Context: an optimization exercise on an open-source flow, tuned for small area. The choices shown serve that exercise and are no tape-out recipe.
Only simulation tests tie the RTL to the original design; equivalence was not proved.
Some runs may be left out. An edit can pass the tests and still lose a function that they never use.
Power figures rest on the tool's default switching activity, not on a simulated workload.

==> design/flow/design.v <==
module adc128spiController (
input  wire        clk_40MHz,
input  wire        nReset,
output reg         spi_cs_n,      
output reg         spi_sclk,      
output reg         spi_din,       
input  wire        spi_dout,      
output reg  [11:0] audio_left,
output reg  [11:0] audio_right,
output reg         audio_ready    
);
reg [2:0] clk_div;
wire sclk_tick = (clk_div == 3'd7);
always @(posedge clk_40MHz or negedge nReset) begin
	if (!nReset)
		clk_div <= 3'd0;
	else
		clk_div <= clk_div + 3'd1;  
end
localparam ST_IDLE  = 2'd0;
localparam ST_PREP  = 2'd1;  
localparam ST_SHIFT = 2'd2;  
reg [1:0]  state;
reg [7:0] ctrl;
reg [4:0] rise_count;
reg [11:0] shift_reg;
reg [11:0] sample_word;
reg [2:0] prev_channel;
reg [2:0] next_channel;
always @(posedge clk_40MHz or negedge nReset) begin
	if (!nReset) begin
		spi_cs_n     <= 1'b1;
		spi_sclk     <= 1'b0;
		spi_din      <= 1'b0;
		audio_left   <= 12'd0;
		audio_right  <= 12'd0;
		audio_ready  <= 1'b0;
		state        <= ST_IDLE;
		rise_count   <= 5'd0;
		shift_reg    <= 12'd0;
		sample_word  <= 12'd0;
		ctrl         <= 8'h00;
		prev_channel <= 3'd0;  
		next_channel <= 3'd0;  
	end else begin
		audio_ready <= 1'b0;  
		case (state)
			ST_IDLE: begin
				ctrl       <= {2'b00, next_channel, 3'b000};
				spi_cs_n   <= 1'b0;
				spi_sclk   <= 1'b0;
				spi_din    <= ctrl[7];
				rise_count <= 5'd0;
				shift_reg  <= 12'd0;
				state <= ST_PREP;
			end
			ST_PREP: begin
				if (sclk_tick) begin
					state <= ST_SHIFT;
				end
			end
			ST_SHIFT: begin
				if (sclk_tick) begin
					if (spi_sclk == 1'b0) begin
						if (rise_count >= 5'd4 && rise_count <= 5'd15) begin
							shift_reg <= {shift_reg[10:0], spi_dout};
							if (rise_count == 5'd15) begin
								sample_word <= {shift_reg[10:0], spi_dout};
							end
						end
						ctrl <= {ctrl[6:0], 1'b0};
						rise_count <= rise_count + 5'd1;
						if (rise_count == 5'd15) begin
							case (prev_channel)
								3'd0: audio_left  <= sample_word;  
								3'd1: audio_right <= sample_word;  
								default: ;  
							endcase
							if (prev_channel == 3'd1) begin
								audio_ready <= 1'b1;
							end
							prev_channel <= next_channel;
							next_channel <= (next_channel == 3'd0) ? 3'd1 : 3'd0;
							spi_cs_n <= 1'b1;
							spi_sclk <= 1'b0;
							state    <= ST_IDLE;
						end else begin
							spi_sclk <= 1'b1;
						end
					end else begin
						spi_din  <= ctrl[7];
						spi_sclk <= 1'b0;
					end
				end
			end
			default: state <= ST_IDLE;
		endcase
	end
end
endmodule
module pcm1802Slave (
input  wire        clk_40MHz,
input  wire        nReset,
output reg         bck,
output reg         lrck,
output reg         scki,
input  wire        dout,
output reg  [23:0] left_out,
output reg  [23:0] right_out,
output reg         sample_ready
);
always @(posedge clk_40MHz or negedge nReset) begin
    if (!nReset)
        scki <= 1'b0;
    else
        scki <= ~scki;
end
reg [2:0] bck_div;
wire bck_tick = (bck_div == 3'd3);  
wire bck_rise = bck_tick & ~bck;
always @(posedge clk_40MHz or negedge nReset) begin
    if (!nReset) begin
        bck_div <= 3'd0;
        bck <= 1'b0;
    end else begin
        bck_div <= bck_div + 3'd1;
        if (bck_tick) begin
            bck_div <= 3'd0;
            bck <= ~bck;
        end
    end
end
reg [5:0] bck_count;
always @(posedge clk_40MHz or negedge nReset) begin
    if (!nReset) begin
        bck_count <= 6'd0;
        lrck <= 1'b0;
    end else if (bck_rise) begin
        if (bck_count == 6'd31) begin
            bck_count <= 6'd0;
            lrck <= ~lrck;
        end else begin
            bck_count <= bck_count + 6'd1;
        end
    end
end
reg [4:0] bit_index;
reg [23:0] shift_reg;
reg        capture_active;
reg        lrck_d;
reg        current_left;
always @(posedge clk_40MHz or negedge nReset) begin
    if (!nReset) begin
        bit_index <= 5'd0;
        shift_reg <= 24'd0;
        left_out <= 24'd0;
        right_out <= 24'd0;
        sample_ready <= 1'b0;
        capture_active <= 1'b0;
        lrck_d <= 1'b0;
        current_left <= 1'b1;
    end else if (bck_rise) begin
        sample_ready <= 1'b0;
        lrck_d <= lrck;
        if (lrck_d != lrck) begin
            capture_active <= 1'b1;
            shift_reg <= {shift_reg[22:0], dout};
            bit_index <= 5'd1;  
            current_left <= (lrck == 1'b0);
        end else if (capture_active) begin
            if (bit_index < 5'd24) begin
                shift_reg <= {shift_reg[22:0], dout};
                if (bit_index == 5'd23) begin
                    if (current_left) begin
                        left_out <= {shift_reg[22:0], dout};
                    end else begin
                        right_out <= {shift_reg[22:0], dout};
                        sample_ready <= 1'b1;  
                    end
                    capture_active <= 1'b0;  
                end
                bit_index <= bit_index + 5'd1;
            end
        end
    end
end
endmodule
module dataGenerator (
	input nReset,
	input clock,
	input [9:0] adc_databus,
	input testModeFlag,
	input seqLoad,           
	input [11:0] audio_left_in,
	input [11:0] audio_right_in,
	input audio_ready,
	input [23:0] pcm_left_in,
	input [23:0] pcm_right_in,
	input pcm_ready,
	output [15:0] dataOut
);
reg [9:0] adcData;
reg [9:0] testData;
reg [47:0] sequenceCount;
reg [8:0] sample_in_frame;
reg [11:0] audio_left_latch;
reg [11:0] audio_right_latch;
reg [23:0] pcm_left_latch;
reg [23:0] pcm_right_latch;
reg [5:0] top_6_bits;
localparam [191:0] SYNC_PATTERN = 192'hDDDF20251015DDDF20251015DDDF20251016FEDCBA987654;
assign dataOut[15:10] = top_6_bits;
assign dataOut[9:0] = testModeFlag ? testData : adcData;
always @ (posedge clock, negedge nReset) begin
	if (!nReset) begin
		adcData <= 10'd0;
		testData <= 10'd0;
		sequenceCount <= 48'd0;
		sample_in_frame <= 9'd0;
		audio_left_latch <= 12'd0;
		audio_right_latch <= 12'd0;
		pcm_left_latch <= 24'd0;
		pcm_right_latch <= 24'd0;
		top_6_bits <= 6'd0;
	end else begin
		adcData <= adc_databus;
		if (testData == 10'd1021 - 1)
			testData <= 10'd0;
		else
			testData <= testData + 10'd1;
		if (audio_ready) begin
			audio_left_latch <= audio_left_in;
			audio_right_latch <= audio_right_in;
		end
		if (pcm_ready) begin
			pcm_left_latch <= pcm_left_in;
			pcm_right_latch <= pcm_right_in;
		end
        case (sample_in_frame)
            9'd0:  top_6_bits <= SYNC_PATTERN[5:0];
            9'd1:  top_6_bits <= SYNC_PATTERN[11:6];
            9'd2:  top_6_bits <= SYNC_PATTERN[17:12];
            9'd3:  top_6_bits <= SYNC_PATTERN[23:18];
            9'd4:  top_6_bits <= SYNC_PATTERN[29:24];
            9'd5:  top_6_bits <= SYNC_PATTERN[35:30];
            9'd6:  top_6_bits <= SYNC_PATTERN[41:36];
            9'd7:  top_6_bits <= SYNC_PATTERN[47:42];
            9'd8:  top_6_bits <= SYNC_PATTERN[53:48];
            9'd9:  top_6_bits <= SYNC_PATTERN[59:54];
            9'd10: top_6_bits <= SYNC_PATTERN[65:60];
            9'd11: top_6_bits <= SYNC_PATTERN[71:66];
            9'd12: top_6_bits <= SYNC_PATTERN[77:72];
            9'd13: top_6_bits <= SYNC_PATTERN[83:78];
            9'd14: top_6_bits <= SYNC_PATTERN[89:84];
            9'd15: top_6_bits <= SYNC_PATTERN[95:90];
            9'd16: top_6_bits <= SYNC_PATTERN[101:96];
            9'd17: top_6_bits <= SYNC_PATTERN[107:102];
            9'd18: top_6_bits <= SYNC_PATTERN[113:108];
            9'd19: top_6_bits <= SYNC_PATTERN[119:114];
            9'd20: top_6_bits <= SYNC_PATTERN[125:120];
            9'd21: top_6_bits <= SYNC_PATTERN[131:126];
            9'd22: top_6_bits <= SYNC_PATTERN[137:132];
            9'd23: top_6_bits <= SYNC_PATTERN[143:138];
            9'd24: top_6_bits <= SYNC_PATTERN[149:144];
            9'd25: top_6_bits <= SYNC_PATTERN[155:150];
            9'd26: top_6_bits <= SYNC_PATTERN[161:156];
            9'd27: top_6_bits <= SYNC_PATTERN[167:162];
            9'd28: top_6_bits <= SYNC_PATTERN[173:168];
            9'd29: top_6_bits <= SYNC_PATTERN[179:174];
            9'd30: top_6_bits <= SYNC_PATTERN[185:180];
            9'd31: top_6_bits <= SYNC_PATTERN[191:186];
            9'd32: top_6_bits <= audio_left_latch[11:6];
            9'd33: top_6_bits <= audio_left_latch[5:0];
            9'd34: top_6_bits <= audio_right_latch[11:6];
            9'd35: top_6_bits <= audio_right_latch[5:0];
            9'd36: top_6_bits <= 6'd0;
            9'd37: top_6_bits <= 6'd0;
            9'd38: top_6_bits <= pcm_left_latch[23:18];
            9'd39: top_6_bits <= pcm_left_latch[17:12];
            9'd40: top_6_bits <= pcm_left_latch[11:6];
            9'd41: top_6_bits <= pcm_left_latch[5:0];
            9'd42: top_6_bits <= pcm_right_latch[23:18];
            9'd43: top_6_bits <= pcm_right_latch[17:12];
            9'd44: top_6_bits <= pcm_right_latch[11:6];
            9'd45: top_6_bits <= pcm_right_latch[5:0];
            9'd46: top_6_bits <= 6'd0;
            9'd47: top_6_bits <= 6'd0;
            default: begin
                case ((sample_in_frame - 9'd48) % 9'd8)
                    9'd0: top_6_bits <= sequenceCount[5:0];
                    9'd1: top_6_bits <= sequenceCount[11:6];
                    9'd2: top_6_bits <= sequenceCount[17:12];
                    9'd3: top_6_bits <= sequenceCount[23:18];
                    9'd4: top_6_bits <= sequenceCount[29:24];
                    9'd5: top_6_bits <= sequenceCount[35:30];
                    9'd6: top_6_bits <= sequenceCount[41:36];
                    9'd7: top_6_bits <= sequenceCount[47:42];
                endcase
            end
        endcase
		if (sample_in_frame == 9'd511) begin
			sample_in_frame <= 9'd0;
		end else begin
			sample_in_frame <= sample_in_frame + 9'd1;
		end
		if (seqLoad) begin
			sequenceCount <= {sequenceCount[37:0], adc_databus};
		end else if (sample_in_frame >= 9'd48 && ((sample_in_frame - 9'd48) % 9'd8 == 9'd7)) begin
			sequenceCount <= sequenceCount + 48'd1;
		end
	end
end
endmodule
module ddCapture (
	input         clk,           
	input         nReset,        
	input  [9:0]  adc_databus,   
	input         testMode,      
	input         seqLoad,       
	input         adc128_sdat,   
	input         pcm_dout,      
	output [15:0] dataOut,       
	output        adc128_cs_n,
	output        adc128_sclk,
	output        adc128_din,
	output        pcm_bck,
	output        pcm_lrck,
	output        pcm_scki
);
wire [11:0] audio_left;
wire [11:0] audio_right;
wire        audio_ready;
wire [23:0] pcm_left;
wire [23:0] pcm_right;
wire        pcm_ready;
adc128spiController audioController0 (
	.clk_40MHz(clk),
	.nReset(nReset),
	.spi_dout(adc128_sdat),
	.spi_cs_n(adc128_cs_n),
	.spi_sclk(adc128_sclk),
	.spi_din(adc128_din),
	.audio_left(audio_left),
	.audio_right(audio_right),
	.audio_ready(audio_ready)
);
pcm1802Slave pcm1802_0 (
	.clk_40MHz(clk),
	.nReset(nReset),
	.bck(pcm_bck),
	.lrck(pcm_lrck),
	.scki(pcm_scki),
	.dout(pcm_dout),
	.left_out(pcm_left),
	.right_out(pcm_right),
	.sample_ready(pcm_ready)
);
dataGenerator dataGenerator0 (
	.nReset(nReset),
	.clock(clk),
	.adc_databus(adc_databus),
	.testModeFlag(testMode),
	.seqLoad(seqLoad),
	.audio_left_in(audio_left),
	.audio_right_in(audio_right),
	.audio_ready(audio_ready),
	.pcm_left_in(pcm_left),
	.pcm_right_in(pcm_right),
	.pcm_ready(pcm_ready),
	.dataOut(dataOut)
);
endmodule
==> design/flow/run.sh <==
#!/bin/bash
# synth_recipe.tcl (not shown) runs the flow's synth.tcl, then flattens the netlist and writes it again
# the make line also repeats each setting of config.mk as NAME=value (left out here)
make -C /OpenROAD-flow-scripts/flow DESIGN_CONFIG=/design/flow/config.mk WORK_HOME=/design/flow/orfs CLKGATE_MAP_FILE= SYNTH_SCRIPT=/design/flow/synth_recipe.tcl finish
==> design/flow/config.mk <==
export PLATFORM = sky130hd
export DESIGN_NAME = ddCapture
export DESIGN_NICKNAME = ddCapture
export VERILOG_FILES = /design/flow/design.v
export SDC_FILE = /design/flow/constraint.sdc
export NUM_CORES = 4
export LEC_CHECK = 0
export CAP_MARGIN = 20
export CORE_MARGIN = 2
export CORE_UTILIZATION = 40
export SLEW_MARGIN = 20
==> design/flow/constraint.sdc <==
create_clock -name core_clock -period 25.0 [get_ports {clk}]
set_input_delay 5.0000 -clock core_clock [delete_from_list [all_inputs] [get_ports {clk}]]
set_output_delay 5.0000 -clock core_clock [all_outputs]
set_load 0.01 [all_outputs]
Run 1, where the registers sit:
Other sequential cells in the stronger gray, the rest of the logic in the fainter gray.
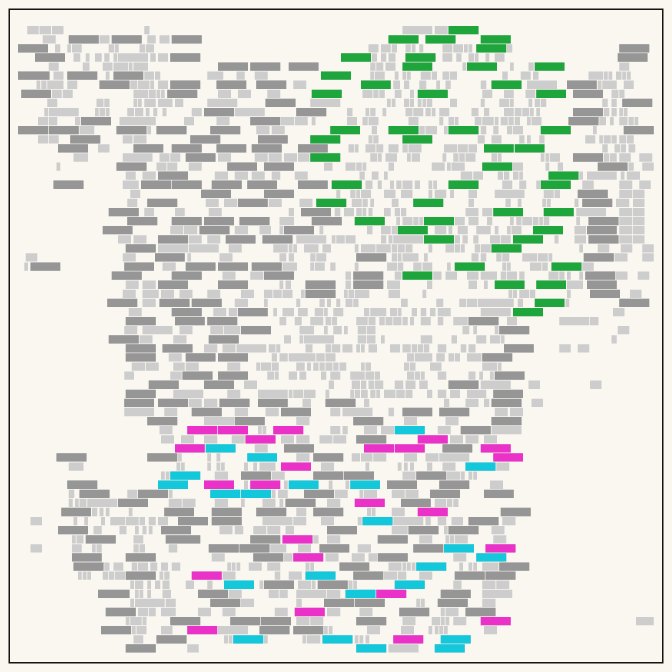
Cyan is pcm1802_0.shift_reg, placed flops 23, where bottom middle. Magenta is pcm1802_0.left_out, placed flops 24. Green is dataGenerator0.sequenceCount, placed flops 48.
Another 220 sequential cells are not colored.

Run 1, routed clock nets over the placement:
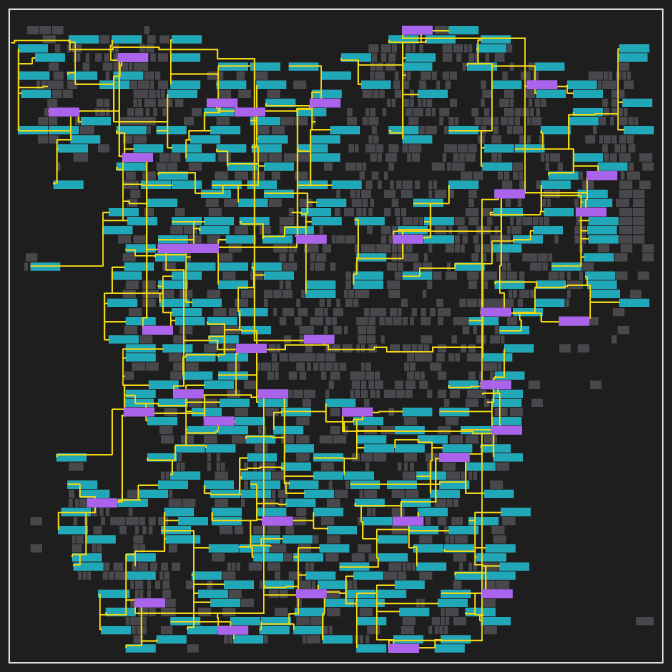
Purple is clock-net drivers, count 36. Cyan is flip-flops, count 315. Yellow is clock wires, length 4,180 um.
Position of the flops: spread over the die.

Run 1, critical path on the layout:
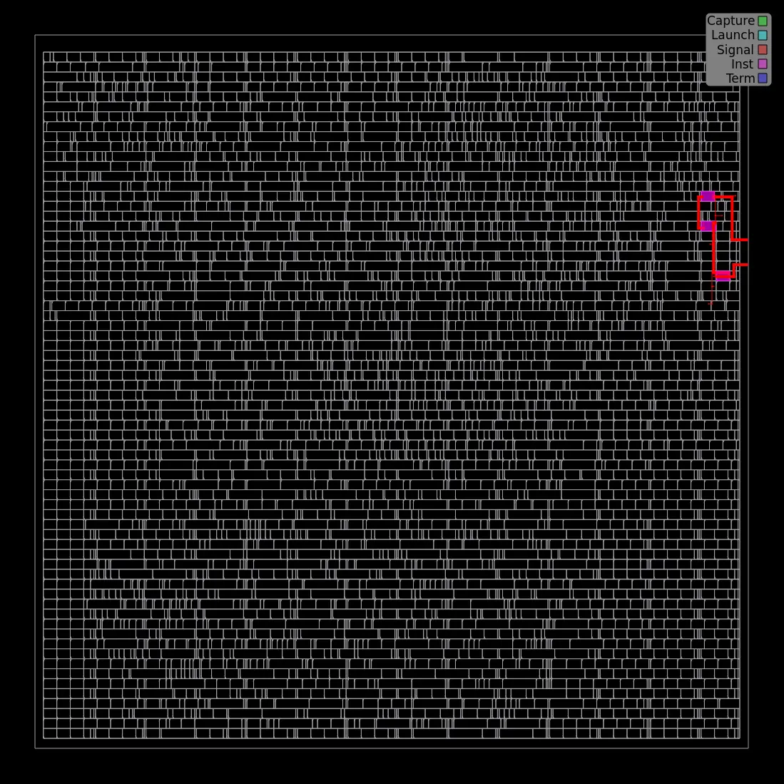
post-layout min period: 11.59 ns
fin util: 0.462
Final Worst Setup Slack: 13.41 ns

Run 1, hierarchy map of the flops:
Bar = 50 um. Other cells in gray.
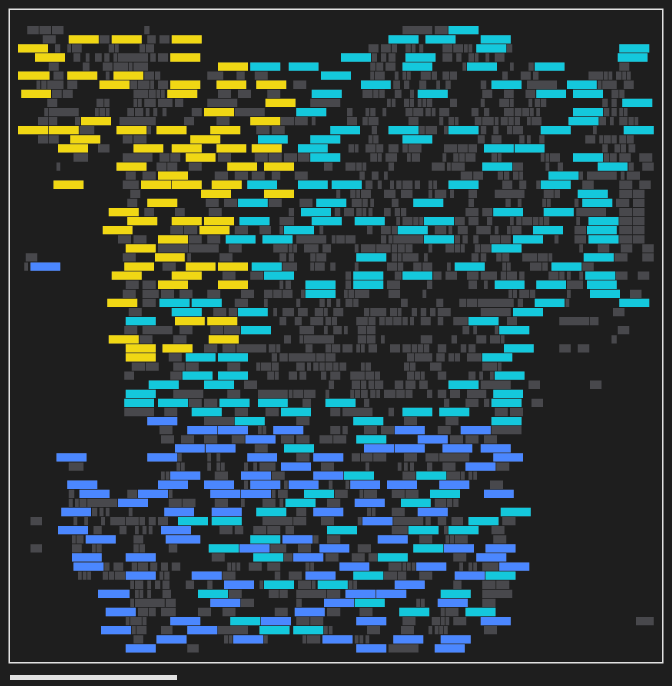
Yellow is audioController0, placed flops 68. Cyan is dataGenerator0, placed flops 155. Blue is pcm1802_0, placed flops 92.

==> flow_summary_export.csv, run 1 <==
group,metric,value,unit
grt,grt_use_met1,0.262,
yosys,synth_top_area_cell,"dfrtp_1",
power_and_ir_drop,p_seq_frac,0.486,
die,core,35700,sq um
clock_network,cts_tree,"yes",
cells_and_area,multi_input_area_share,0.381,
grt,grt_pass1_vias,10100,
min_path,hold_path_end,"audioController0.clk_div[0]",
setup_path,crit_path_start,"testMode",
grt,grt_util_met2,0.281,
power_and_ir_drop,power_combinational,0.0418,mW
yosys,synth_edf_count,0,
die,die-area,38100,sq um
route,initialDrtViolationCount,811,
placed_design,gp_congestion,0.874,
placed_design,hpwl,21500,um
cells_and_area,comb.multi_input.count,883,
yosys,synthesis.nets,1332,
power_and_ir_drop,maxPowerGroup,"sequential cells",
yosys,synthTopCellsByCount,"313 x dfrtp_1, 177 x nand2_1, 176 x mux2_2",
route,drtPass1Iterations,6,
cells_and_area,fin_area,16500,sq um
outcome,status,"complete, no violations",
setup_path,path_common_cell,"clkdlybuf4s50_1",
placed_design,place.port_buffers,37,
clock_network,cts_resized,0,
timing,finalCritPeriodShare,0.464,
route,top_layer_used,"met4",
flow_run,drv_cap,0,
cells_and_area,clockBufferCount,51,
die,rows,69,
yosys,yosys_warnings,3,
min_path,min_from,"audioController0.clk_div[0]",
cells_and_area,final-nonclk-buf-share,0.0283,
yosys,synth_top_family_by_area,"multiplexers",
placed_design,dp_cells,1733,
timing,fin_worst_skew,0.00730,ns
yosys,avgSynthCellArea,11.3,sq um
setup_path,timing.rr.start,"dataGenerator0.sample_in_frame[1]",
cells_and_area,regMostFlops,"dataGenerator0.sequenceCount",
yosys,synthMuxAreaShare,0.143,
setup_path,critPathTopFamily,"buffers and inverters",
timing,setup-tns-final,0,ns
power_and_ir_drop,leakage,7.52,nW
yosys,synth-simple-area-share,0.129,
die,start_util,0.409,
cells_and_area,nets,1344,
cells_and_area,largest_reg_flops,48,
clock_network,numClockSinks,315,
power_and_ir_drop,p_per_area,67.2,nW/um^2
timing,fmax,86.3,MHz
cells_and_area,area_delta_synth_final,13.1,%
cells_and_area,final_common_cell,"dfrtp_1",
cells_and_area,antenna_cells,0,
yosys,ys.flop_type,"dfrtp_1",
die,ios,38,
die,nWellTaps,461,
setup_path,reg2reg_depth,9,
power_and_ir_drop,swShare,0.227,
route,wire_per_inst,18.7,um
yosys,synth_compound_area_frac,0.105,
power_and_ir_drop,peakVddDrop,0.0000434,V
clock_network,cts.clk_slew.worst_paths,0.05,ns
cells_and_area,final-seq-area,7890,sq um
route,ant_nets,0,
placed_design,place_area,15300,sq um
timing,slew_viol_final,0,
min_path,hold_depth,1,
setup_path,timing.rr.end,"dataGenerator0.top_6_bits[0]",
Run 1, close-up of the layout:
Window x 136 to 156, y 39 to 59 um. Cells in gray, sequential cells in the stronger gray; small squares are vias.
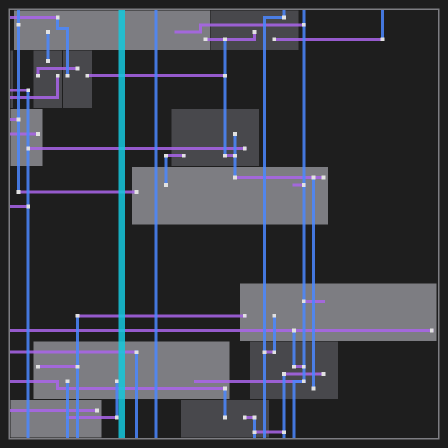

## Run 2: what changed since run 1
==> design/flow/design.v (replaced) <==
module adc128spiController (
input  wire        clk_40MHz,
input  wire [8:0]  pos,
output wire        spi_cs_n,
output wire        spi_sclk,
output wire        spi_din,
input  wire        spi_dout,
output reg  [47:0] words
);
assign spi_cs_n = (pos[7:0] == 8'd0);
assign spi_sclk = ~pos[3] & (pos[7:4] != 4'd0);
assign spi_din  = pos[8] & (pos[7:0] >= 8'd72) & (pos[7:0] <= 8'd87);
wire sample = (pos[3:0] == 4'd15) & (pos[7:6] != 2'd0);
always @(posedge clk_40MHz) begin
	if (sample)
		words <= {words[46:0], spi_dout};
end
endmodule
module pcm1802Slave (
input  wire        clk_40MHz,
input  wire [8:0]  pos,
output wire        bck,
output wire        lrck,
output wire        scki,
input  wire        dout,
output reg  [52:0] words
);
assign scki = pos[0];
assign bck  = pos[2];
assign lrck = pos[8] ? (pos[7:0] < 8'd252) : (pos[7:0] >= 8'd252);
wire sample = (pos[2:0] == 3'd3) & ~(pos[7] & pos[6]);
always @(posedge clk_40MHz) begin
	if (sample)
		words <= {words[51:0], dout};
end
endmodule
module dataGenerator (
	input nReset,
	input clock,
	input [8:0] pos,          
	input frame1,             
	input frame2,             
	input [9:0] adc_databus,
	input testModeFlag,
	input seqLoad,           
	input [23:0] adc_words,
	input [52:0] pcm_words,
	output [15:0] dataOut
);
reg [9:0] adcData;
reg [9:0] testData;
reg [47:0] sequenceCount;
reg [5:0] top_6_bits;
localparam [191:0] SYNC_PATTERN = 192'hDDDF20251015DDDF20251015DDDF20251016FEDCBA987654;
assign dataOut[15:10] = top_6_bits;
assign dataOut[9:0] = testModeFlag ? testData : adcData;
wire [23:0] adc_shown   = frame2 ? adc_words : 24'd0;
wire [23:0] pcm_l_shown = frame2 ? pcm_words[52:29] : 24'd0;
reg [5:0] field;
always @(*) begin
	field = 6'd0;
	if (pos < 9'd32)
		field = SYNC_PATTERN[pos[4:0]*6 +: 6];
	else if (pos >= 9'd48)
		field = sequenceCount[pos[2:0]*6 +: 6];
	else case (pos[3:0])
		4'd0:  field = adc_shown[23:18];
		4'd1:  field = adc_shown[17:12];
		4'd2:  field = adc_shown[11:6];
		4'd3:  field = adc_shown[5:0];
		4'd6:  field = pcm_l_shown[23:18];
		4'd7:  field = pcm_l_shown[17:12];
		4'd8:  field = pcm_l_shown[11:6];
		4'd9:  field = pcm_l_shown[5:0];
		4'd10: field = frame1 ? pcm_words[28:23] : 6'd0;
		4'd11: field = frame1 ? pcm_words[22:17] : 6'd0;
		4'd12: field = frame1 ? pcm_words[17:12] : 6'd0;
		4'd13: field = frame1 ? pcm_words[11:6]  : 6'd0;
		default: field = 6'd0;
	endcase
end
always @ (posedge clock, negedge nReset) begin
	if (!nReset) begin
		adcData <= 10'd0;
		testData <= 10'd0;
		sequenceCount <= 48'd0;
		top_6_bits <= 6'd0;
	end else begin
		adcData <= adc_databus;
		if (testData == 10'd1020)
			testData <= 10'd0;
		else
			testData <= testData + 10'd1;
		top_6_bits <= field;
		if (seqLoad)
			sequenceCount <= {sequenceCount[37:0], adc_databus};
		else if (pos >= 9'd48 && pos[2:0] == 3'd7)
			sequenceCount <= sequenceCount + 48'd1;
	end
end
endmodule
module ddCapture (
	input         clk,           
	input         nReset,        
	input  [9:0]  adc_databus,   
	input         testMode,      
	input         seqLoad,       
	input         adc128_sdat,   
	input         pcm_dout,      
	output [15:0] dataOut,       
	output        adc128_cs_n,
	output        adc128_sclk,
	output        adc128_din,
	output        pcm_bck,
	output        pcm_lrck,
	output        pcm_scki
);
reg [8:0] pos;
reg       frame1, frame2;
always @(posedge clk or negedge nReset) begin
	if (!nReset) begin
		pos    <= 9'd0;
		frame1 <= 1'b0;
		frame2 <= 1'b0;
	end else begin
		pos <= pos + 9'd1;
		if (pos == 9'd511) begin
			frame1 <= 1'b1;
			frame2 <= frame1;
		end
	end
end
wire [47:0] adc_words;
wire [52:0] pcm_words;
adc128spiController audioController0 (
	.clk_40MHz(clk),
	.pos(pos),
	.spi_dout(adc128_sdat),
	.spi_cs_n(adc128_cs_n),
	.spi_sclk(adc128_sclk),
	.spi_din(adc128_din),
	.words(adc_words)
);
pcm1802Slave pcm1802_0 (
	.clk_40MHz(clk),
	.pos(pos),
	.bck(pcm_bck),
	.lrck(pcm_lrck),
	.scki(pcm_scki),
	.dout(pcm_dout),
	.words(pcm_words)
);
dataGenerator dataGenerator0 (
	.nReset(nReset),
	.clock(clk),
	.pos(pos),
	.frame1(frame1),
	.frame2(frame2),
	.adc_databus(adc_databus),
	.testModeFlag(testMode),
	.seqLoad(seqLoad),
	.adc_words(adc_words[47:24]),
	.pcm_words(pcm_words),
	.dataOut(dataOut)
);
endmodule
Run 2, close-up of the layout:
Window x 103 to 123, y 28 to 48 um. Cells in gray, sequential cells in the stronger gray; small squares are vias.
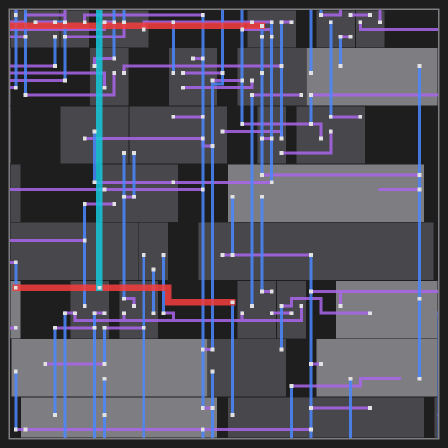
Cyan is M4. Purple is M1. Blue is M2. Red is M3.
Netlist names of flops here include dataGenerator0.sequenceCount (4). 29 logic cells have their middle in the window. Sequential cells in the window: 6. Most frequent: dfrtp_1 (6), nand2_1 (5), o21ai_0 (4).

Run 2, hierarchy map of the flops:
Bar = 50 um. Other sequential cells in the stronger gray, the rest of the logic in the fainter gray.
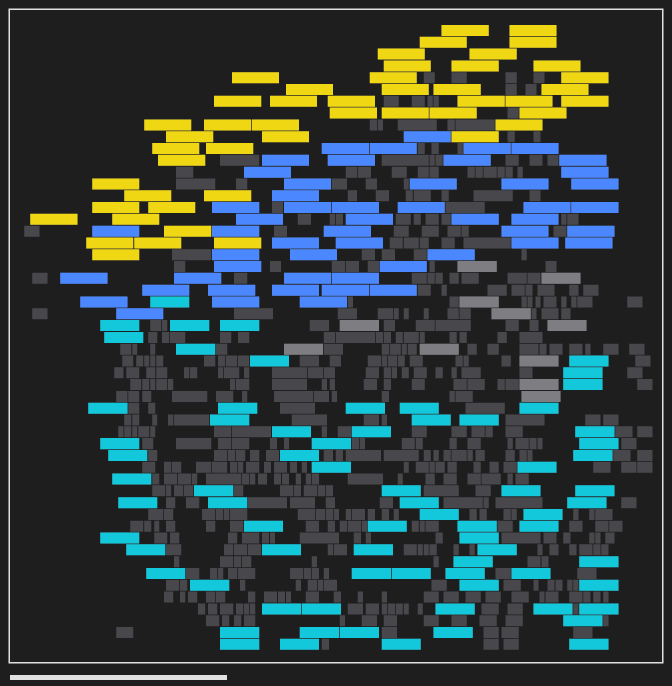
Yellow is audioController0, placed flops 48. Blue is pcm1802_0, placed flops 53. Cyan is dataGenerator0, placed flops 74.

==> run 2 against run 1 <==
  * Still clean on timing, DRC and antenna
  * Non-clock buffer count fell by 6
  * Global-route usage decreased by 0.47 points
  * Register-to-register slack got worse by 1.2 ns
==> flow_summary_export.csv, run 2 <==
group,metric,value,unit
timing,fin_hold_ws,0.416,ns
clock_network,cts_tree,"yes",
yosys,synth_top_area_share,0.355,
setup_path,cp.arrival,6.64,ns
timing,finalCritPeriodShare,0.466,
setup_path,critical_path.startpoint_type,"primary input",
cells_and_area,comb.multi_input.count,451,
setup_path,cp.depth,3,
timing,worst_pin_slew,0.882,ns
yosys,synth-simple-area-share,0.137,
timing,fin_ws,13.36,ns
grt,busiest_layer,"met2",
setup_path,cp_num_buf_inv,2,
yosys,avgSynthCellArea,12.2,sq um
route,wl_met1,9010,um
power_and_ir_drop,swShare,0.243,
cells_and_area,stdcell_count,1003,
yosys,ys.flop_type,"edfxtp_1",
yosys,ys_top_cells_by_area,"edfxtp_1 35%, dfrtp_1 25%, xnor2_1 3.6%",
yosys,synth_area,8550,sq um
cells_and_area,multi_input_area_share,0.324,
yosys,synthXorXnorAreaFrac,0.0532,
cells_and_area,regMostFlops,"pcm1802_0.words",
setup_path,path_cells,"clkdlybuf4s50_1 > mux2_2 > clkdlybuf4s50_1",
placed_design,hpwl,12300,um
die,die-area,22600,sq um
grt,grt_use_met1,0.261,
timing,fin_worst_skew,0.0124,ns
yosys,synth_compound_area_frac,0.0973,
die,rows,53,
yosys,synth_fa_ha_area_frac,0.0161,
timing,setup_violations,0,
cells_and_area,multi_input_area,3180,sq um
cells_and_area,final_common_cell,"edfxtp_1",
setup_path,cp_max_fo,10,
route,ant_nets,0,
placed_design,place.port_buffers,37,
grt,grt_max_degree,87,
grt,antenna_found_initial,0,
timing,fin_crit,11.64,ns
timing,fmax,85.9,MHz
route,met2RoutedLength,8730,um
cells_and_area,final-nonclk-buf-share,0.0428,
cells_and_area,fillers,1845,
cells_and_area,largest_reg_flops,53,
power_and_ir_drop,maxPowerGroup,"sequential cells",
cells_and_area,fin_util,0.466,
yosys,synth_top_family_by_area,"simple AND/OR/NAND/NOR gates",
timing,slew_viol_final,0,
route,drtPass1Iterations,6,
power_and_ir_drop,p_total,0.682,mW
die,nWellTaps,275,
timing,setup-tns-final,0,ns
route,top_layer_used,"met4",
cells_and_area,final-seq-area,5160,sq um
placed_design,place_area,9150,sq um
route,wl_met3,942,um
cells_and_area,sh_seq_area,0.526,
cells_and_area,antenna_cells,0,
yosys,synth_edf_count,101,
setup_path,cp_data_required_time,20.00,ns
yosys,synth-async-reset-ratio,0.457,
setup_path,timing.rr.end,"dataGenerator0.sequenceCount[43]",
cells_and_area,nNonClkBuffers,44,
grt,use_met3,0.0318,
yosys,synth-seq-cells,186,
route,drcViolationCount,0,
clock_network,cts_htree_levels,4,
grt,grt_pass1_wl,31200,um
route,vias_per_cell,5.73,
power_and_ir_drop,power.share.clock,0.429,
power_and_ir_drop,p_per_area,69.6,nW/um^2
route,wl,19000,um
min_path,hold_path_end,"audioController0.words[16]",
power_and_ir_drop,power.switching,0.166,mW
setup_path,reg2reg_depth,6,
setup_path,path_class,"in2out",
setup_path,critPathTopFamily,"buffers and inverters",
grt,grt_usage,0.178,
power_and_ir_drop,leakage,3.44,nW
clock_network,numClockSinks,186,
clock_network,clockRootBuffer,"clkbuf_16",
power_and_ir_drop,p_int,0.516,mW
cells_and_area,drive_gt1_frac,0.110,
power_and_ir_drop,p_seq_frac,0.516,
power_and_ir_drop,peakVddDrop,0.0000372,V
outcome,status,"complete, no violations",
yosys,synthMuxAreaShare,0.0658,
route,initialDrtViolationCount,758,
power_and_ir_drop,power_combinational,0.0379,mW
yosys,yosys_warnings,4,
cells_and_area,nFlopsAndLatches,186,
yosys,yosysMostFrequentCell,"edfxtp_1",
setup_path,ff2ff_setup_slack,20.64,ns
cells_and_area,nets,742,
yosys,yosysUniqueCellTypes,56,
clock_network,numCtsBuffers,17,
yosys,synth_top_area_cell,"edfxtp_1",
die,start_util,0.407,
cells_and_area,area_delta_synth_final,14.6,%
setup_path,end_kind,"output pin",
timing,rsz0062_at_grt,"false",
die,core,21000,sq um
grt,grt_util_met2,0.264,
cells_and_area,final-clk-cell-share,0.0656,
timing,relSlewSlack,0.410,
min_path,min_from,"audioController0.words[15]",
setup_path,critical_path.endpoint,"dataOut[1]",
setup_path,cp_slowest_stage_delay,0.75,ns
route,wire_per_inst,19.0,um
setup_path,cp_slowest_cell,"clkdlybuf4s50_1",
power_and_ir_drop,pg_seq,0.352,mW
cells_and_area,final_cell_mix,"101 x edfxtp_1, 85 x dfrtp_1, 75 x nand2_1",
cells_and_area,largest_class,"registers",
yosys,syn_inst,699,
yosys,synthTopCellsByCount,"101 x edfxtp_1, 85 x dfrtp_1, 75 x nand2_1",
clock_network,cts_resized,0,
placed_design,place_ws,13.35,ns
placed_design,gp_congestion,0.820,
min_path,hold_depth,0,
power_and_ir_drop,combPwrFrac,0.056,
setup_path,crit_path_start,"testMode",
cells_and_area,clockBufferCount,17,
clock_network,cts.clk_slew.worst_paths,0.08,ns
placed_design,dp_cells,971,
setup_path,timing.rr.start,"pos[1]",
yosys,synthesis.nets,726,
grt,grt_pass1_vias,5602,
clock_network,clockBufferDepth,2,
die,ios,38,
cells_and_area,fin_area,9800,sq um
flow_run,drv_cap,0,
setup_path,path_common_cell,"clkdlybuf4s50_1",
Run 2, where the registers sit:
Other sequential cells in the stronger gray, the rest of the logic in the fainter gray.
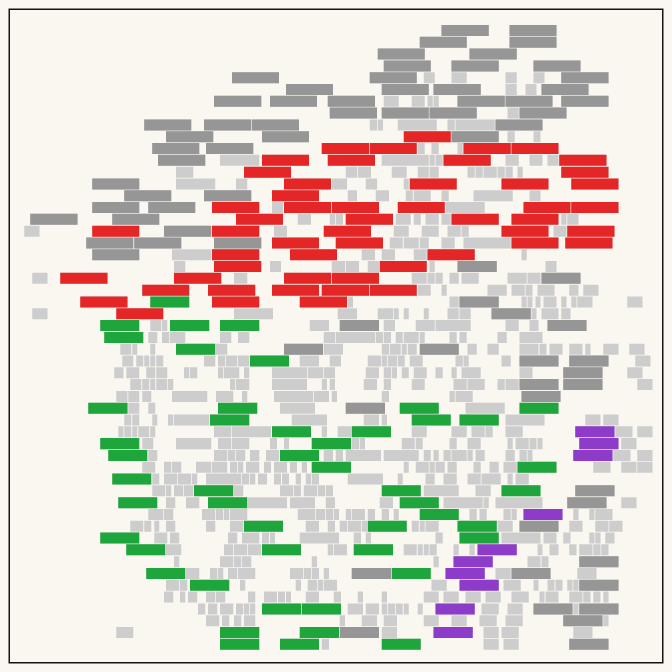
Purple is dataGenerator0.adcData, placed flops 10, where bottom right. Red is pcm1802_0.words, placed flops 53. Green is dataGenerator0.sequenceCount, placed flops 48.
Another 75 sequential cells are not colored.

Run 2, routed clock nets over the placement:
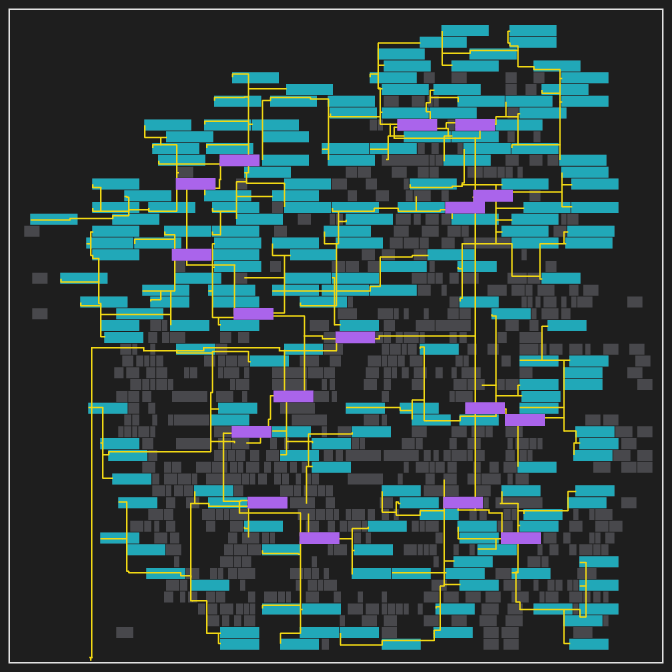

## Run 3: what changed since run 2
--- a/design/flow/config.mk
+++ b/design/flow/config.mk
@@ -7,5 +7,8 @@
 export LEC_CHECK = 0
 export CAP_MARGIN = 20
 export CORE_MARGIN = 2
-export CORE_UTILIZATION = 40
+export CORE_UTILIZATION = 70
+export CTS_BUF_LIST = sky130_fd_sc_hd__clkbuf_8
+export CTS_CLUSTER_DIAMETER = 100
+export CTS_CLUSTER_SIZE = 30
 export SLEW_MARGIN = 20
Run 3, routed clock nets over the placement:
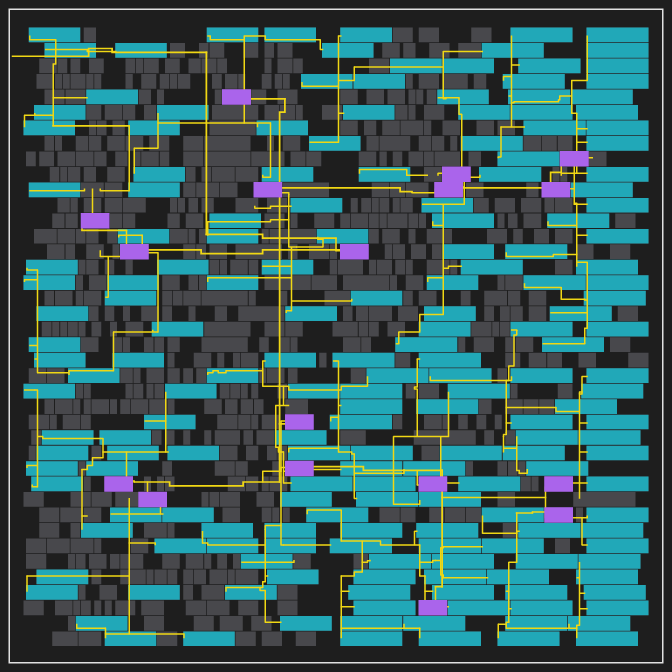
Purple is clock-net drivers, count 17. Yellow is clock wires, length 1,860 um. Cyan is flip-flops, count 186.
Position of the flops: spread over the die. There are 18 routed clock nets.

Run 3, critical path on the layout:
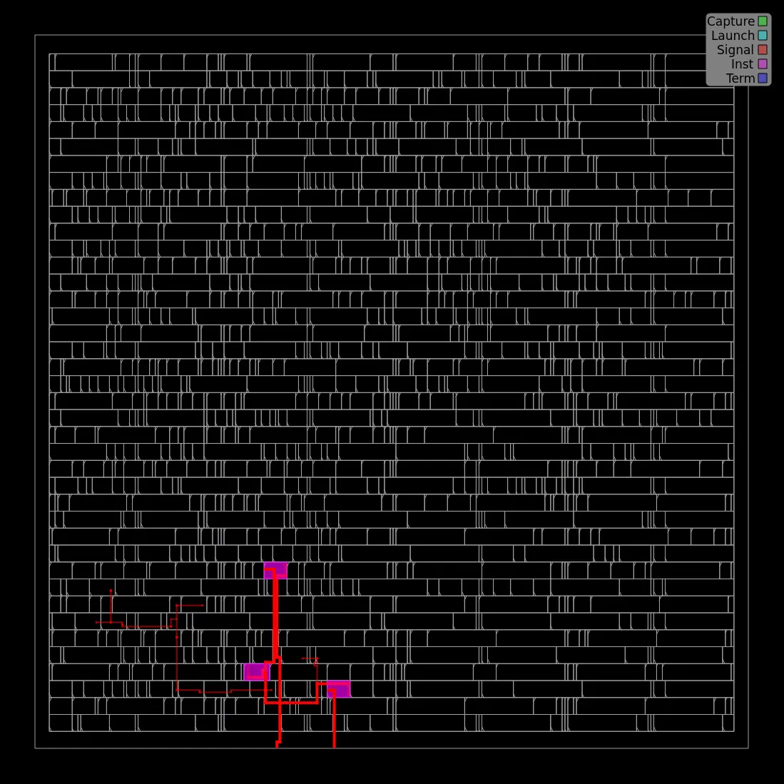
Final Worst Setup Slack: 13.35 ns
post-layout min period: 11.65 ns

==> run 3 against run 2 <==
  * Die area shrank 42%
  * Non-clock buffer count shrank 2
  * Sequential cell count is the same
  * Critical path depth is the same
  * Final area shrank 4.2%
==> flow_summary_export.csv, run 3 <==
group,metric,value,unit
power_and_ir_drop,peakVddDrop,0.0000482,V
yosys,synth_top_area_share,0.355,
power_and_ir_drop,p_total,0.596,mW
grt,antenna_found_initial,0,
timing,setup_violations,0,
yosys,synthXorXnorAreaFrac,0.0532,
setup_path,cp_slowest_cell,"clkdlybuf4s50_1",
yosys,yosysUniqueCellTypes,56,
grt,grt_usage,0.297,
min_path,hold_path_end,"audioController0.words[3]",
cells_and_area,largest_reg_flops,53,
cells_and_area,sh_seq_area,0.549,
placed_design,place.port_buffers,37,
cells_and_area,drive_gt1_frac,0.103,
grt,busiest_layer,"met2",
yosys,yosys_warnings,4,
route,drtPass1Iterations,5,
cells_and_area,fin_area,9390,sq um
setup_path,reg2reg_depth,6,
placed_design,dp_cells,840,
setup_path,cp.arrival,6.65,ns
route,wl,18200,um
setup_path,end_kind,"output pin",
route,ant_nets,0,
grt,grt_pass1_wl,29900,um
yosys,synth_fa_ha_area_frac,0.0161,
cells_and_area,final_common_cell,"edfxtp_1",
cells_and_area,fillers,736,
cells_and_area,multi_input_area_share,0.338,
cells_and_area,multi_input_area,3170,sq um
timing,rsz0062_at_grt,"false",
setup_path,cp_max_fo,10,
clock_network,cts_resized,0,
yosys,avgSynthCellArea,12.2,sq um
timing,fin_worst_skew,0.00917,ns
yosys,ys.flop_type,"edfxtp_1",
clock_network,clockBufferDepth,2,
cells_and_area,nets,740,
route,drcViolationCount,0,
cells_and_area,comb.multi_input.count,451,
route,initialDrtViolationCount,812,
cells_and_area,final-clk-cell-share,0.0445,
power_and_ir_drop,pg_seq,0.352,mW
route,wl_met1,7540,um
cells_and_area,antenna_cells,0,
power_and_ir_drop,p_per_area,63.5,nW/um^2
yosys,synth_area,8550,sq um
power_and_ir_drop,leakage,3.33,nW
grt,use_met3,0.0603,
placed_design,gp_congestion,0.925,
route,vias_per_cell,6.78,
clock_network,cts_tree,"yes",
grt,grt_use_met1,0.425,
power_and_ir_drop,power.switching,0.150,mW
placed_design,hpwl,11700,um
yosys,yosysMostFrequentCell,"edfxtp_1",
route,met2RoutedLength,8900,um
cells_and_area,final_cell_mix,"101 x edfxtp_1, 85 x dfrtp_1, 75 x nand2_1",
cells_and_area,final-nonclk-buf-share,0.0428,
timing,slew_viol_final,0,
setup_path,path_class,"in2out",
cells_and_area,clockBufferCount,17,
grt,grt_max_degree,87,
min_path,hold_depth,0,
cells_and_area,nNonClkBuffers,42,
flow_run,drv_cap,0,
timing,fmax,85.9,MHz
route,wire_per_inst,20.9,um
yosys,synth-async-reset-ratio,0.457,
clock_network,cts_htree_levels,4,
yosys,synthTopCellsByCount,"101 x edfxtp_1, 85 x dfrtp_1, 75 x nand2_1",
cells_and_area,stdcell_count,873,
timing,worst_pin_slew,1.01,ns
yosys,synth_top_area_cell,"edfxtp_1",
outcome,status,"complete, no violations",
setup_path,crit_path_start,"testMode",
Run 3, hierarchy map of the flops:
Bar = 20 um. Other sequential cells in the stronger gray, the rest of the logic in the fainter gray.
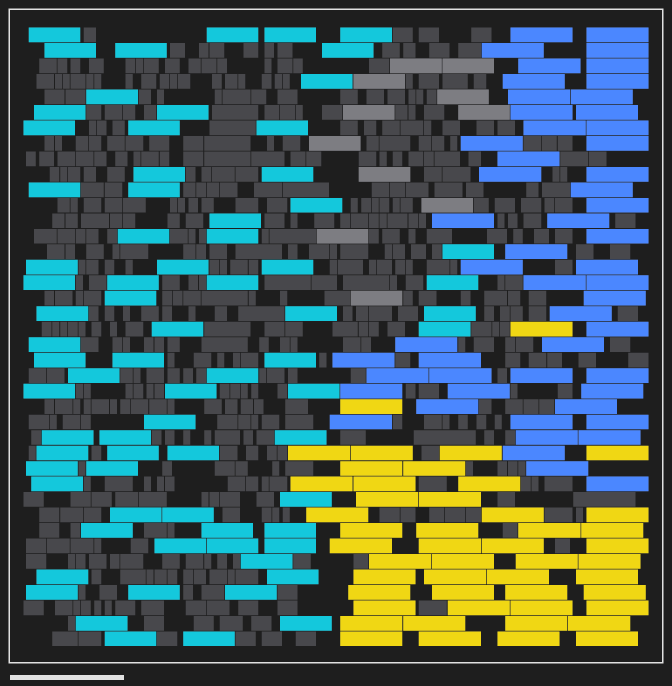
Blue is pcm1802_0, placed flops 53. Cyan is dataGenerator0, placed flops 74. Yellow is audioController0, placed flops 48.

Run 3, close-up of the layout:
Window x 76 to 96, y 19 to 39 um. Cells in gray, sequential cells in the stronger gray; small squares are vias.
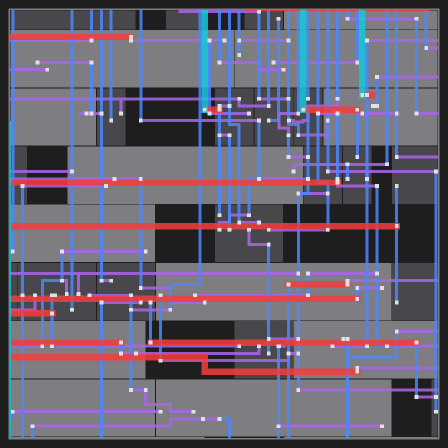

==> run 4: a larger rewrite; changed files in full <==
==> design/flow/design.v <==
module adc128spiController (
input  wire        clk_40MHz,
input  wire [8:0]  pos,
output wire        spi_cs_n,
output wire        spi_sclk,
output wire        spi_din,
input  wire        spi_dout,
output reg  [60:0] loop
);
assign spi_cs_n = (pos[7:0] == 8'd0);
assign spi_sclk = ~pos[3] & (pos[7:4] != 4'd0);
assign spi_din  = pos[8] & (pos[7:0] >= 8'd72) & (pos[7:0] <= 8'd87);
wire sample = (pos[3:0] == 4'd15) & (pos[7:6] != 2'd0);
always @(posedge clk_40MHz)
	loop <= {loop[59:0], sample ? spi_dout : loop[60]};
endmodule
module pcm1802Slave (
input  wire        clk_40MHz,
input  wire [8:0]  pos,
output wire        bck,
output wire        lrck,
output wire        scki,
input  wire        dout,
output reg  [34:0] left_loop,
output reg  [24:0] right_loop
);
assign scki = pos[0];
assign bck  = pos[2];
assign lrck = pos[8] ? (pos[7:0] < 8'd252) : (pos[7:0] >= 8'd252);
wire sample = (pos[2:0] == 3'd3) & ~(pos[7] & pos[6]);
always @(posedge clk_40MHz) begin
	left_loop  <= {left_loop[33:0],  (sample & ~pos[8]) ? dout : left_loop[34]};
	right_loop <= {right_loop[23:0], (sample &  pos[8]) ? dout : right_loop[24]};
end
endmodule
module dataGenerator (
	input nReset,
	input clock,
	input [8:0] pos,          
	input frame1,             
	input frame2,             
	input [9:0] adc_databus,
	input testModeFlag,
	input seqLoad,           
	input [60:0] adc_loop,
	input [34:0] pcm_left_loop,
	input [24:0] pcm_right_loop,
	output [15:0] dataOut
);
reg [9:0] adcData;
reg [9:0] testData;
reg [47:0] sequenceCount;
reg [5:0] top_6_bits;
localparam [191:0] SYNC_PATTERN = 192'hDDDF20251015DDDF20251015DDDF20251016FEDCBA987654;
assign dataOut[15:10] = top_6_bits;
assign dataOut[9:0] = testModeFlag ? testData : adcData;
wire [11:0] adc_left, adc_right;
wire [23:0] pcm_left, pcm_right;
genvar b;
generate
	for (b = 0; b < 12; b = b + 1) begin : adc_bits
		assign adc_left[b]  = adc_loop[(1024 + 32 + (b < 6) - (79 + 16 * (11 - b)) - 1) % 61];
		assign adc_right[b] = adc_loop[(1024 + 34 + (b < 6) - (335 + 16 * (11 - b)) - 1) % 61];
	end
	for (b = 0; b < 24; b = b + 1) begin : pcm_bits
		assign pcm_left[b]  = pcm_left_loop[(512 + 38 + (23 - b) / 6 - (3 + 8 * (23 - b)) - 1) % 35];
		assign pcm_right[b] = pcm_right_loop[(512 + 42 + (23 - b) / 6 - (259 + 8 * (23 - b)) - 1) % 25];
	end
endgenerate
wire        in_sync = (pos[8:5] == 4'd0);
wire        in_seq  = (pos[8:4] >= 5'd3);
wire        in_aud  = (pos[8:4] == 5'd2);
wire [5:0]  sync_field = SYNC_PATTERN[pos[4:0]*6 +: 6];
wire [7:0]  seq_sel;
wire [15:0] aud_sel;
generate
	for (b = 0; b < 8; b = b + 1) begin : seq_sels
		assign seq_sel[b] = in_seq & (pos[2:0] == b);
	end
	for (b = 0; b < 16; b = b + 1) begin : aud_sels
		assign aud_sel[b] = in_aud & (pos[3:0] == b);
	end
endgenerate
wire adc_on = frame2;
wire pl_on  = frame2;
wire pr_on  = frame1;
wire [5:0] field =
	({6{in_sync}} & sync_field) |
	({6{seq_sel[0]}} & sequenceCount[5:0]) |
	({6{seq_sel[1]}} & sequenceCount[11:6]) |
	({6{seq_sel[2]}} & sequenceCount[17:12]) |
	({6{seq_sel[3]}} & sequenceCount[23:18]) |
	({6{seq_sel[4]}} & sequenceCount[29:24]) |
	({6{seq_sel[5]}} & sequenceCount[35:30]) |
	({6{seq_sel[6]}} & sequenceCount[41:36]) |
	({6{seq_sel[7]}} & sequenceCount[47:42]) |
	({6{aud_sel[0]  & adc_on}} & adc_left[11:6]) |
	({6{aud_sel[1]  & adc_on}} & adc_left[5:0]) |
	({6{aud_sel[2]  & adc_on}} & adc_right[11:6]) |
	({6{aud_sel[3]  & adc_on}} & adc_right[5:0]) |
	({6{aud_sel[6]  & pl_on}}  & pcm_left[23:18]) |
	({6{aud_sel[7]  & pl_on}}  & pcm_left[17:12]) |
	({6{aud_sel[8]  & pl_on}}  & pcm_left[11:6]) |
	({6{aud_sel[9]  & pl_on}}  & pcm_left[5:0]) |
	({6{aud_sel[10] & pr_on}}  & pcm_right[23:18]) |
	({6{aud_sel[11] & pr_on}}  & pcm_right[17:12]) |
	({6{aud_sel[12] & pr_on}}  & pcm_right[11:6]) |
	({6{aud_sel[13] & pr_on}}  & pcm_right[5:0]);
wire        seq_inc = in_seq & (pos[2:0] == 3'd7);
wire [48:0] seq_carry;
wire [10:0] test_carry;
assign seq_carry[0]  = seq_inc;
assign test_carry[0] = 1'b1;
generate
	for (b = 0; b < 48; b = b + 1) begin : seq_add
		assign seq_carry[b+1] = seq_carry[b] & sequenceCount[b];
	end
	for (b = 0; b < 10; b = b + 1) begin : test_add
		assign test_carry[b+1] = test_carry[b] & testData[b];
	end
endgenerate
always @ (posedge clock, negedge nReset) begin
	if (!nReset) begin
		adcData <= 10'd0;
		testData <= 10'd0;
		sequenceCount <= 48'd0;
		top_6_bits <= 6'd0;
	end else begin
		adcData <= adc_databus;
		if (testData == 10'd1020)
			testData <= 10'd0;
		else
			testData <= testData ^ test_carry[9:0];
		top_6_bits <= field;
		if (seqLoad)
			sequenceCount <= {sequenceCount[37:0], adc_databus};
		else
			sequenceCount <= sequenceCount ^ seq_carry[47:0];
	end
end
endmodule
module ddCapture (
	input         clk,           
	input         nReset,        
	input  [9:0]  adc_databus,   
	input         testMode,      
	input         seqLoad,       
	input         adc128_sdat,   
	input         pcm_dout,      
	output [15:0] dataOut,       
	output        adc128_cs_n,
	output        adc128_sclk,
	output        adc128_din,
	output        pcm_bck,
	output        pcm_lrck,
	output        pcm_scki
);
reg [8:0] pos;
reg       frame1, frame2;
wire [9:0] pos_carry;
assign pos_carry[0] = 1'b1;
genvar i;
generate for (i = 0; i < 9; i = i + 1) begin : pos_inc
	assign pos_carry[i+1] = pos_carry[i] & pos[i];
end endgenerate
wire [8:0] pos_next = pos ^ pos_carry[8:0];
always @(posedge clk or negedge nReset) begin
	if (!nReset) begin
		pos    <= 9'd0;
		frame1 <= 1'b0;
		frame2 <= 1'b0;
	end else begin
		pos <= pos_next;
		if (pos == 9'd511) begin
			frame1 <= 1'b1;
			frame2 <= frame1;
		end
	end
end
wire [60:0] adc_loop;
wire [34:0] pcm_left_loop;
wire [24:0] pcm_right_loop;
adc128spiController audioController0 (
	.clk_40MHz(clk),
	.pos(pos),
	.spi_dout(adc128_sdat),
	.spi_cs_n(adc128_cs_n),
	.spi_sclk(adc128_sclk),
	.spi_din(adc128_din),
	.loop(adc_loop)
);
pcm1802Slave pcm1802_0 (
	.clk_40MHz(clk),
	.pos(pos),
	.bck(pcm_bck),
	.lrck(pcm_lrck),
	.scki(pcm_scki),
	.dout(pcm_dout),
	.left_loop(pcm_left_loop),
	.right_loop(pcm_right_loop)
);
dataGenerator dataGenerator0 (
	.nReset(nReset),
	.clock(clk),
	.pos(pos),
	.frame1(frame1),
	.frame2(frame2),
	.adc_databus(adc_databus),
	.testModeFlag(testMode),
	.seqLoad(seqLoad),
	.adc_loop(adc_loop),
	.pcm_left_loop(pcm_left_loop),
	.pcm_right_loop(pcm_right_loop),
	.dataOut(dataOut)
);
endmodule
==> design/flow/config.mk <==
export PLATFORM = sky130hd
export DESIGN_NAME = ddCapture
export DESIGN_NICKNAME = ddCapture
export VERILOG_FILES = /design/flow/design.v
export SDC_FILE = /design/flow/constraint.sdc
export NUM_CORES = 4
export LEC_CHECK = 0
export CAP_MARGIN = 20
export CORE_MARGIN = 2
export CORE_UTILIZATION = 40
export CTS_BUF_LIST = sky130_fd_sc_hd__clkbuf_4 sky130_fd_sc_hd__clkbuf_8
export SLEW_MARGIN = 20
Run 4, close-up of the layout:
Window x 97 to 117, y 26 to 46 um. Cells in gray, sequential cells in the stronger gray; small squares are vias.
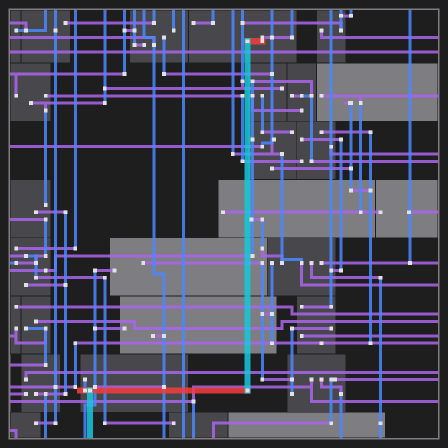
Cyan is M4. Red is M3. Blue is M2. Purple is M1.
Netlist names of flops here include pcm1802_0.right_loop (4). Sequential cells in the window: 4. 21 logic cells have their middle in the window. Most frequent: dfxtp_1 (4).

Run 4, hierarchy map of the flops:
Bar = 50 um. Other sequential cells in the stronger gray, the rest of the logic in the fainter gray.
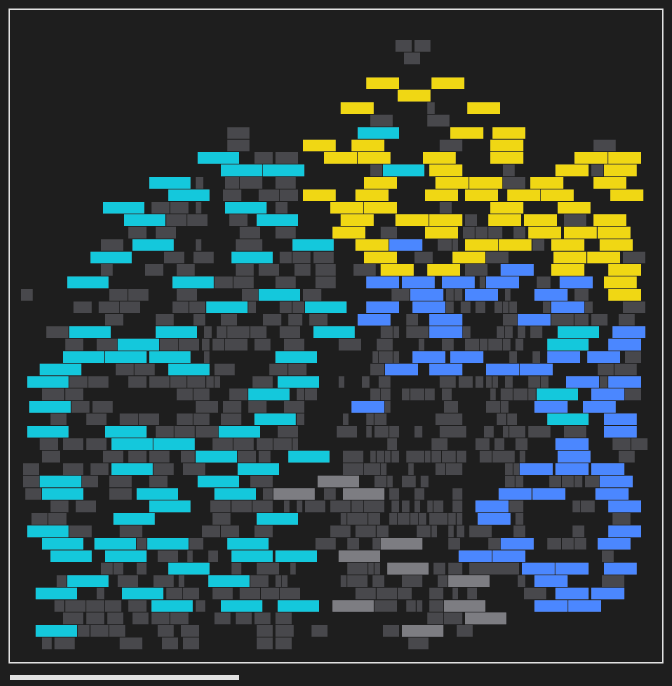
Blue is pcm1802_0, placed flops 60. Cyan is dataGenerator0, placed flops 74. Yellow is audioController0, placed flops 61.
Another 11 sequential cells are not colored.

==> run 4 against run 3 <==
  * Still clean
  * Die area rose by 55%
  * Final area down 4.5%
  * Wire length down 8.9%
  * Sequential share of layout area down 4.2 points
  * Via count down 19%
  * Area after synthesis shrank 10%
  * Maximum frequency increased by 0.42%
  * Critical endpoint is now dataOut[8]
  * Largest power group unchanged
==> flow_summary_export.csv, run 4 <==
group,metric,value,unit
power_and_ir_drop,pg_seq,0.363,mW
timing,finalCritPeriodShare,0.464,
clock_network,cts_resized,0,
placed_design,hpwl,11100,um
die,rows,50,
setup_path,cp_slowest_stage_delay,0.73,ns
setup_path,cp_data_required_time,20.00,ns
min_path,hold_path_end,"audioController0.loop[17]",
route,drtPass1Iterations,6,
yosys,synth_top_area_share,0.316,
cells_and_area,final_common_cell,"dfxtp_1",
yosys,synth-async-reset-ratio,0.413,
clock_network,clockBufferDepth,3,
yosys,yosysMostFrequentCell,"dfxtp_1",
route,ant_nets,0,
grt,use_met3,0.0417,
clock_network,clockRootBuffer,"clkbuf_8",
cells_and_area,clockBufferCount,52,
cells_and_area,final-seq-area,4550,sq um
power_and_ir_drop,p_seq_frac,0.510,
cells_and_area,comb.multi_input.count,337,
die,nWellTaps,234,
setup_path,cp_slowest_cell,"clkdlybuf4s50_1",
clock_network,cts_tree,"yes",
outcome,status,"complete, no violations",
power_and_ir_drop,power_combinational,0.0405,mW
cells_and_area,drive_gt1_frac,0.217,
route,top_layer_used,"met4",
cells_and_area,final_cell_mix,"121 x dfxtp_1, 85 x dfrtp_1, 72 x ha_1",
power_and_ir_drop,peakVddDrop,0.0000445,V
cells_and_area,regMostFlops,"audioController0.loop",
yosys,synthTopCellsByCount,"121 x dfxtp_1, 85 x dfrtp_1, 72 x ha_1",
timing,rsz0062_at_grt,"false",
power_and_ir_drop,power.share.clock,0.433,
route,initialDrtViolationCount,404,
timing,fin_hold_ws,0.306,ns
power_and_ir_drop,swShare,0.228,
timing,hold_violations,0,
power_and_ir_drop,combPwrFrac,0.057,
cells_and_area,fin_area,8970,sq um
setup_path,cp_max_fo,10,
grt,grt_usage,0.171,
die,die-area,20300,sq um
setup_path,end_kind,"output pin",
yosys,synthXorXnorAreaFrac,0.00571,
yosys,synth_edf_count,0,
setup_path,crit_path_start,"testMode",
cells_and_area,nFlopsAndLatches,206,
setup_path,critical_path.endpoint,"dataOut[8]",
cells_and_area,stdcell_count,892,
yosys,synth_area,7670,sq um
yosys,synth_fa_ha_area_frac,0.117,
yosys,synth_compound_area_frac,0.0970,
cells_and_area,nets,721,
setup_path,ff2ff_setup_slack,13.76,ns
grt,grt_max_degree,69,
die,core,18800,sq um
cells_and_area,largest_class,"registers",
cells_and_area,inverters,10,
route,vias_per_cell,5.37,
power_and_ir_drop,p_per_area,79.3,nW/um^2
yosys,synth_top_family_by_area,"adder cells",
cells_and_area,antenna_cells,0,
yosys,synth-seq-cells,206,
timing,worst_pin_slew,0.903,ns
yosys,ys_top_cells_by_area,"dfxtp_1 32%, dfrtp_1 28%, ha_1 12%",
grt,grt_pass1_vias,4921,
timing,fmax,86.2,MHz
timing,slew_viol_final,0,
placed_design,dp_cells,831,
min_path,min_from,"audioController0.loop[16]",
min_path,hold_path_class,"reg2reg",
yosys,synth_top_area_cell,"dfxtp_1",
timing,setup_violations,0,
route,wl,16600,um
clock_network,cts_htree_levels,2,
timing,relSlewSlack,0.398,
route,wl_met1,7560,um
grt,gr-total-overflow,0,
power_and_ir_drop,p_total,0.711,mW
cells_and_area,largest_reg_flops,61,
die,ios,38,
cells_and_area,final-clk-cell-share,0.0820,
yosys,yosys_warnings,4,
clock_network,insertion_delay,0.52,ns
placed_design,place.port_buffers,37,
grt,grt_use_met1,0.231,
power_and_ir_drop,p_int,0.549,mW
flow_run,drv_cap,0,
cells_and_area,final-nonclk-buf-share,0.0466,
placed_design,gp_congestion,0.841,
grt,busiest_layer,"met2",
grt,antenna_found_initial,0,
setup_path,timing.rr.start,"pos[8]",
setup_path,cp_num_buf_inv,2,
setup_path,cp.arrival,6.60,ns
yosys,synthMuxAreaShare,0.0964,
clock_network,numCtsBuffers,34,
cells_and_area,nNonClkBuffers,44,
power_and_ir_drop,powerClk,0.308,mW
power_and_ir_drop,leakage,3.91,nW
setup_path,critical_path.startpoint_type,"primary input",
placed_design,place_area,8230,sq um
setup_path,timing.rr.end,"dataGenerator0.sequenceCount[46]",
yosys,ys.flop_type,"dfxtp_1",
route,wire_per_inst,18.6,um
setup_path,cp.depth,3,
yosys,yosysUniqueCellTypes,52,
cells_and_area,sh_seq_area,0.507,
die,start_util,0.409,
yosys,avgSynthCellArea,13.1,sq um
setup_path,reg2reg_depth,51,
cells_and_area,top_regs,"audioController0.loop x61, dataGenerator0.sequenceCount x48, pcm1802_0.left_loop x35",
yosys,syn_inst,585,
power_and_ir_drop,power.switching,0.162,mW
die,die_h,142,um
cells_and_area,multi_input_area,2940,sq um
timing,fin_worst_skew,0.0194,ns
setup_path,path_class,"in2out",
route,drcViolationCount,0,
clock_network,cts.clk_slew.worst_paths,0.06,ns
die,die_w,142,um
min_path,hold_depth,0,
setup_path,critPathTopFamily,"buffers and inverters",
cells_and_area,fillers,1682,
yosys,yosysSeqAreaShare,0.593,
route,met2RoutedLength,7830,um
setup_path,path_cells,"clkdlybuf4s50_1 > mux2_2 > clkdlybuf4s50_1",
clock_network,post-cts-setup-buffer-count,0,
grt,grt_pass1_wl,26800,um
cells_and_area,multi_input_area_share,0.327,
clock_network,hold_buffers,0,
Run 4, critical path on the layout:
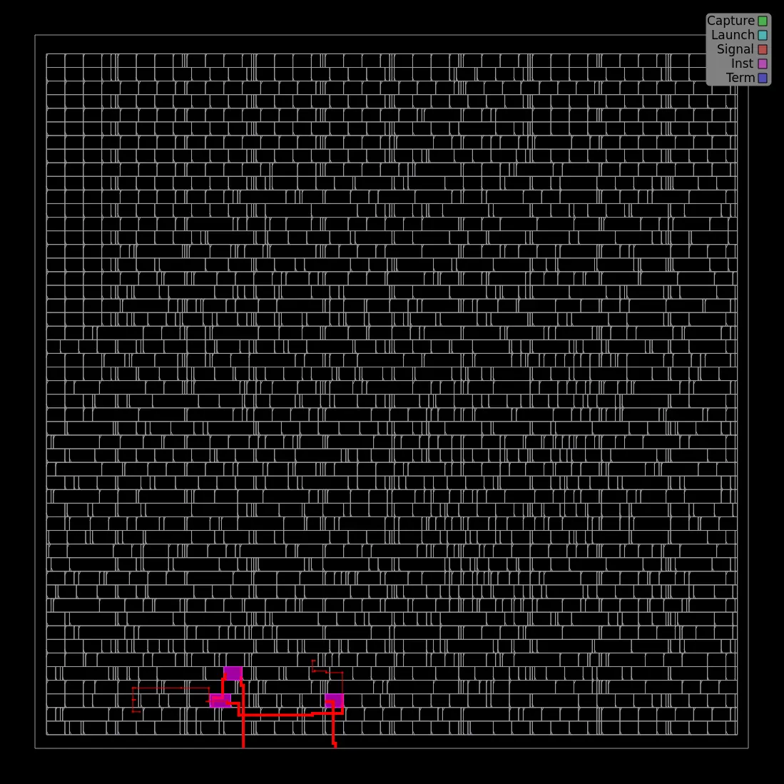
Final Worst Setup Slack: 13.40 ns
fin util: 0.478
setup tns final: 0 ns
post-layout min period: 11.60 ns

Run 4, routed clock nets over the placement:
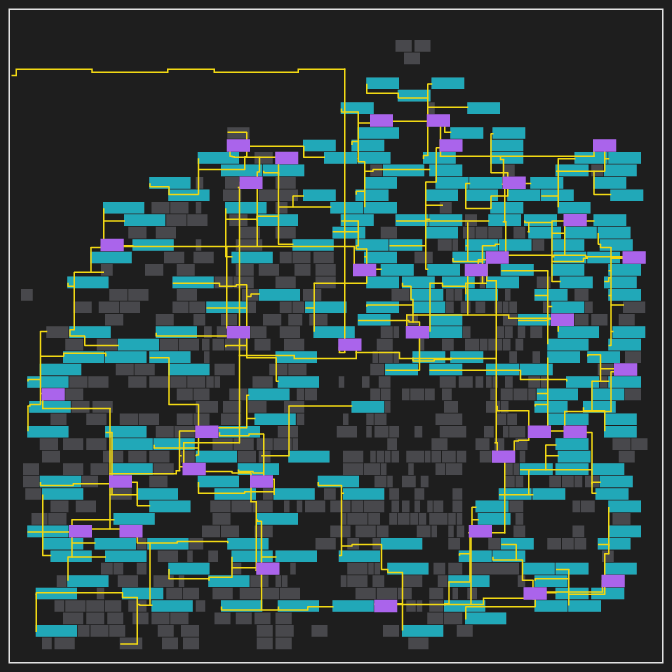

## Run 5: what changed since run 4
--- a/design/flow/config.mk
+++ b/design/flow/config.mk
@@ -8,5 +8,5 @@
 export CAP_MARGIN = 20
 export CORE_MARGIN = 2
 export CORE_UTILIZATION = 40
-export CTS_BUF_LIST = sky130_fd_sc_hd__clkbuf_4 sky130_fd_sc_hd__clkbuf_8
+export CTS_BUF_LIST = sky130_fd_sc_hd__clkbuf_8
 export SLEW_MARGIN = 20
Run 5, routed clock nets over the placement:
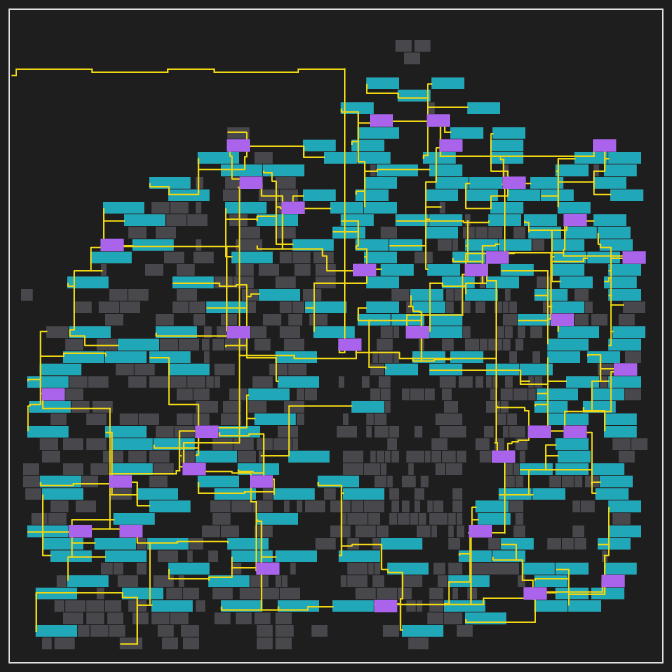
Purple is clock-net drivers, count 34. Cyan is flip-flops, count 206. Yellow is clock wires, length 2,510 um.
There are 35 routed clock nets.

Run 5, hierarchy map of the flops:
Bar = 50 um. Other sequential cells in the stronger gray, the rest of the logic in the fainter gray.
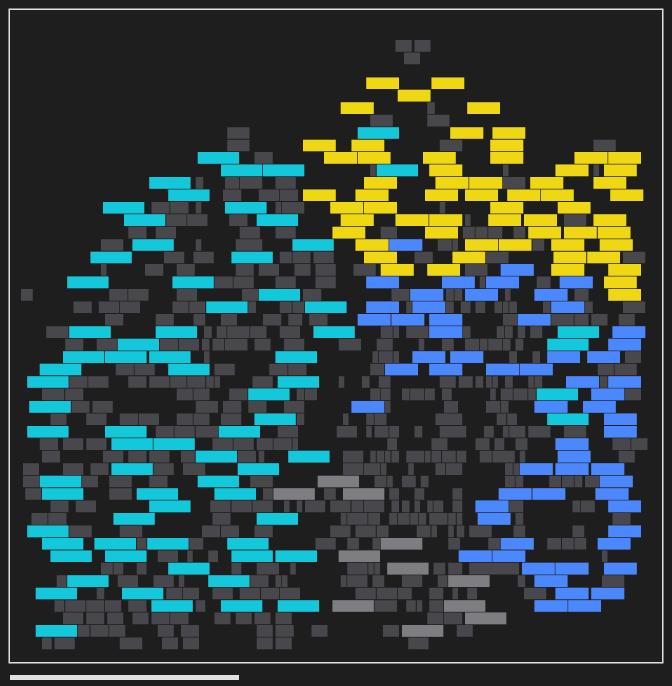
Yellow is audioController0, placed flops 61. Cyan is dataGenerator0, placed flops 74. Blue is pcm1802_0, placed flops 60.
Another 11 sequential cells are not colored.

Run 5, where the registers sit:
Other sequential cells in the stronger gray, the rest of the logic in the fainter gray.
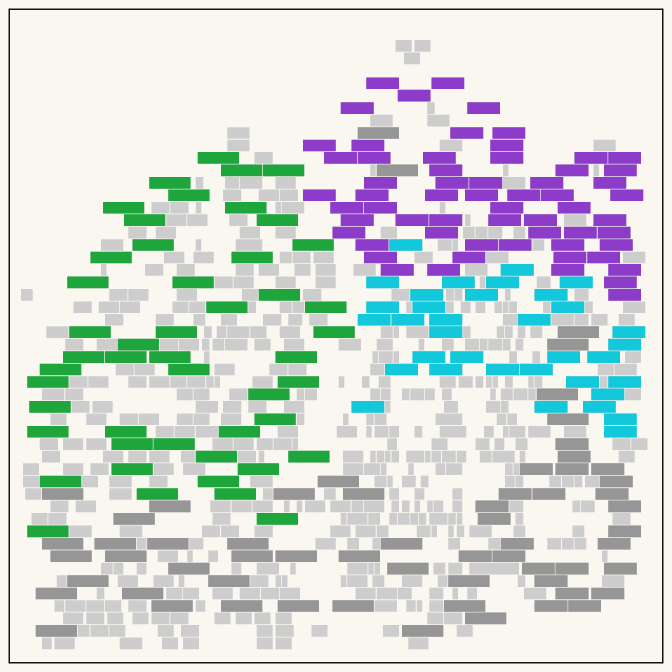
Cyan is pcm1802_0.left_loop, placed flops 35. Green is dataGenerator0.sequenceCount, placed flops 48. Purple is audioController0.loop, placed flops 61.
Another 62 sequential cells are not colored.

==> run 5 against run 4 <==
  * Via count hardly changed
  * Hold slack is essentially flat
  * Register-to-register slack barely moved
  * Synthesized cell count is the same
  * Die area did not move
  * Still clean
  * Global-route usage about the same
  * Sequential cell count stayed put
  * Critical path type unchanged
  * Final area fell by 0.46%
==> flow_summary_export.csv, run 5 <==
group,metric,value,unit
clock_network,cts_htree_levels,2,
cells_and_area,nets,721,
die,core,18800,sq um
timing,setup-tns-final,0,ns
cells_and_area,largest_reg_flops,61,
power_and_ir_drop,power_combinational,0.0405,mW
setup_path,end_kind,"output pin",
yosys,yosysUniqueCellTypes,52,
cells_and_area,fin_area,8930,sq um
yosys,synthTopCellsByCount,"121 x dfxtp_1, 85 x dfrtp_1, 72 x ha_1",
yosys,synth_top_area_cell,"dfxtp_1",
setup_path,path_class,"in2out",
cells_and_area,fillers,1686,
route,vias_per_cell,5.38,
clock_network,hold_buffers,0,
timing,finalCritPeriodShare,0.464,
route,wire_per_inst,18.6,um
yosys,synthMuxAreaShare,0.0964,
route,initialDrtViolationCount,421,
cells_and_area,multi_input_area_share,0.329,
clock_network,insertion_delay,0.53,ns
power_and_ir_drop,powerClk,0.292,mW
cells_and_area,multi_input_area,2940,sq um
route,drcViolationCount,0,
cells_and_area,final-clk-cell-share,0.0778,
placed_design,gp_congestion,0.841,
clock_network,cts.clk_slew.worst_paths,0.06,ns
yosys,syn_inst,585,
setup_path,cp.arrival,6.59,ns
yosys,yosysSeqAreaShare,0.593,
power_and_ir_drop,combPwrFrac,0.058,
yosys,synth_edf_count,0,
setup_path,critical_path.endpoint,"dataOut[8]",
yosys,yosys_warnings,4,
power_and_ir_drop,p_total,0.696,mW
min_path,hold_depth,0,
die,die_w,142,um
cells_and_area,comb.multi_input.count,337,
setup_path,cp_max_fo,10,
flow_run,drv_cap,0,
min_path,hold_path_class,"reg2reg",
cells_and_area,stdcell_count,892,
route,ant_nets,0,
yosys,synth_area,7670,sq um
placed_design,hpwl,11100,um
setup_path,cp.depth,3,
cells_and_area,nNonClkBuffers,44,
grt,gr-total-overflow,0,
setup_path,timing.rr.end,"dataGenerator0.sequenceCount[46]",
setup_path,critPathTopFamily,"buffers and inverters",
power_and_ir_drop,peakVddDrop,0.0000446,V
setup_path,path_cells,"clkdlybuf4s50_1 > mux2_2 > clkdlybuf4s50_1",
power_and_ir_drop,leakage,3.92,nW
yosys,synth_top_family_by_area,"adder cells",
timing,hold_violations,0,
grt,use_met3,0.0390,
yosys,yosysMostFrequentCell,"dfxtp_1",
setup_path,cp_num_buf_inv,2,
grt,grt_max_degree,69,
outcome,status,"complete, no violations",
grt,busiest_layer,"met2",
min_path,min_from,"audioController0.loop[16]",
yosys,synth_compound_area_frac,0.0970,
yosys,ys_top_cells_by_area,"dfxtp_1 32%, dfrtp_1 28%, ha_1 12%",
grt,grt_use_met1,0.232,
die,die-area,20300,sq um
setup_path,timing.rr.start,"pos[2]",
min_path,hold_path_end,"audioController0.loop[17]",
setup_path,ff2ff_setup_slack,13.77,ns
yosys,synth-seq-cells,206,
setup_path,cp_slowest_cell,"clkdlybuf4s50_1",
grt,grt_pass1_wl,26800,um
cells_and_area,antenna_cells,0,
route,wl_met1,7630,um
cells_and_area,nFlopsAndLatches,206,
power_and_ir_drop,power.share.clock,0.420,
cells_and_area,clockBufferCount,41,
yosys,avgSynthCellArea,13.1,sq um
timing,fin_worst_skew,0.0218,ns
cells_and_area,regMostFlops,"audioController0.loop",
route,wl,16600,um
cells_and_area,final_common_cell,"dfxtp_1",
Run 5, close-up of the layout:
Window x 97 to 117, y 26 to 46 um. Cells in gray, sequential cells in the stronger gray; small squares are vias.
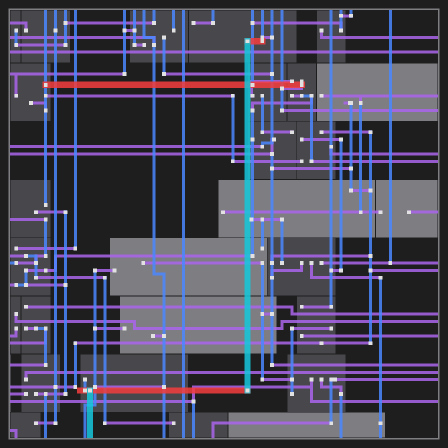

## Run 6: files that changed since run 5, shown whole
==> design/flow/design.v <==
module adc128spiController (
input  wire        clk_40MHz,
input  wire [8:0]  pos,
output wire        spi_cs_n,
output wire        spi_sclk,
output wire        spi_din,
input  wire        spi_dout,
output wire [11:0] left_shown,
output wire [11:0] right_shown
);
localparam integer LEN = 51;
assign spi_cs_n = (pos[7:0] == 8'd0);
assign spi_sclk = ~pos[3] & (pos[7:4] != 4'd0);
assign spi_din  = pos[8] & (pos[7:0] >= 8'd72) & (pos[7:0] <= 8'd87);
wire sample = (pos[3:0] == 4'd15) & (pos[7:6] != 2'd0);
wire first6 = (pos[7:4] <= 4'd9);
wire [3:0] ins;
assign ins[0] = sample & ~pos[8] &  first6;
assign ins[1] = sample & ~pos[8] & ~first6;
assign ins[2] = sample &  pos[8] &  first6;
assign ins[3] = sample &  pos[8] & ~first6;
reg [LEN-1:0] loop;
wire [LEN-1:0] prev = {loop[LEN-2:0], loop[LEN-1]};
always @(posedge clk_40MHz) begin
	loop    <= prev;
	loop[0] <= ins[0] ? spi_dout : prev[0];
	loop[2] <= ins[1] ? spi_dout : prev[2];
	loop[5] <= ins[2] ? spi_dout : prev[5];
	loop[7] <= ins[3] ? spi_dout : prev[7];
end
genvar i;
generate
	for (i = 0; i < 12; i = i + 1) begin : shown
		assign left_shown[11-i]  = loop[((i < 6 ? 0 : 2) + 1024 + 32 + (i >= 6) - (79 + 16 * i) - 1) % LEN];
		assign right_shown[11-i] = loop[((i < 6 ? 5 : 7) + 1024 + 34 + (i >= 6) - (335 + 16 * i) - 1) % LEN];
	end
endgenerate
endmodule
module pcm1802Slave (
input  wire        clk_40MHz,
input  wire [8:0]  pos,
output wire        bck,
output wire        lrck,
output wire        scki,
input  wire        dout,
output wire [23:0] left_shown,
output wire [23:0] right_shown
);
localparam integer LLEN = 29;
localparam integer RLEN = 25;
assign scki = pos[0];
assign bck  = pos[2];
assign lrck = pos[8] ? (pos[7:0] < 8'd252) : (pos[7:0] >= 8'd252);
wire sample = (pos[2:0] == 3'd3) & ~(pos[7] & pos[6]);
wire [2:0] lins;
assign lins[0] = sample & ~pos[8] & (pos[7:3] <= 5'd5);
assign lins[1] = sample & ~pos[8] & (pos[7:3] >= 5'd6) & (pos[7:3] <= 5'd11);
assign lins[2] = sample & ~pos[8] & (pos[7:3] >= 5'd12);
wire rins = sample & pos[8];
reg [LLEN-1:0] lloop;
reg [RLEN-1:0] rloop;
wire [LLEN-1:0] lprev = {lloop[LLEN-2:0], lloop[LLEN-1]};
always @(posedge clk_40MHz) begin
	lloop    <= lprev;
	lloop[0] <= lins[0] ? dout : lprev[0];
	lloop[9] <= lins[1] ? dout : lprev[9];
	lloop[8] <= lins[2] ? dout : lprev[8];
	rloop    <= {rloop[RLEN-2:0], rins ? dout : rloop[RLEN-1]};
end
genvar i;
generate
	for (i = 0; i < 24; i = i + 1) begin : shown
		assign left_shown[23-i]  = lloop[((i < 6 ? 0 : i < 12 ? 9 : 8) + 512 + 38 + i / 6 - (3 + 8 * i) - 1) % LLEN];
		assign right_shown[23-i] = rloop[(512 + 42 + i / 6 - (259 + 8 * i) - 1) % RLEN];
	end
endgenerate
endmodule
module dataGenerator (
	input nReset,
	input clock,
	input [8:0] pos,          
	input frame1,             
	input frame2,             
	input [9:0] adc_databus,
	input testModeFlag,
	input seqLoad,           
	input [11:0] adc_left,
	input [11:0] adc_right,
	input [23:0] pcm_left,
	input [23:0] pcm_right,
	output [15:0] dataOut
);
reg [9:0] adcData;
reg [9:0] testData;
reg [47:0] sequenceCount;
reg [5:0] top_6_bits;
localparam [191:0] SYNC_PATTERN = 192'hDDDF20251015DDDF20251015DDDF20251016FEDCBA987654;
assign dataOut[15:10] = top_6_bits;
assign dataOut[9:0] = testModeFlag ? testData : adcData;
genvar b;
wire        in_sync = (pos[8:5] == 4'd0);
wire        in_seq  = (pos[8:4] >= 5'd3);
wire        in_aud  = (pos[8:4] == 5'd2);
wire [5:0]  sync_field = SYNC_PATTERN[pos[4:0]*6 +: 6];
wire [7:0]  seq_sel;
wire [15:0] aud_sel;
generate
	for (b = 0; b < 8; b = b + 1) begin : seq_sels
		assign seq_sel[b] = in_seq & (pos[2:0] == b);
	end
	for (b = 0; b < 16; b = b + 1) begin : aud_sels
		assign aud_sel[b] = in_aud & (pos[3:0] == b);
	end
endgenerate
wire adc_on = frame2;
wire pl_on  = frame2;
wire pr_on  = frame1;
wire [5:0] field =
	({6{in_sync}} & sync_field) |
	({6{seq_sel[0]}} & sequenceCount[5:0]) |
	({6{seq_sel[1]}} & sequenceCount[11:6]) |
	({6{seq_sel[2]}} & sequenceCount[17:12]) |
	({6{seq_sel[3]}} & sequenceCount[23:18]) |
	({6{seq_sel[4]}} & sequenceCount[29:24]) |
	({6{seq_sel[5]}} & sequenceCount[35:30]) |
	({6{seq_sel[6]}} & sequenceCount[41:36]) |
	({6{seq_sel[7]}} & sequenceCount[47:42]) |
	({6{aud_sel[0]  & adc_on}} & adc_left[11:6]) |
	({6{aud_sel[1]  & adc_on}} & adc_left[5:0]) |
	({6{aud_sel[2]  & adc_on}} & adc_right[11:6]) |
	({6{aud_sel[3]  & adc_on}} & adc_right[5:0]) |
	({6{aud_sel[6]  & pl_on}}  & pcm_left[23:18]) |
	({6{aud_sel[7]  & pl_on}}  & pcm_left[17:12]) |
	({6{aud_sel[8]  & pl_on}}  & pcm_left[11:6]) |
	({6{aud_sel[9]  & pl_on}}  & pcm_left[5:0]) |
	({6{aud_sel[10] & pr_on}}  & pcm_right[23:18]) |
	({6{aud_sel[11] & pr_on}}  & pcm_right[17:12]) |
	({6{aud_sel[12] & pr_on}}  & pcm_right[11:6]) |
	({6{aud_sel[13] & pr_on}}  & pcm_right[5:0]);
wire        seq_inc = in_seq & (pos[2:0] == 3'd7);
wire [48:0] seq_carry;
wire [10:0] test_carry;
assign seq_carry[0]  = seq_inc;
assign test_carry[0] = 1'b1;
generate
	for (b = 0; b < 48; b = b + 1) begin : seq_add
		assign seq_carry[b+1] = seq_carry[b] & sequenceCount[b];
	end
	for (b = 0; b < 10; b = b + 1) begin : test_add
		assign test_carry[b+1] = test_carry[b] & testData[b];
	end
endgenerate
always @ (posedge clock, negedge nReset) begin
	if (!nReset) begin
		adcData <= 10'd0;
		testData <= 10'd0;
		sequenceCount <= 48'd0;
		top_6_bits <= 6'd0;
	end else begin
		adcData <= adc_databus;
		if (testData == 10'd1020)
			testData <= 10'd0;
		else
			testData <= testData ^ test_carry[9:0];
		top_6_bits <= field;
		if (seqLoad)
			sequenceCount <= {sequenceCount[37:0], adc_databus};
		else
			sequenceCount <= sequenceCount ^ seq_carry[47:0];
	end
end
endmodule
module ddCapture (
	input         clk,           
	input         nReset,        
	input  [9:0]  adc_databus,   
	input         testMode,      
	input         seqLoad,       
	input         adc128_sdat,   
	input         pcm_dout,      
	output [15:0] dataOut,       
	output        adc128_cs_n,
	output        adc128_sclk,
	output        adc128_din,
	output        pcm_bck,
	output        pcm_lrck,
	output        pcm_scki
);
reg [8:0] pos;
reg       frame1, frame2;
wire [9:0] pos_carry;
assign pos_carry[0] = 1'b1;
genvar i;
generate for (i = 0; i < 9; i = i + 1) begin : pos_inc
	assign pos_carry[i+1] = pos_carry[i] & pos[i];
end endgenerate
wire [8:0] pos_next = pos ^ pos_carry[8:0];
always @(posedge clk or negedge nReset) begin
	if (!nReset) begin
		pos    <= 9'd0;
		frame1 <= 1'b0;
		frame2 <= 1'b0;
	end else begin
		pos <= pos_next;
		if (pos == 9'd511) begin
			frame1 <= 1'b1;
			frame2 <= frame1;
		end
	end
end
wire [11:0] adc_left, adc_right;
wire [23:0] pcm_left, pcm_right;
adc128spiController audioController0 (
	.clk_40MHz(clk),
	.pos(pos),
	.spi_dout(adc128_sdat),
	.spi_cs_n(adc128_cs_n),
	.spi_sclk(adc128_sclk),
	.spi_din(adc128_din),
	.left_shown(adc_left),
	.right_shown(adc_right)
);
pcm1802Slave pcm1802_0 (
	.clk_40MHz(clk),
	.pos(pos),
	.bck(pcm_bck),
	.lrck(pcm_lrck),
	.scki(pcm_scki),
	.dout(pcm_dout),
	.left_shown(pcm_left),
	.right_shown(pcm_right)
);
dataGenerator dataGenerator0 (
	.nReset(nReset),
	.clock(clk),
	.pos(pos),
	.frame1(frame1),
	.frame2(frame2),
	.adc_databus(adc_databus),
	.testModeFlag(testMode),
	.seqLoad(seqLoad),
	.adc_left(adc_left),
	.adc_right(adc_right),
	.pcm_left(pcm_left),
	.pcm_right(pcm_right),
	.dataOut(dataOut)
);
endmodule
==> design/flow/config.mk <==
export PLATFORM = sky130hd
export DESIGN_NAME = ddCapture
export DESIGN_NICKNAME = ddCapture
export VERILOG_FILES = /design/flow/design.v
export SDC_FILE = /design/flow/constraint.sdc
export NUM_CORES = 4
export LEC_CHECK = 0
export CAP_MARGIN = 20
export CORE_MARGIN = 2
export CORE_UTILIZATION = 40
export CTS_BUF_LIST = sky130_fd_sc_hd__clkbuf_8
export CTS_CLUSTER_DIAMETER = 200
export CTS_CLUSTER_SIZE = 40
export SLEW_MARGIN = 20
Run 6, close-up of the layout:
Window x 96 to 116, y 25 to 45 um. Cells in gray, sequential cells in the stronger gray; small squares are vias.
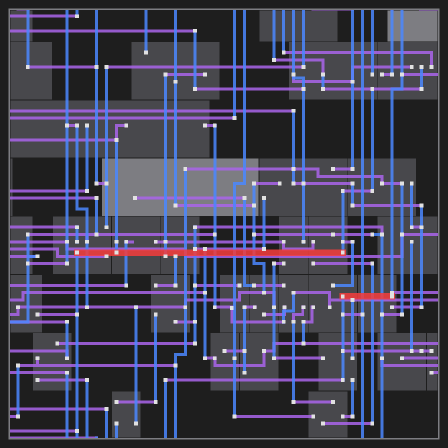
Red is M3. Blue is M2. Purple is M1.
Sequential cells in the window: 1. Netlist names of flops here include pcm1802_0.lloop (1). Most frequent: nor2_1 (5), a21oi_1 (4). 28 logic cells have their middle in the window.

Run 6, routed clock nets over the placement:
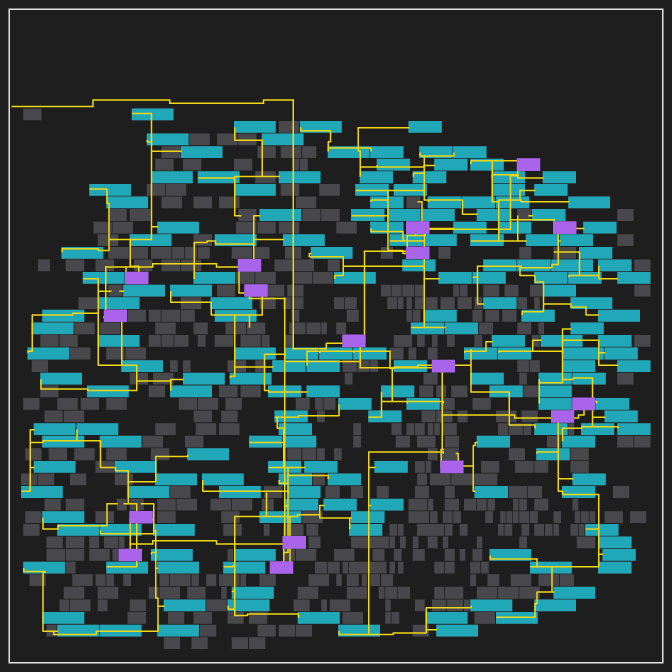
Yellow is clock wires, length 2,100 um. Cyan is flip-flops, count 190. Purple is clock-net drivers, count 17.
There are 18 routed clock nets.

Run 6, hierarchy map of the flops:
Bar = 50 um. Other sequential cells in the stronger gray, the rest of the logic in the fainter gray.
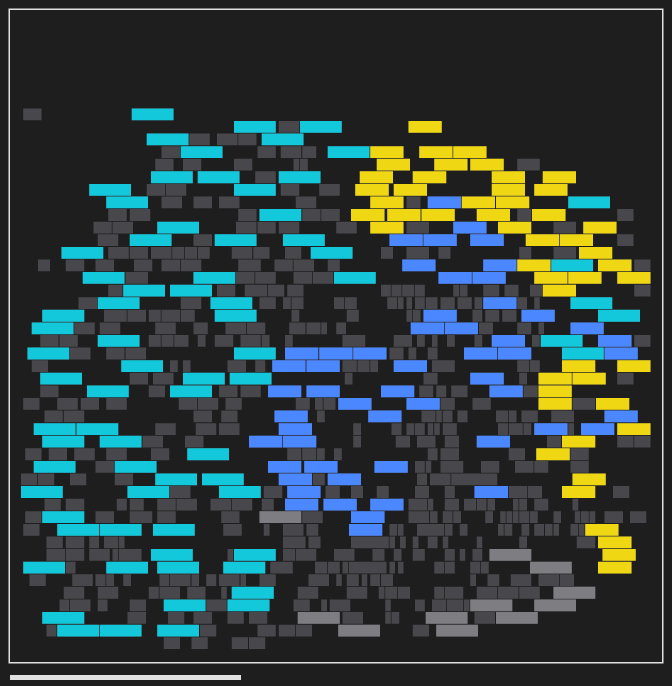
Yellow is audioController0, placed flops 51. Cyan is dataGenerator0, placed flops 74. Blue is pcm1802_0, placed flops 54.
Another 11 sequential cells are not colored.

==> run 6 against run 5 <==
  * Largest power group unchanged
  * Core utilization shrank 2.0 points
  * Combinational power rose by 4%
  * Maximum frequency decreased by 0.45%
  * Sequential power down 6.9%
  * Final cell count shrank 3.1%
  * Critical path type unchanged
  * Total power shrank 18%
  * Clock skew fell by 0.0093 ns
  * Non-clock buffer count down 1
  * Via count fell by 2.8%
  * Die area is 2.3% lower
  * Count of clock-buffer cells in the layout decreased by 23
  * Critical path depth unchanged
==> flow_summary_export.csv, run 6 <==
group,metric,value,unit
placed_design,hpwl,11200,um
clock_network,post-cts-setup-buffer-count,0,
timing,fin_ws,13.35,ns
clock_network,cts_htree_levels,4,
power_and_ir_drop,peakVddDrop,0.0000342,V
setup_path,critical_path.endpoint,"dataOut[6]",
grt,grt_util_met2,0.264,
power_and_ir_drop,p_int,0.422,mW
setup_path,crit_path_start,"testMode",
grt,grt_usage,0.172,
route,wire_per_inst,18.6,um
power_and_ir_drop,powerClk,0.191,mW
min_path,min_from,"audioController0.loop[11]",
setup_path,cp_data_required_time,20.00,ns
power_and_ir_drop,pg_seq,0.338,mW
yosys,synth-simple-area-share,0.0852,
clock_network,cts.clk_slew.worst_paths,0.11,ns
yosys,synthTopCellsByCount,"105 x dfxtp_1, 85 x dfrtp_1, 72 x ha_1",
cells_and_area,fin_util,0.456,
setup_path,cp_slowest_cell,"clkdlybuf4s50_1",
clock_network,numCtsBuffers,17,
power_and_ir_drop,p_seq_frac,0.591,
die,die_h,141,um
route,vias_per_cell,5.40,
cells_and_area,fillers,1694,
cells_and_area,regMostFlops,"audioController0.loop",
setup_path,path_cells,"clkdlybuf4s50_1 > mux2_2 > clkdlybuf4s50_1",
setup_path,cp_num_buf_inv,2,
yosys,avgSynthCellArea,12.8,sq um
grt,busiest_layer,"met2",
cells_and_area,stdcell_count,864,
power_and_ir_drop,p_per_area,67.6,nW/um^2
yosys,synth_top_area_cell,"dfrtp_1",
yosys,syn_inst,583,
die,nWellTaps,234,
die,die-area,19800,sq um
yosys,synth_compound_area_frac,0.0945,
timing,worst_pin_slew,0.788,ns
cells_and_area,final_cell_mix,"105 x dfxtp_1, 85 x dfrtp_1, 72 x ha_1",
timing,relSlewSlack,0.470,
yosys,synth_top_family_by_area,"adder cells",
die,rows,50,
grt,gr-total-overflow,0,
setup_path,cp_max_fo,10,
setup_path,ff2ff_setup_slack,14.19,ns
clock_network,clockBufferDepth,2,
timing,setup-tns-final,0,ns
cells_and_area,nNonClkBuffers,43,
cells_and_area,drive_gt1_frac,0.187,
placed_design,place.port_buffers,37,
cells_and_area,nets,705,
cells_and_area,multi_input_area_share,0.367,
yosys,ys_top_cells_by_area,"dfrtp_1 28%, dfxtp_1 28%, ha_1 12%",
power_and_ir_drop,swShare,0.261,
yosys,synthMuxAreaShare,0.108,
grt,grt_pass1_wl,26400,um
min_path,hold_path_end,"audioController0.loop[12]",
power_and_ir_drop,combPwrFrac,0.074,
cells_and_area,final_common_cell,"dfxtp_1",
timing,slew_viol_final,0,
route,initialDrtViolationCount,439,
timing,finalCritPeriodShare,0.466,
yosys,yosysUniqueCellTypes,58,
setup_path,end_kind,"output pin",
route,top_layer_used,"met4",
placed_design,gp_congestion,0.888,
route,wl,16100,um
power_and_ir_drop,power.share.clock,0.335,
die,core,18500,sq um
setup_path,cp_slowest_stage_delay,0.77,ns
timing,rsz0062_at_grt,"false",
yosys,synth_fa_ha_area_frac,0.120,
clock_network,hold_buffers,0,
timing,fin_crit,11.65,ns
die,start_util,0.405,
placed_design,dp_cells,831,
setup_path,cp.depth,3,
clock_network,cts_tree,"yes",
yosys,yosys_warnings,4,
cells_and_area,final-nonclk-buf-share,0.0487,
yosys,yosysSeqAreaShare,0.565,
clock_network,cts_resized,0,
setup_path,path_common_cell,"clkdlybuf4s50_1",
route,wl_met1,7560,um
cells_and_area,inverters,11,
clock_network,numClockSinks,190,
timing,fin_hold_ws,0.328,ns
setup_path,reg2reg_depth,50,
min_path,hold_path_class,"reg2reg",
cells_and_area,final-clk-cell-share,0.0443,
min_path,hold_depth,0,
power_and_ir_drop,power_combinational,0.0421,mW
cells_and_area,sh_seq_area,0.501,
cells_and_area,largest_reg_flops,51,
setup_path,timing.rr.start,"pos[4]",
cells_and_area,antenna_cells,0,
setup_path,timing.rr.end,"dataGenerator0.sequenceCount[46]",
cells_and_area,area_delta_synth_final,12.8,%
cells_and_area,final-seq-area,4230,sq um
grt,use_met3,0.0404,
timing,fmax,85.9,MHz
clock_network,clockRootBuffer,"clkbuf_8",
flow_run,drv_cap,0,
cells_and_area,largest_class,"registers",
route,wl_met3,638,um
power_and_ir_drop,maxPowerGroup,"sequential cells",
setup_path,path_class,"in2out",
cells_and_area,top_regs,"audioController0.loop x51, dataGenerator0.sequenceCount x48, pcm1802_0.lloop x29",
yosys,synth-seq-cells,190,
outcome,status,"complete, no violations",
cells_and_area,fin_area,8450,sq um
cells_and_area,nFlopsAndLatches,190,
route,ant_nets,0,
yosys,synth_top_area_share,0.284,
grt,antenna_found_initial,0,
yosys,ys.flop_type,"dfxtp_1",
yosys,synthXorXnorAreaFrac,0.00585,
yosys,synth_edf_count,0,
yosys,synth_area,7490,sq um
placed_design,place_area,8060,sq um
cells_and_area,clockBufferCount,18,
timing,fin_worst_skew,0.0125,ns
power_and_ir_drop,p_total,0.571,mW
setup_path,critPathTopFamily,"buffers and inverters",
cells_and_area,multi_input_area,3100,sq um
route,drtPass1Iterations,8,
setup_path,critical_path.startpoint_type,"primary input",
power_and_ir_drop,leakage,3.66,nW
yosys,yosysMostFrequentCell,"dfxtp_1",
yosys,synthesis.nets,671,
grt,grt_max_degree,86,
clock_network,insertion_delay,0.47,ns
grt,grt_pass1_vias,4813,
die,die_w,141,um
timing,hold_violations,0,
yosys,synth-async-reset-ratio,0.447,
route,drcViolationCount,0,
timing,setup_violations,0,
placed_design,place_ws,13.36,ns
die,ios,38,
power_and_ir_drop,power.switching,0.149,mW
cells_and_area,comb.multi_input.count,354,
route,met2RoutedLength,7490,um
grt,grt_use_met1,0.236,
route,vias,4662,
setup_path,cp.arrival,6.65,ns
## Run 7: what changed since run 6
--- a/design/flow/config.mk
+++ b/design/flow/config.mk
@@ -9,6 +9,4 @@
 export CORE_MARGIN = 2
 export CORE_UTILIZATION = 40
 export CTS_BUF_LIST = sky130_fd_sc_hd__clkbuf_8
-export CTS_CLUSTER_DIAMETER = 200
-export CTS_CLUSTER_SIZE = 40
 export SLEW_MARGIN = 20
Run 7, where the registers sit:
Other sequential cells in the stronger gray, the rest of the logic in the fainter gray.
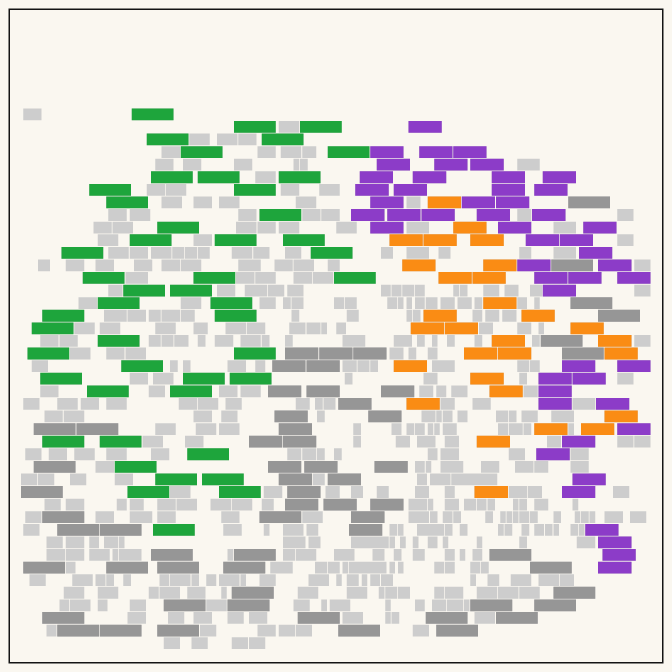
Purple is audioController0.loop, placed flops 51. Orange is pcm1802_0.lloop, placed flops 29, where right middle. Green is dataGenerator0.sequenceCount, placed flops 48.

==> run 7 against run 6 <==
  * Setup slack unchanged
  * Total power unchanged
  * Final cell count did not move
  * Wire length unchanged
  * Clock power about the same
  * Highest routed layer unchanged
==> flow_summary_export.csv, run 7 <==
group,metric,value,unit
clock_network,cts_resized,0,
setup_path,timing.rr.start,"pos[4]",
clock_network,cts.clk_slew.worst_paths,0.11,ns
power_and_ir_drop,pg_seq,0.338,mW
route,drcViolationCount,0,
setup_path,path_class,"in2out",
route,initialDrtViolationCount,439,
timing,setup_violations,0,
power_and_ir_drop,power.share.clock,0.335,
setup_path,critical_path.endpoint,"dataOut[6]",
placed_design,place_area,8060,sq um
route,vias,4662,
yosys,yosysUniqueCellTypes,58,
yosys,synth_top_family_by_area,"adder cells",
cells_and_area,final-seq-area,4230,sq um
route,wire_per_inst,18.6,um
route,drtPass1Iterations,8,
cells_and_area,final-nonclk-buf-share,0.0487,
grt,grt_util_met2,0.264,
route,met2RoutedLength,7490,um
timing,fin_hold_ws,0.328,ns
yosys,synthTopCellsByCount,"105 x dfxtp_1, 85 x dfrtp_1, 72 x ha_1",
route,wl_met1,7560,um
placed_design,place.port_buffers,37,
power_and_ir_drop,power_combinational,0.0421,mW
grt,grt_use_met1,0.236,
cells_and_area,multi_input_area,3100,sq um
timing,slew_viol_final,0,
die,die-area,19800,sq um
placed_design,place_ws,13.36,ns
cells_and_area,nets,705,
yosys,synth_edf_count,0,
cells_and_area,inverters,11,
setup_path,end_kind,"output pin",
timing,fmax,85.9,MHz
timing,rsz0062_at_grt,"false",
power_and_ir_drop,p_int,0.422,mW
timing,setup-tns-final,0,ns
min_path,hold_path_end,"audioController0.loop[12]",
route,wl,16100,um
setup_path,path_cells,"clkdlybuf4s50_1 > mux2_2 > clkdlybuf4s50_1",
die,ios,38,
setup_path,critical_path.startpoint_type,"primary input",
yosys,yosys_warnings,4,
power_and_ir_drop,p_per_area,67.6,nW/um^2
min_path,hold_depth,0,
power_and_ir_drop,p_total,0.571,mW
clock_network,numClockSinks,190,
grt,antenna_found_initial,0,
route,wl_met3,638,um
yosys,yosysMostFrequentCell,"dfxtp_1",
grt,gr-total-overflow,0,
route,vias_per_cell,5.40,
yosys,synth_top_area_cell,"dfrtp_1",
power_and_ir_drop,powerClk,0.191,mW
setup_path,crit_path_start,"testMode",
power_and_ir_drop,leakage,3.66,nW
setup_path,cp.arrival,6.65,ns
timing,worst_pin_slew,0.788,ns
grt,grt_usage,0.172,
yosys,avgSynthCellArea,12.8,sq um
timing,hold_violations,0,
power_and_ir_drop,power.switching,0.149,mW
outcome,status,"complete, no violations",
yosys,synth_top_area_share,0.284,
setup_path,cp_data_required_time,20.00,ns
yosys,synth-seq-cells,190,
power_and_ir_drop,swShare,0.261,
cells_and_area,largest_reg_flops,51,
setup_path,cp_num_buf_inv,2,
setup_path,timing.rr.end,"dataGenerator0.sequenceCount[46]",
cells_and_area,comb.multi_input.count,354,
timing,fin_worst_skew,0.0125,ns
grt,use_met3,0.0404,
route,ant_nets,0,
cells_and_area,fin_area,8450,sq um
power_and_ir_drop,p_seq_frac,0.591,
cells_and_area,fillers,1694,
die,start_util,0.405,
yosys,ys_top_cells_by_area,"dfrtp_1 28%, dfxtp_1 28%, ha_1 12%",
cells_and_area,multi_input_area_share,0.367,
yosys,synth_compound_area_frac,0.0945,
min_path,hold_path_class,"reg2reg",
die,nWellTaps,234,
setup_path,cp.depth,3,
yosys,yosysSeqAreaShare,0.565,
flow_run,drv_cap,0,
power_and_ir_drop,combPwrFrac,0.074,
cells_and_area,largest_class,"registers",
cells_and_area,nNonClkBuffers,43,
min_path,min_from,"audioController0.loop[11]",
placed_design,hpwl,11200,um
timing,finalCritPeriodShare,0.466,
power_and_ir_drop,peakVddDrop,0.0000342,V
yosys,synth-async-reset-ratio,0.447,
clock_network,post-cts-setup-buffer-count,0,
setup_path,cp_slowest_stage_delay,0.77,ns
clock_network,clockBufferDepth,2,
yosys,ys.flop_type,"dfxtp_1",
setup_path,path_common_cell,"clkdlybuf4s50_1",
placed_design,gp_congestion,0.888,
die,core,18500,sq um
clock_network,numCtsBuffers,17,
die,die_w,141,um
clock_network,cts_htree_levels,4,
cells_and_area,top_regs,"audioController0.loop x51, dataGenerator0.sequenceCount x48, pcm1802_0.lloop x29",
cells_and_area,final-clk-cell-share,0.0443,
grt,grt_pass1_vias,4813,
yosys,synth_fa_ha_area_frac,0.120,
die,die_h,141,um
grt,busiest_layer,"met2",
timing,relSlewSlack,0.470,
grt,grt_pass1_wl,26400,um
cells_and_area,drive_gt1_frac,0.187,
cells_and_area,area_delta_synth_final,12.8,%
clock_network,insertion_delay,0.47,ns
cells_and_area,final_common_cell,"dfxtp_1",
clock_network,clockRootBuffer,"clkbuf_8",
placed_design,dp_cells,831,
cells_and_area,nFlopsAndLatches,190,
yosys,synthesis.nets,671,
die,rows,50,
setup_path,ff2ff_setup_slack,14.19,ns
clock_network,cts_tree,"yes",
cells_and_area,antenna_cells,0,
setup_path,critPathTopFamily,"buffers and inverters",
yosys,synthXorXnorAreaFrac,0.00585,
yosys,synth_area,7490,sq um
setup_path,cp_slowest_cell,"clkdlybuf4s50_1",
cells_and_area,sh_seq_area,0.501,
cells_and_area,final_cell_mix,"105 x dfxtp_1, 85 x dfrtp_1, 72 x ha_1",
yosys,synthMuxAreaShare,0.108,
yosys,synth-simple-area-share,0.0852,
setup_path,cp_max_fo,10,
cells_and_area,regMostFlops,"audioController0.loop",
yosys,syn_inst,583,
setup_path,reg2reg_depth,50,
route,top_layer_used,"met4",
cells_and_area,clockBufferCount,18,
clock_network,hold_buffers,0,
grt,grt_max_degree,86,
power_and_ir_drop,maxPowerGroup,"sequential cells",
Run 7, critical path on the layout:
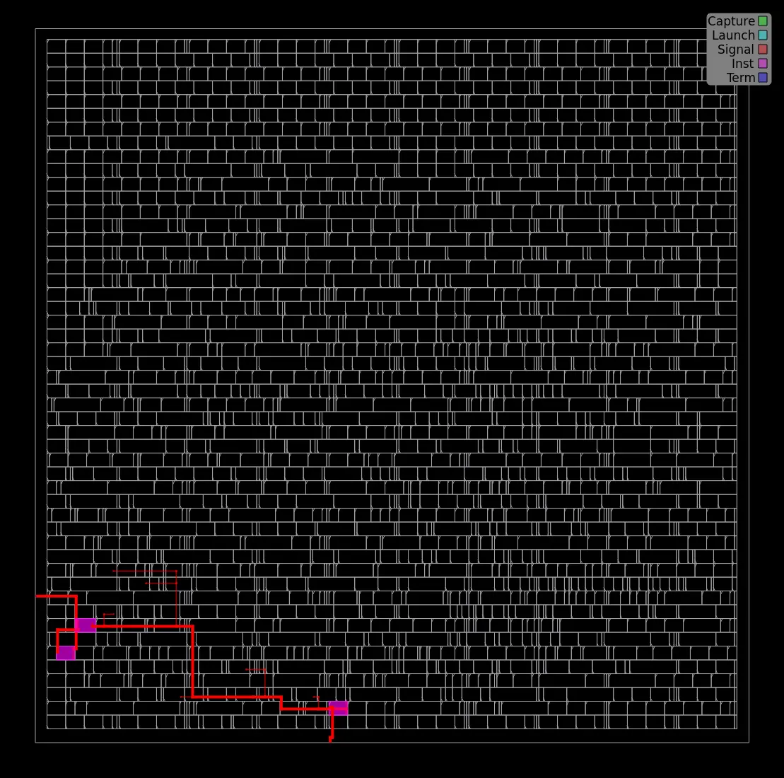
post-layout min period: 11.65 ns
Final Worst Setup Slack: 13.35 ns
fin util: 0.456
final non-filler cell total: 864

## Run 8: what changed since run 7
--- a/design/flow/config.mk
+++ b/design/flow/config.mk
@@ -8,5 +8,7 @@
 export CAP_MARGIN = 20
 export CORE_MARGIN = 2
 export CORE_UTILIZATION = 40
-export CTS_BUF_LIST = sky130_fd_sc_hd__clkbuf_8
+export CTS_BUF_LIST = sky130_fd_sc_hd__clkbuf_16
+export CTS_CLUSTER_DIAMETER = 300
+export CTS_CLUSTER_SIZE = 50
 export SLEW_MARGIN = 20
Run 8, critical path on the layout:
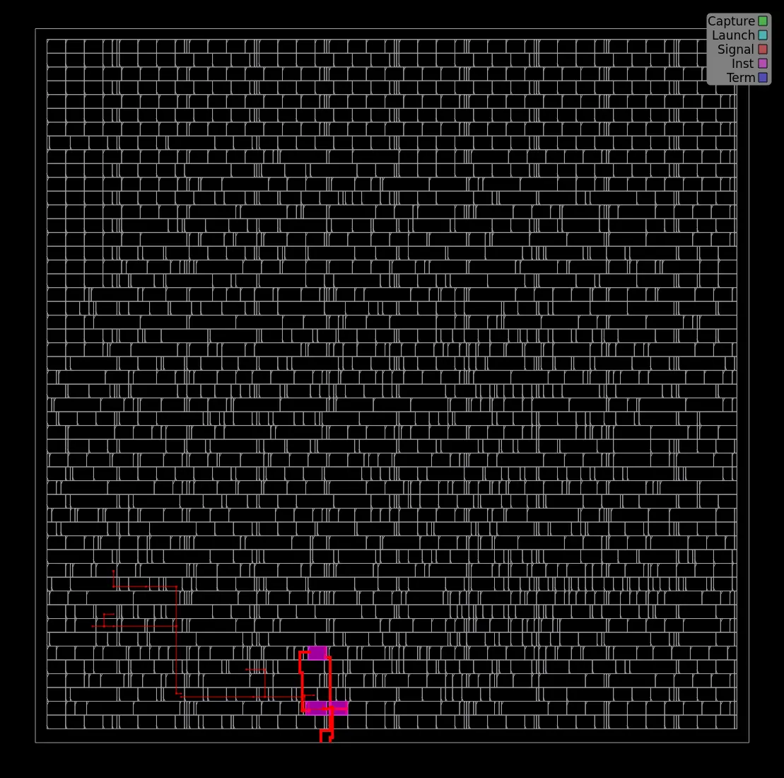
Final Worst Setup Slack: 13.36 ns
post-layout min period: 11.64 ns
fin util: 0.466

Run 8, close-up of the layout:
Window x 96 to 116, y 25 to 45 um. Cells in gray, sequential cells in the stronger gray; small squares are vias.
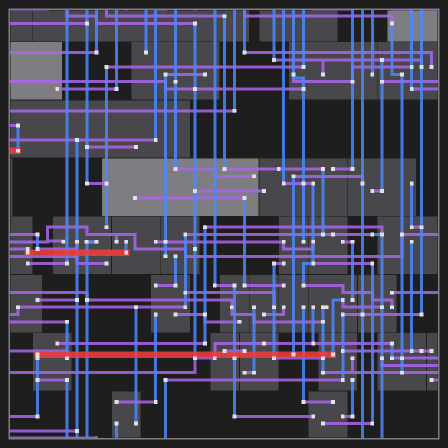
Purple is M1. Blue is M2. Red is M3.
Most frequent: nor2_1 (5), a21oi_1 (4). 29 logic cells have their middle in the window. Netlist names of flops here include pcm1802_0.lloop (1). Sequential cells in the window: 1.

==> run 8 against run 7 <==
  * Sequential cell count is the same
  * Final cell count is the same
  * Global-route usage increased by 0.068 points
  * Sequential power is essentially flat
  * Via count down 0.21%
  * Synthesized cell count stayed put
  * Hold slack got worse by 0.0013 ns
  * Area after synthesis did not move
  * Total power grew 11%
  * Sequential share of layout area is 1.1 points lower
  * Combinational power barely moved
  * Wire length up 0.99%
  * Critical path type unchanged
==> flow_summary_export.csv, run 8 <==
group,metric,value,unit
yosys,syn_inst,583,
cells_and_area,final-clk-cell-share,0.0644,
clock_network,cts_tree,"yes",
yosys,yosysSeqAreaShare,0.565,
clock_network,insertion_delay,0.43,ns
route,top_layer_used,"met4",
cells_and_area,antenna_cells,0,
die,start_util,0.405,
cells_and_area,final-seq-area,4230,sq um
route,initialDrtViolationCount,418,
power_and_ir_drop,power.share.clock,0.402,
placed_design,hpwl,11200,um
power_and_ir_drop,p_seq_frac,0.532,
yosys,synth_top_area_share,0.284,
placed_design,place.port_buffers,37,
die,core,18500,sq um
timing,setup_violations,0,
clock_network,numClockSinks,190,
yosys,synth-simple-area-share,0.0852,
yosys,synth_top_family_by_area,"adder cells",
min_path,min_from,"pcm1802_0.rloop[2]",
setup_path,cp_max_fo,10,
route,vias,4652,
power_and_ir_drop,maxPowerGroup,"sequential cells",
route,wl_met1,7530,um
outcome,status,"complete, no violations",
cells_and_area,multi_input_area,3100,sq um
route,wire_per_inst,18.8,um
clock_network,clockBufferDepth,2,
clock_network,cts_resized,0,
yosys,synthesis.nets,671,
power_and_ir_drop,peakVddDrop,0.0000448,V
route,vias_per_cell,5.38,
yosys,synth_compound_area_frac,0.0945,
yosys,synthTopCellsByCount,"105 x dfxtp_1, 85 x dfrtp_1, 72 x ha_1",
setup_path,reg2reg_depth,50,
power_and_ir_drop,pg_seq,0.338,mW
clock_network,cts.clk_slew.worst_paths,0.07,ns
timing,hold_violations,0,
setup_path,path_class,"in2out",
route,wl,16200,um
setup_path,cp.arrival,6.64,ns
cells_and_area,multi_input_area_share,0.359,
cells_and_area,drive_gt1_frac,0.186,
yosys,ys.flop_type,"dfxtp_1",
die,die_w,141,um
yosys,synthXorXnorAreaFrac,0.00585,
cells_and_area,fillers,1669,
die,die-area,19800,sq um
placed_design,place_area,8060,sq um
power_and_ir_drop,combPwrFrac,0.067,
timing,rsz0062_at_grt,"false",
grt,grt_max_degree,86,
setup_path,crit_path_start,"testMode",
grt,gr-total-overflow,0,
power_and_ir_drop,power_combinational,0.0423,mW
yosys,yosysUniqueCellTypes,58,
setup_path,ff2ff_setup_slack,14.23,ns
setup_path,path_cells,"clkdlybuf4s50_1 > mux2_2 > clkdlybuf4s50_1",
setup_path,critPathTopFamily,"buffers and inverters",
grt,antenna_found_initial,0,
grt,grt_usage,0.173,
grt,grt_pass1_vias,4804,
setup_path,timing.rr.end,"dataGenerator0.sequenceCount[46]",
yosys,synth_fa_ha_area_frac,0.120,
route,drtPass1Iterations,7,
clock_network,hold_buffers,0,
cells_and_area,area_delta_synth_final,15.2,%
clock_network,cts_htree_levels,4,
die,rows,50,
timing,fin_hold_ws,0.327,ns
timing,setup-tns-final,0,ns
clock_network,post-cts-setup-buffer-count,0,
setup_path,timing.rr.start,"pos[4]",
route,ant_nets,0,
yosys,ys_top_cells_by_area,"dfrtp_1 28%, dfxtp_1 28%, ha_1 12%",
die,nWellTaps,234,
grt,grt_use_met1,0.236,
setup_path,cp.depth,3,
power_and_ir_drop,swShare,0.248,
cells_and_area,top_regs,"audioController0.loop x51, dataGenerator0.sequenceCount x48, pcm1802_0.lloop x29",
yosys,avgSynthCellArea,12.8,sq um
yosys,synth-seq-cells,190,
cells_and_area,regMostFlops,"audioController0.loop",
min_path,hold_depth,0,
cells_and_area,sh_seq_area,0.490,
setup_path,critical_path.startpoint_type,"primary input",
setup_path,end_kind,"output pin",
grt,grt_util_met2,0.270,
power_and_ir_drop,p_total,0.636,mW
timing,fin_worst_skew,0.00668,ns
flow_run,drv_cap,0,
cells_and_area,largest_class,"registers",
route,wl_met3,729,um
setup_path,cp_slowest_stage_delay,0.76,ns
cells_and_area,final-nonclk-buf-share,0.0477,
power_and_ir_drop,p_per_area,73.7,nW/um^2
cells_and_area,largest_reg_flops,51,
cells_and_area,nets,705,
timing,finalCritPeriodShare,0.466,
route,drcViolationCount,0,
min_path,hold_path_class,"reg2reg",
cells_and_area,inverters,11,
cells_and_area,fin_area,8630,sq um
yosys,synth_top_area_cell,"dfrtp_1",
cells_and_area,final_cell_mix,"105 x dfxtp_1, 85 x dfrtp_1, 72 x ha_1",
cells_and_area,nFlopsAndLatches,190,
grt,grt_pass1_wl,26500,um
setup_path,cp_num_buf_inv,2,
route,met2RoutedLength,7670,um
cells_and_area,comb.multi_input.count,354,
placed_design,gp_congestion,0.888,
grt,busiest_layer,"met2",
die,ios,38,
yosys,synth_edf_count,0,
placed_design,place_ws,13.36,ns
timing,worst_pin_slew,0.801,ns
cells_and_area,stdcell_count,864,
yosys,yosysMostFrequentCell,"dfxtp_1",
timing,slew_viol_final,0,
placed_design,dp_cells,831,
setup_path,path_common_cell,"clkdlybuf4s50_1",
Run 8, hierarchy map of the flops:
Bar = 50 um. Other sequential cells in the stronger gray, the rest of the logic in the fainter gray.
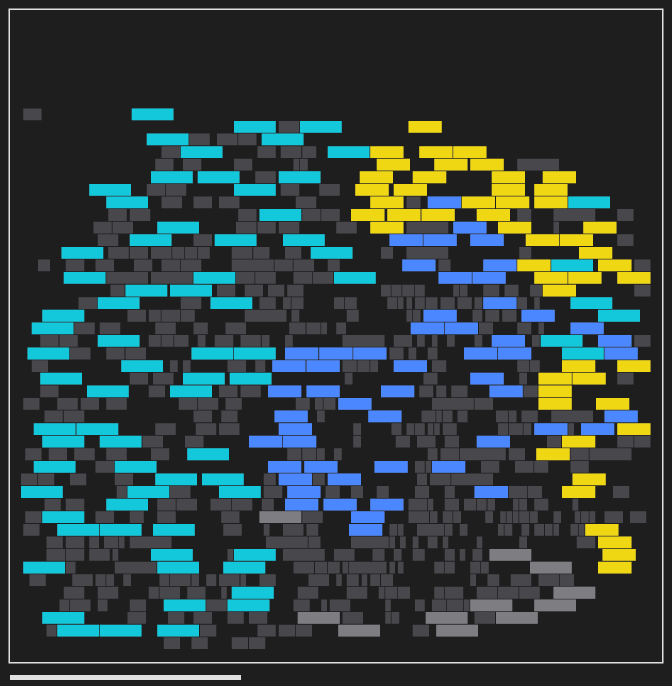
Yellow is audioController0, placed flops 51. Blue is pcm1802_0, placed flops 54. Cyan is dataGenerator0, placed flops 74.
Another 11 sequential cells are not colored.

Run 8, routed clock nets over the placement:
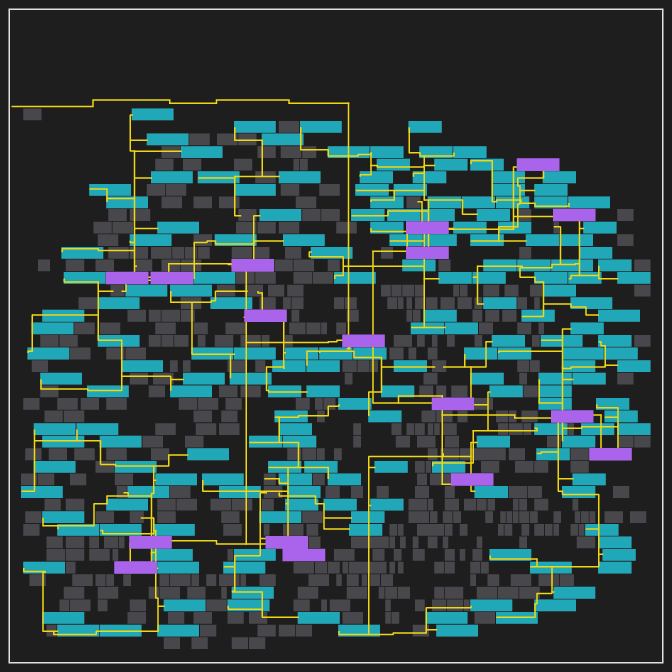

## Run 9: what changed since run 8
==> design/flow/flow/run.sh (new file) <==
#!/bin/bash
# Own layout flow: the standard flow (standard.sh), with two changes to how
# the layout is made:
#  - clock tree: larger sink clusters and no dummy loads (CTS_ARGS)
#  - port buffers: the smallest buffer cell (BUFFER_PORTS_ARGS)
# Everything else (synthesis, floorplan, power grid, taps, placement, routing,
# finish) is the standard flow unchanged. Full tool logs stay under orfs/logs/;
# the make output goes to flow_make.log in the work folder.
set -euo pipefail
export CTS_ARGS="-sink_clustering_enable -repair_clock_nets -dont_use_dummy_load -buf_list sky130_fd_sc_hd__clkbuf_8"
export BUFFER_PORTS_ARGS="-buffer_cell sky130_fd_sc_hd__buf_1"
bash standard.sh > flow_make.log 2>&1
==> design/flow/standard.sh (new file) <==
#!/bin/bash
# synth_recipe.tcl (not shown) runs the flow's synth.tcl, then flattens the netlist and writes it again
# the make line also repeats each setting of config.mk as NAME=value (left out here)
make -C /OpenROAD-flow-scripts/flow DESIGN_CONFIG=/design/flow/config.mk WORK_HOME=/design/flow/orfs CLKGATE_MAP_FILE= SYNTH_SCRIPT=/design/flow/synth_recipe.tcl "${@:-finish}"
--- a/design/flow/config.mk
+++ b/design/flow/config.mk
@@ -8,7 +8,4 @@
 export CAP_MARGIN = 20
 export CORE_MARGIN = 2
 export CORE_UTILIZATION = 40
-export CTS_BUF_LIST = sky130_fd_sc_hd__clkbuf_16
-export CTS_CLUSTER_DIAMETER = 300
-export CTS_CLUSTER_SIZE = 50
 export SLEW_MARGIN = 20
removed: design/flow/run.sh
Run 9, routed clock nets over the placement:
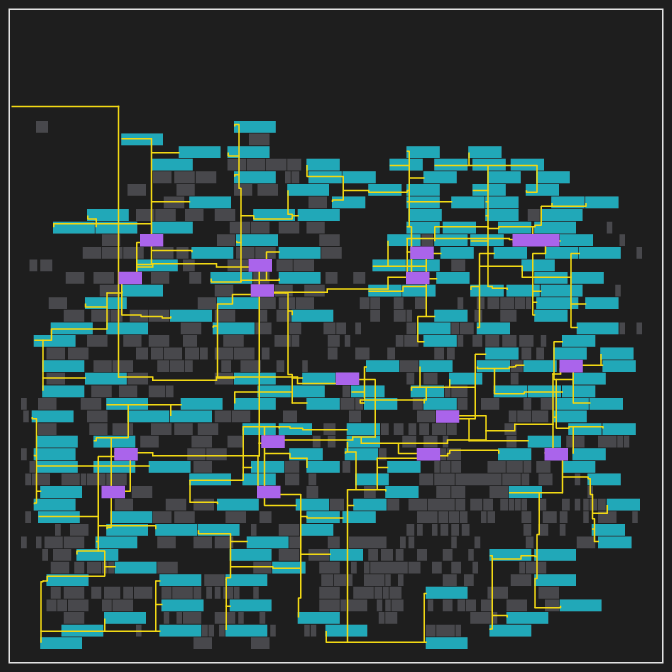
Cyan is flip-flops, count 190. Purple is clock-net drivers, count 17. Yellow is clock wires, length 2,020 um.
There are 18 routed clock nets.

Run 9, critical path on the layout:
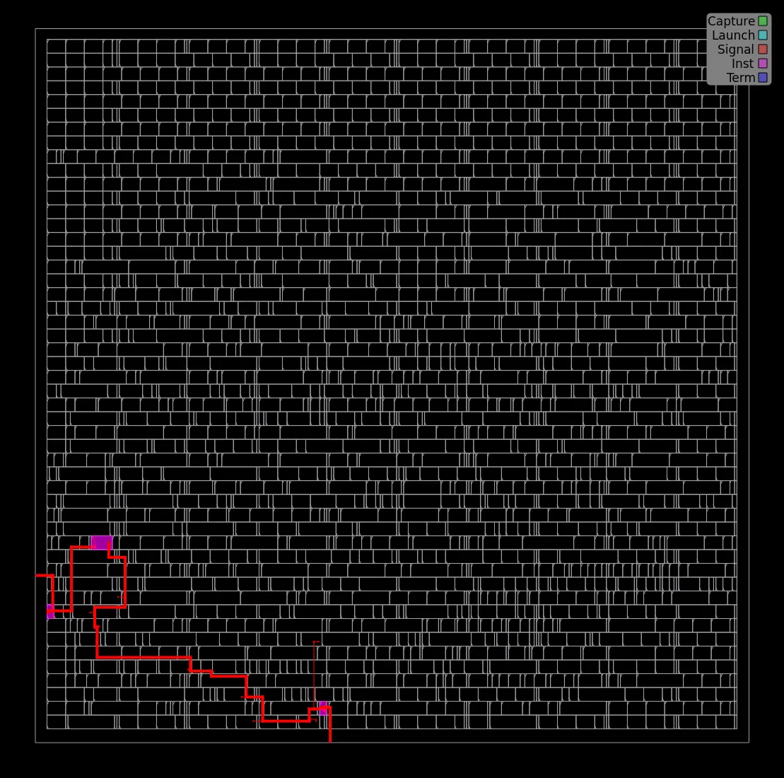
post-layout min period: 11.00 ns
Final Worst Setup Slack: 14.00 ns

Run 9, where the registers sit:
Other sequential cells in the stronger gray, the rest of the logic in the fainter gray.
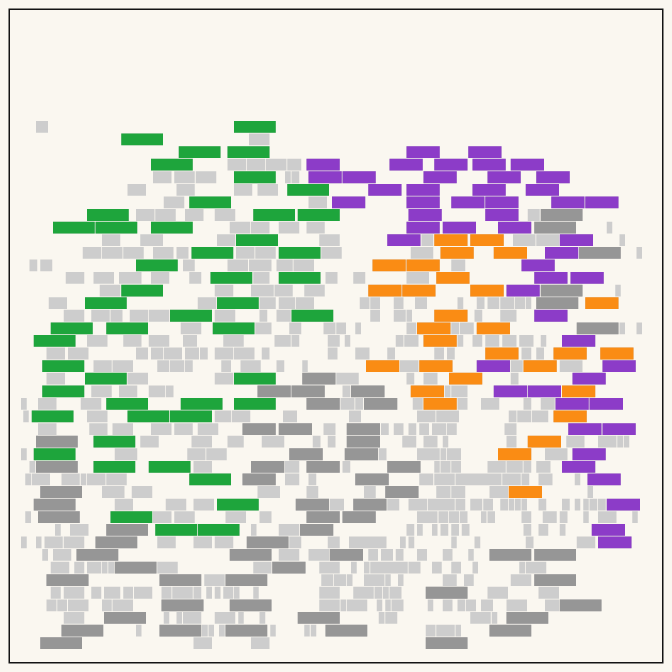
Purple is audioController0.loop, placed flops 51. Green is dataGenerator0.sequenceCount, placed flops 48. Orange is pcm1802_0.lloop, placed flops 29.
Another 62 sequential cells are not colored.

==> run 9 against run 8 <==
  * Critical path depth is the same
  * Sequential cell count is the same
  * Final area shrank 6.2%
  * Clock skew grew 0.023 ns
  * Core utilization shrank 2.9 points
  * Clock power shrank 41%
  * Final cell count shrank 1.7%
  * First-iteration DRC count shrank 16%
  * Via count grew 1.5%
  * Synthesized cell count is the same
  * Largest power group unchanged
==> flow_summary_export.csv, run 9 <==
group,metric,value,unit
outcome,status,"complete, no violations",
die,core,18500,sq um
flow_run,drv_cap,0,
setup_path,critical_path.startpoint_type,"primary input",
setup_path,cp_slowest_stage_delay,0.45,ns
yosys,synth_compound_area_frac,0.0945,
yosys,synth-seq-cells,190,
cells_and_area,multi_input_area,3100,sq um
clock_network,cts_tree,"yes",
placed_design,place_area,7850,sq um
power_and_ir_drop,p_per_area,65.1,nW/um^2
yosys,yosysUniqueCellTypes,58,
yosys,synthXorXnorAreaFrac,0.00585,
cells_and_area,nFlopsAndLatches,190,
route,top_layer_used,"met4",
cells_and_area,final-nonclk-buf-share,0.0234,
cells_and_area,inverters,11,
cells_and_area,final-clk-cell-share,0.0289,
min_path,min_from,"pcm1802_0.lloop[5]",
clock_network,post-cts-setup-buffer-count,0,
timing,rsz0062_at_grt,"false",
clock_network,numClockSinks,190,
timing,setup_violations,0,
setup_path,path_cells,"buf_1 > mux2_2 > buf_1",
timing,finalCritPeriodShare,0.440,
yosys,synth_fa_ha_area_frac,0.120,
timing,setup-tns-final,0,ns
grt,gr-total-overflow,0,
clock_network,hold_buffers,0,
power_and_ir_drop,p_total,0.527,mW
setup_path,cp.arrival,6.00,ns
clock_network,cts_resized,0,
route,wl_met1,7320,um
cells_and_area,top_regs,"audioController0.loop x51, dataGenerator0.sequenceCount x48, pcm1802_0.lloop x29",
yosys,ys.flop_type,"dfxtp_1",
yosys,synth_top_area_cell,"dfrtp_1",
cells_and_area,nets,705,
setup_path,path_class,"in2out",
power_and_ir_drop,power.share.clock,0.285,
route,ant_nets,0,
route,initialDrtViolationCount,350,
clock_network,clockBufferDepth,2,
power_and_ir_drop,combPwrFrac,0.074,
clock_network,insertion_delay,0.46,ns
route,vias,4720,
power_and_ir_drop,pg_seq,0.338,mW
cells_and_area,comb.multi_input.count,354,
route,vias_per_cell,5.56,
placed_design,gp_congestion,0.917,
route,wl,16200,um
placed_design,place_ws,14.01,ns
die,rows,50,
cells_and_area,stdcell_count,849,
cells_and_area,largest_class,"registers",
yosys,synth-simple-area-share,0.0852,
cells_and_area,drive_gt1_frac,0.171,
min_path,hold_path_class,"reg2reg",
cells_and_area,area_delta_synth_final,8.00,%
yosys,synth_top_family_by_area,"adder cells",
yosys,syn_inst,583,
timing,fin_worst_skew,0.0299,ns
setup_path,cp_max_fo,10,
route,wl_met3,825,um
yosys,yosysMostFrequentCell,"dfxtp_1",

==> screenshots <==
Where the registers sit.
Other sequential cells in the stronger gray, the rest of the logic in the fainter gray.
Plate I
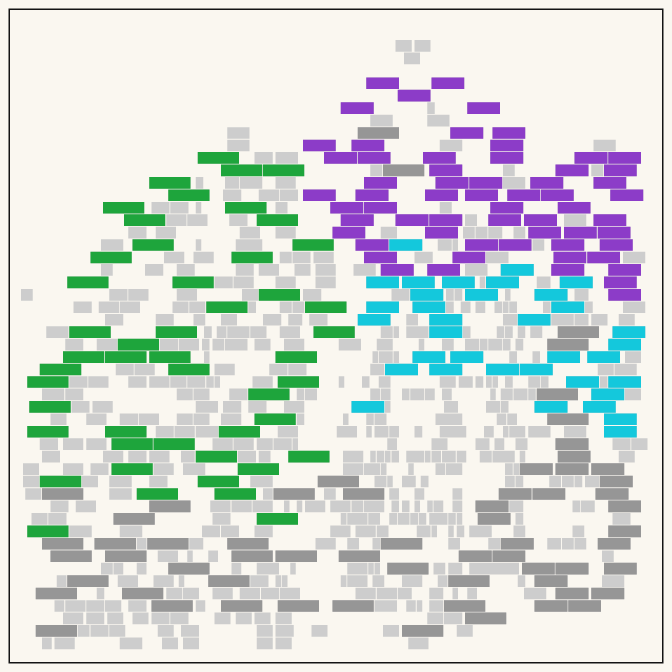
Plate II
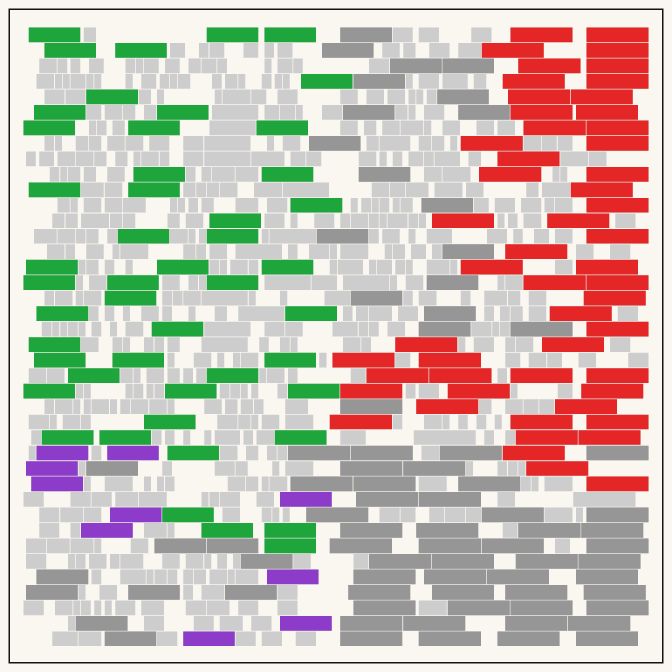
run 3 -> Plate II
run 4 -> Plate I

Key to Plate I:
Purple is audioController0.loop, placed flops 61. Cyan is pcm1802_0.left_loop, placed flops 35. Green is dataGenerator0.sequenceCount, placed flops 48.
Another 62 sequential cells are not colored.

## what the ideal ports hide
In the flow no input, the clock included, has a driving cell. The finished layouts below were timed again as built, in two steps. Step 1: set_driving_cell puts a clkbuf_16 on clk and a buf_2 on each other input, an assumption about the parent block. Step 2 adds t to the input delays and takes it off the output delays; t is the mean of the earliest and latest rising clock arrival at the registers after step 1. Input paths then give back, and output paths get back, about the clock's delay inside the block. a / b / c = ideal ports / drivers / drivers and shift; a / b = the first two.
| run | t, ns | slack for setup (ns) | hold slack, ns | worst slew at a driven data input, ns |
|---|---|---|---|---|
| run 1 | 0.574 | 13.409 / 13.379 / 13.379 | 0.427 / 0.427 / 0.427 | 0.05 |
| run 2 | 0.471 | 13.355 / 13.332 / 13.332 | 0.416 / 0.416 / 0.416 | 0.05 |
| run 3 | 0.497 | 13.354 / 13.327 / 13.327 | 0.422 / 0.422 / 0.422 | 0.04 |
| run 4 | 0.552 | 13.402 / 13.375 / 13.375 | 0.306 / 0.306 / 0.306 | 0.03 |
| run 5 | 0.554 | 13.405 / 13.378 / 13.378 | 0.306 / 0.306 / 0.306 | 0.03 |
| run 6 | 0.499 | 13.353 / 13.328 / 13.328 | 0.328 / 0.328 / 0.328 | 0.04 |
| run 7 | 0.499 | 13.353 / 13.328 / 13.328 | 0.328 / 0.328 / 0.328 | 0.04 |
| run 8 | 0.467 | 13.361 / 13.336 / 13.336 | 0.327 / 0.327 / 0.327 | 0.04 |
| run 9 | 0.487 | 14.003 / 13.975 / 13.975 | 0.294 / 0.294 / 0.294 | 0.03 |
After both steps setup and hold are still met in every run listed. For run 1, which loses most, drivers alone change the setup slack by -0.030 ns; drivers and shift together by -0.030 ns.
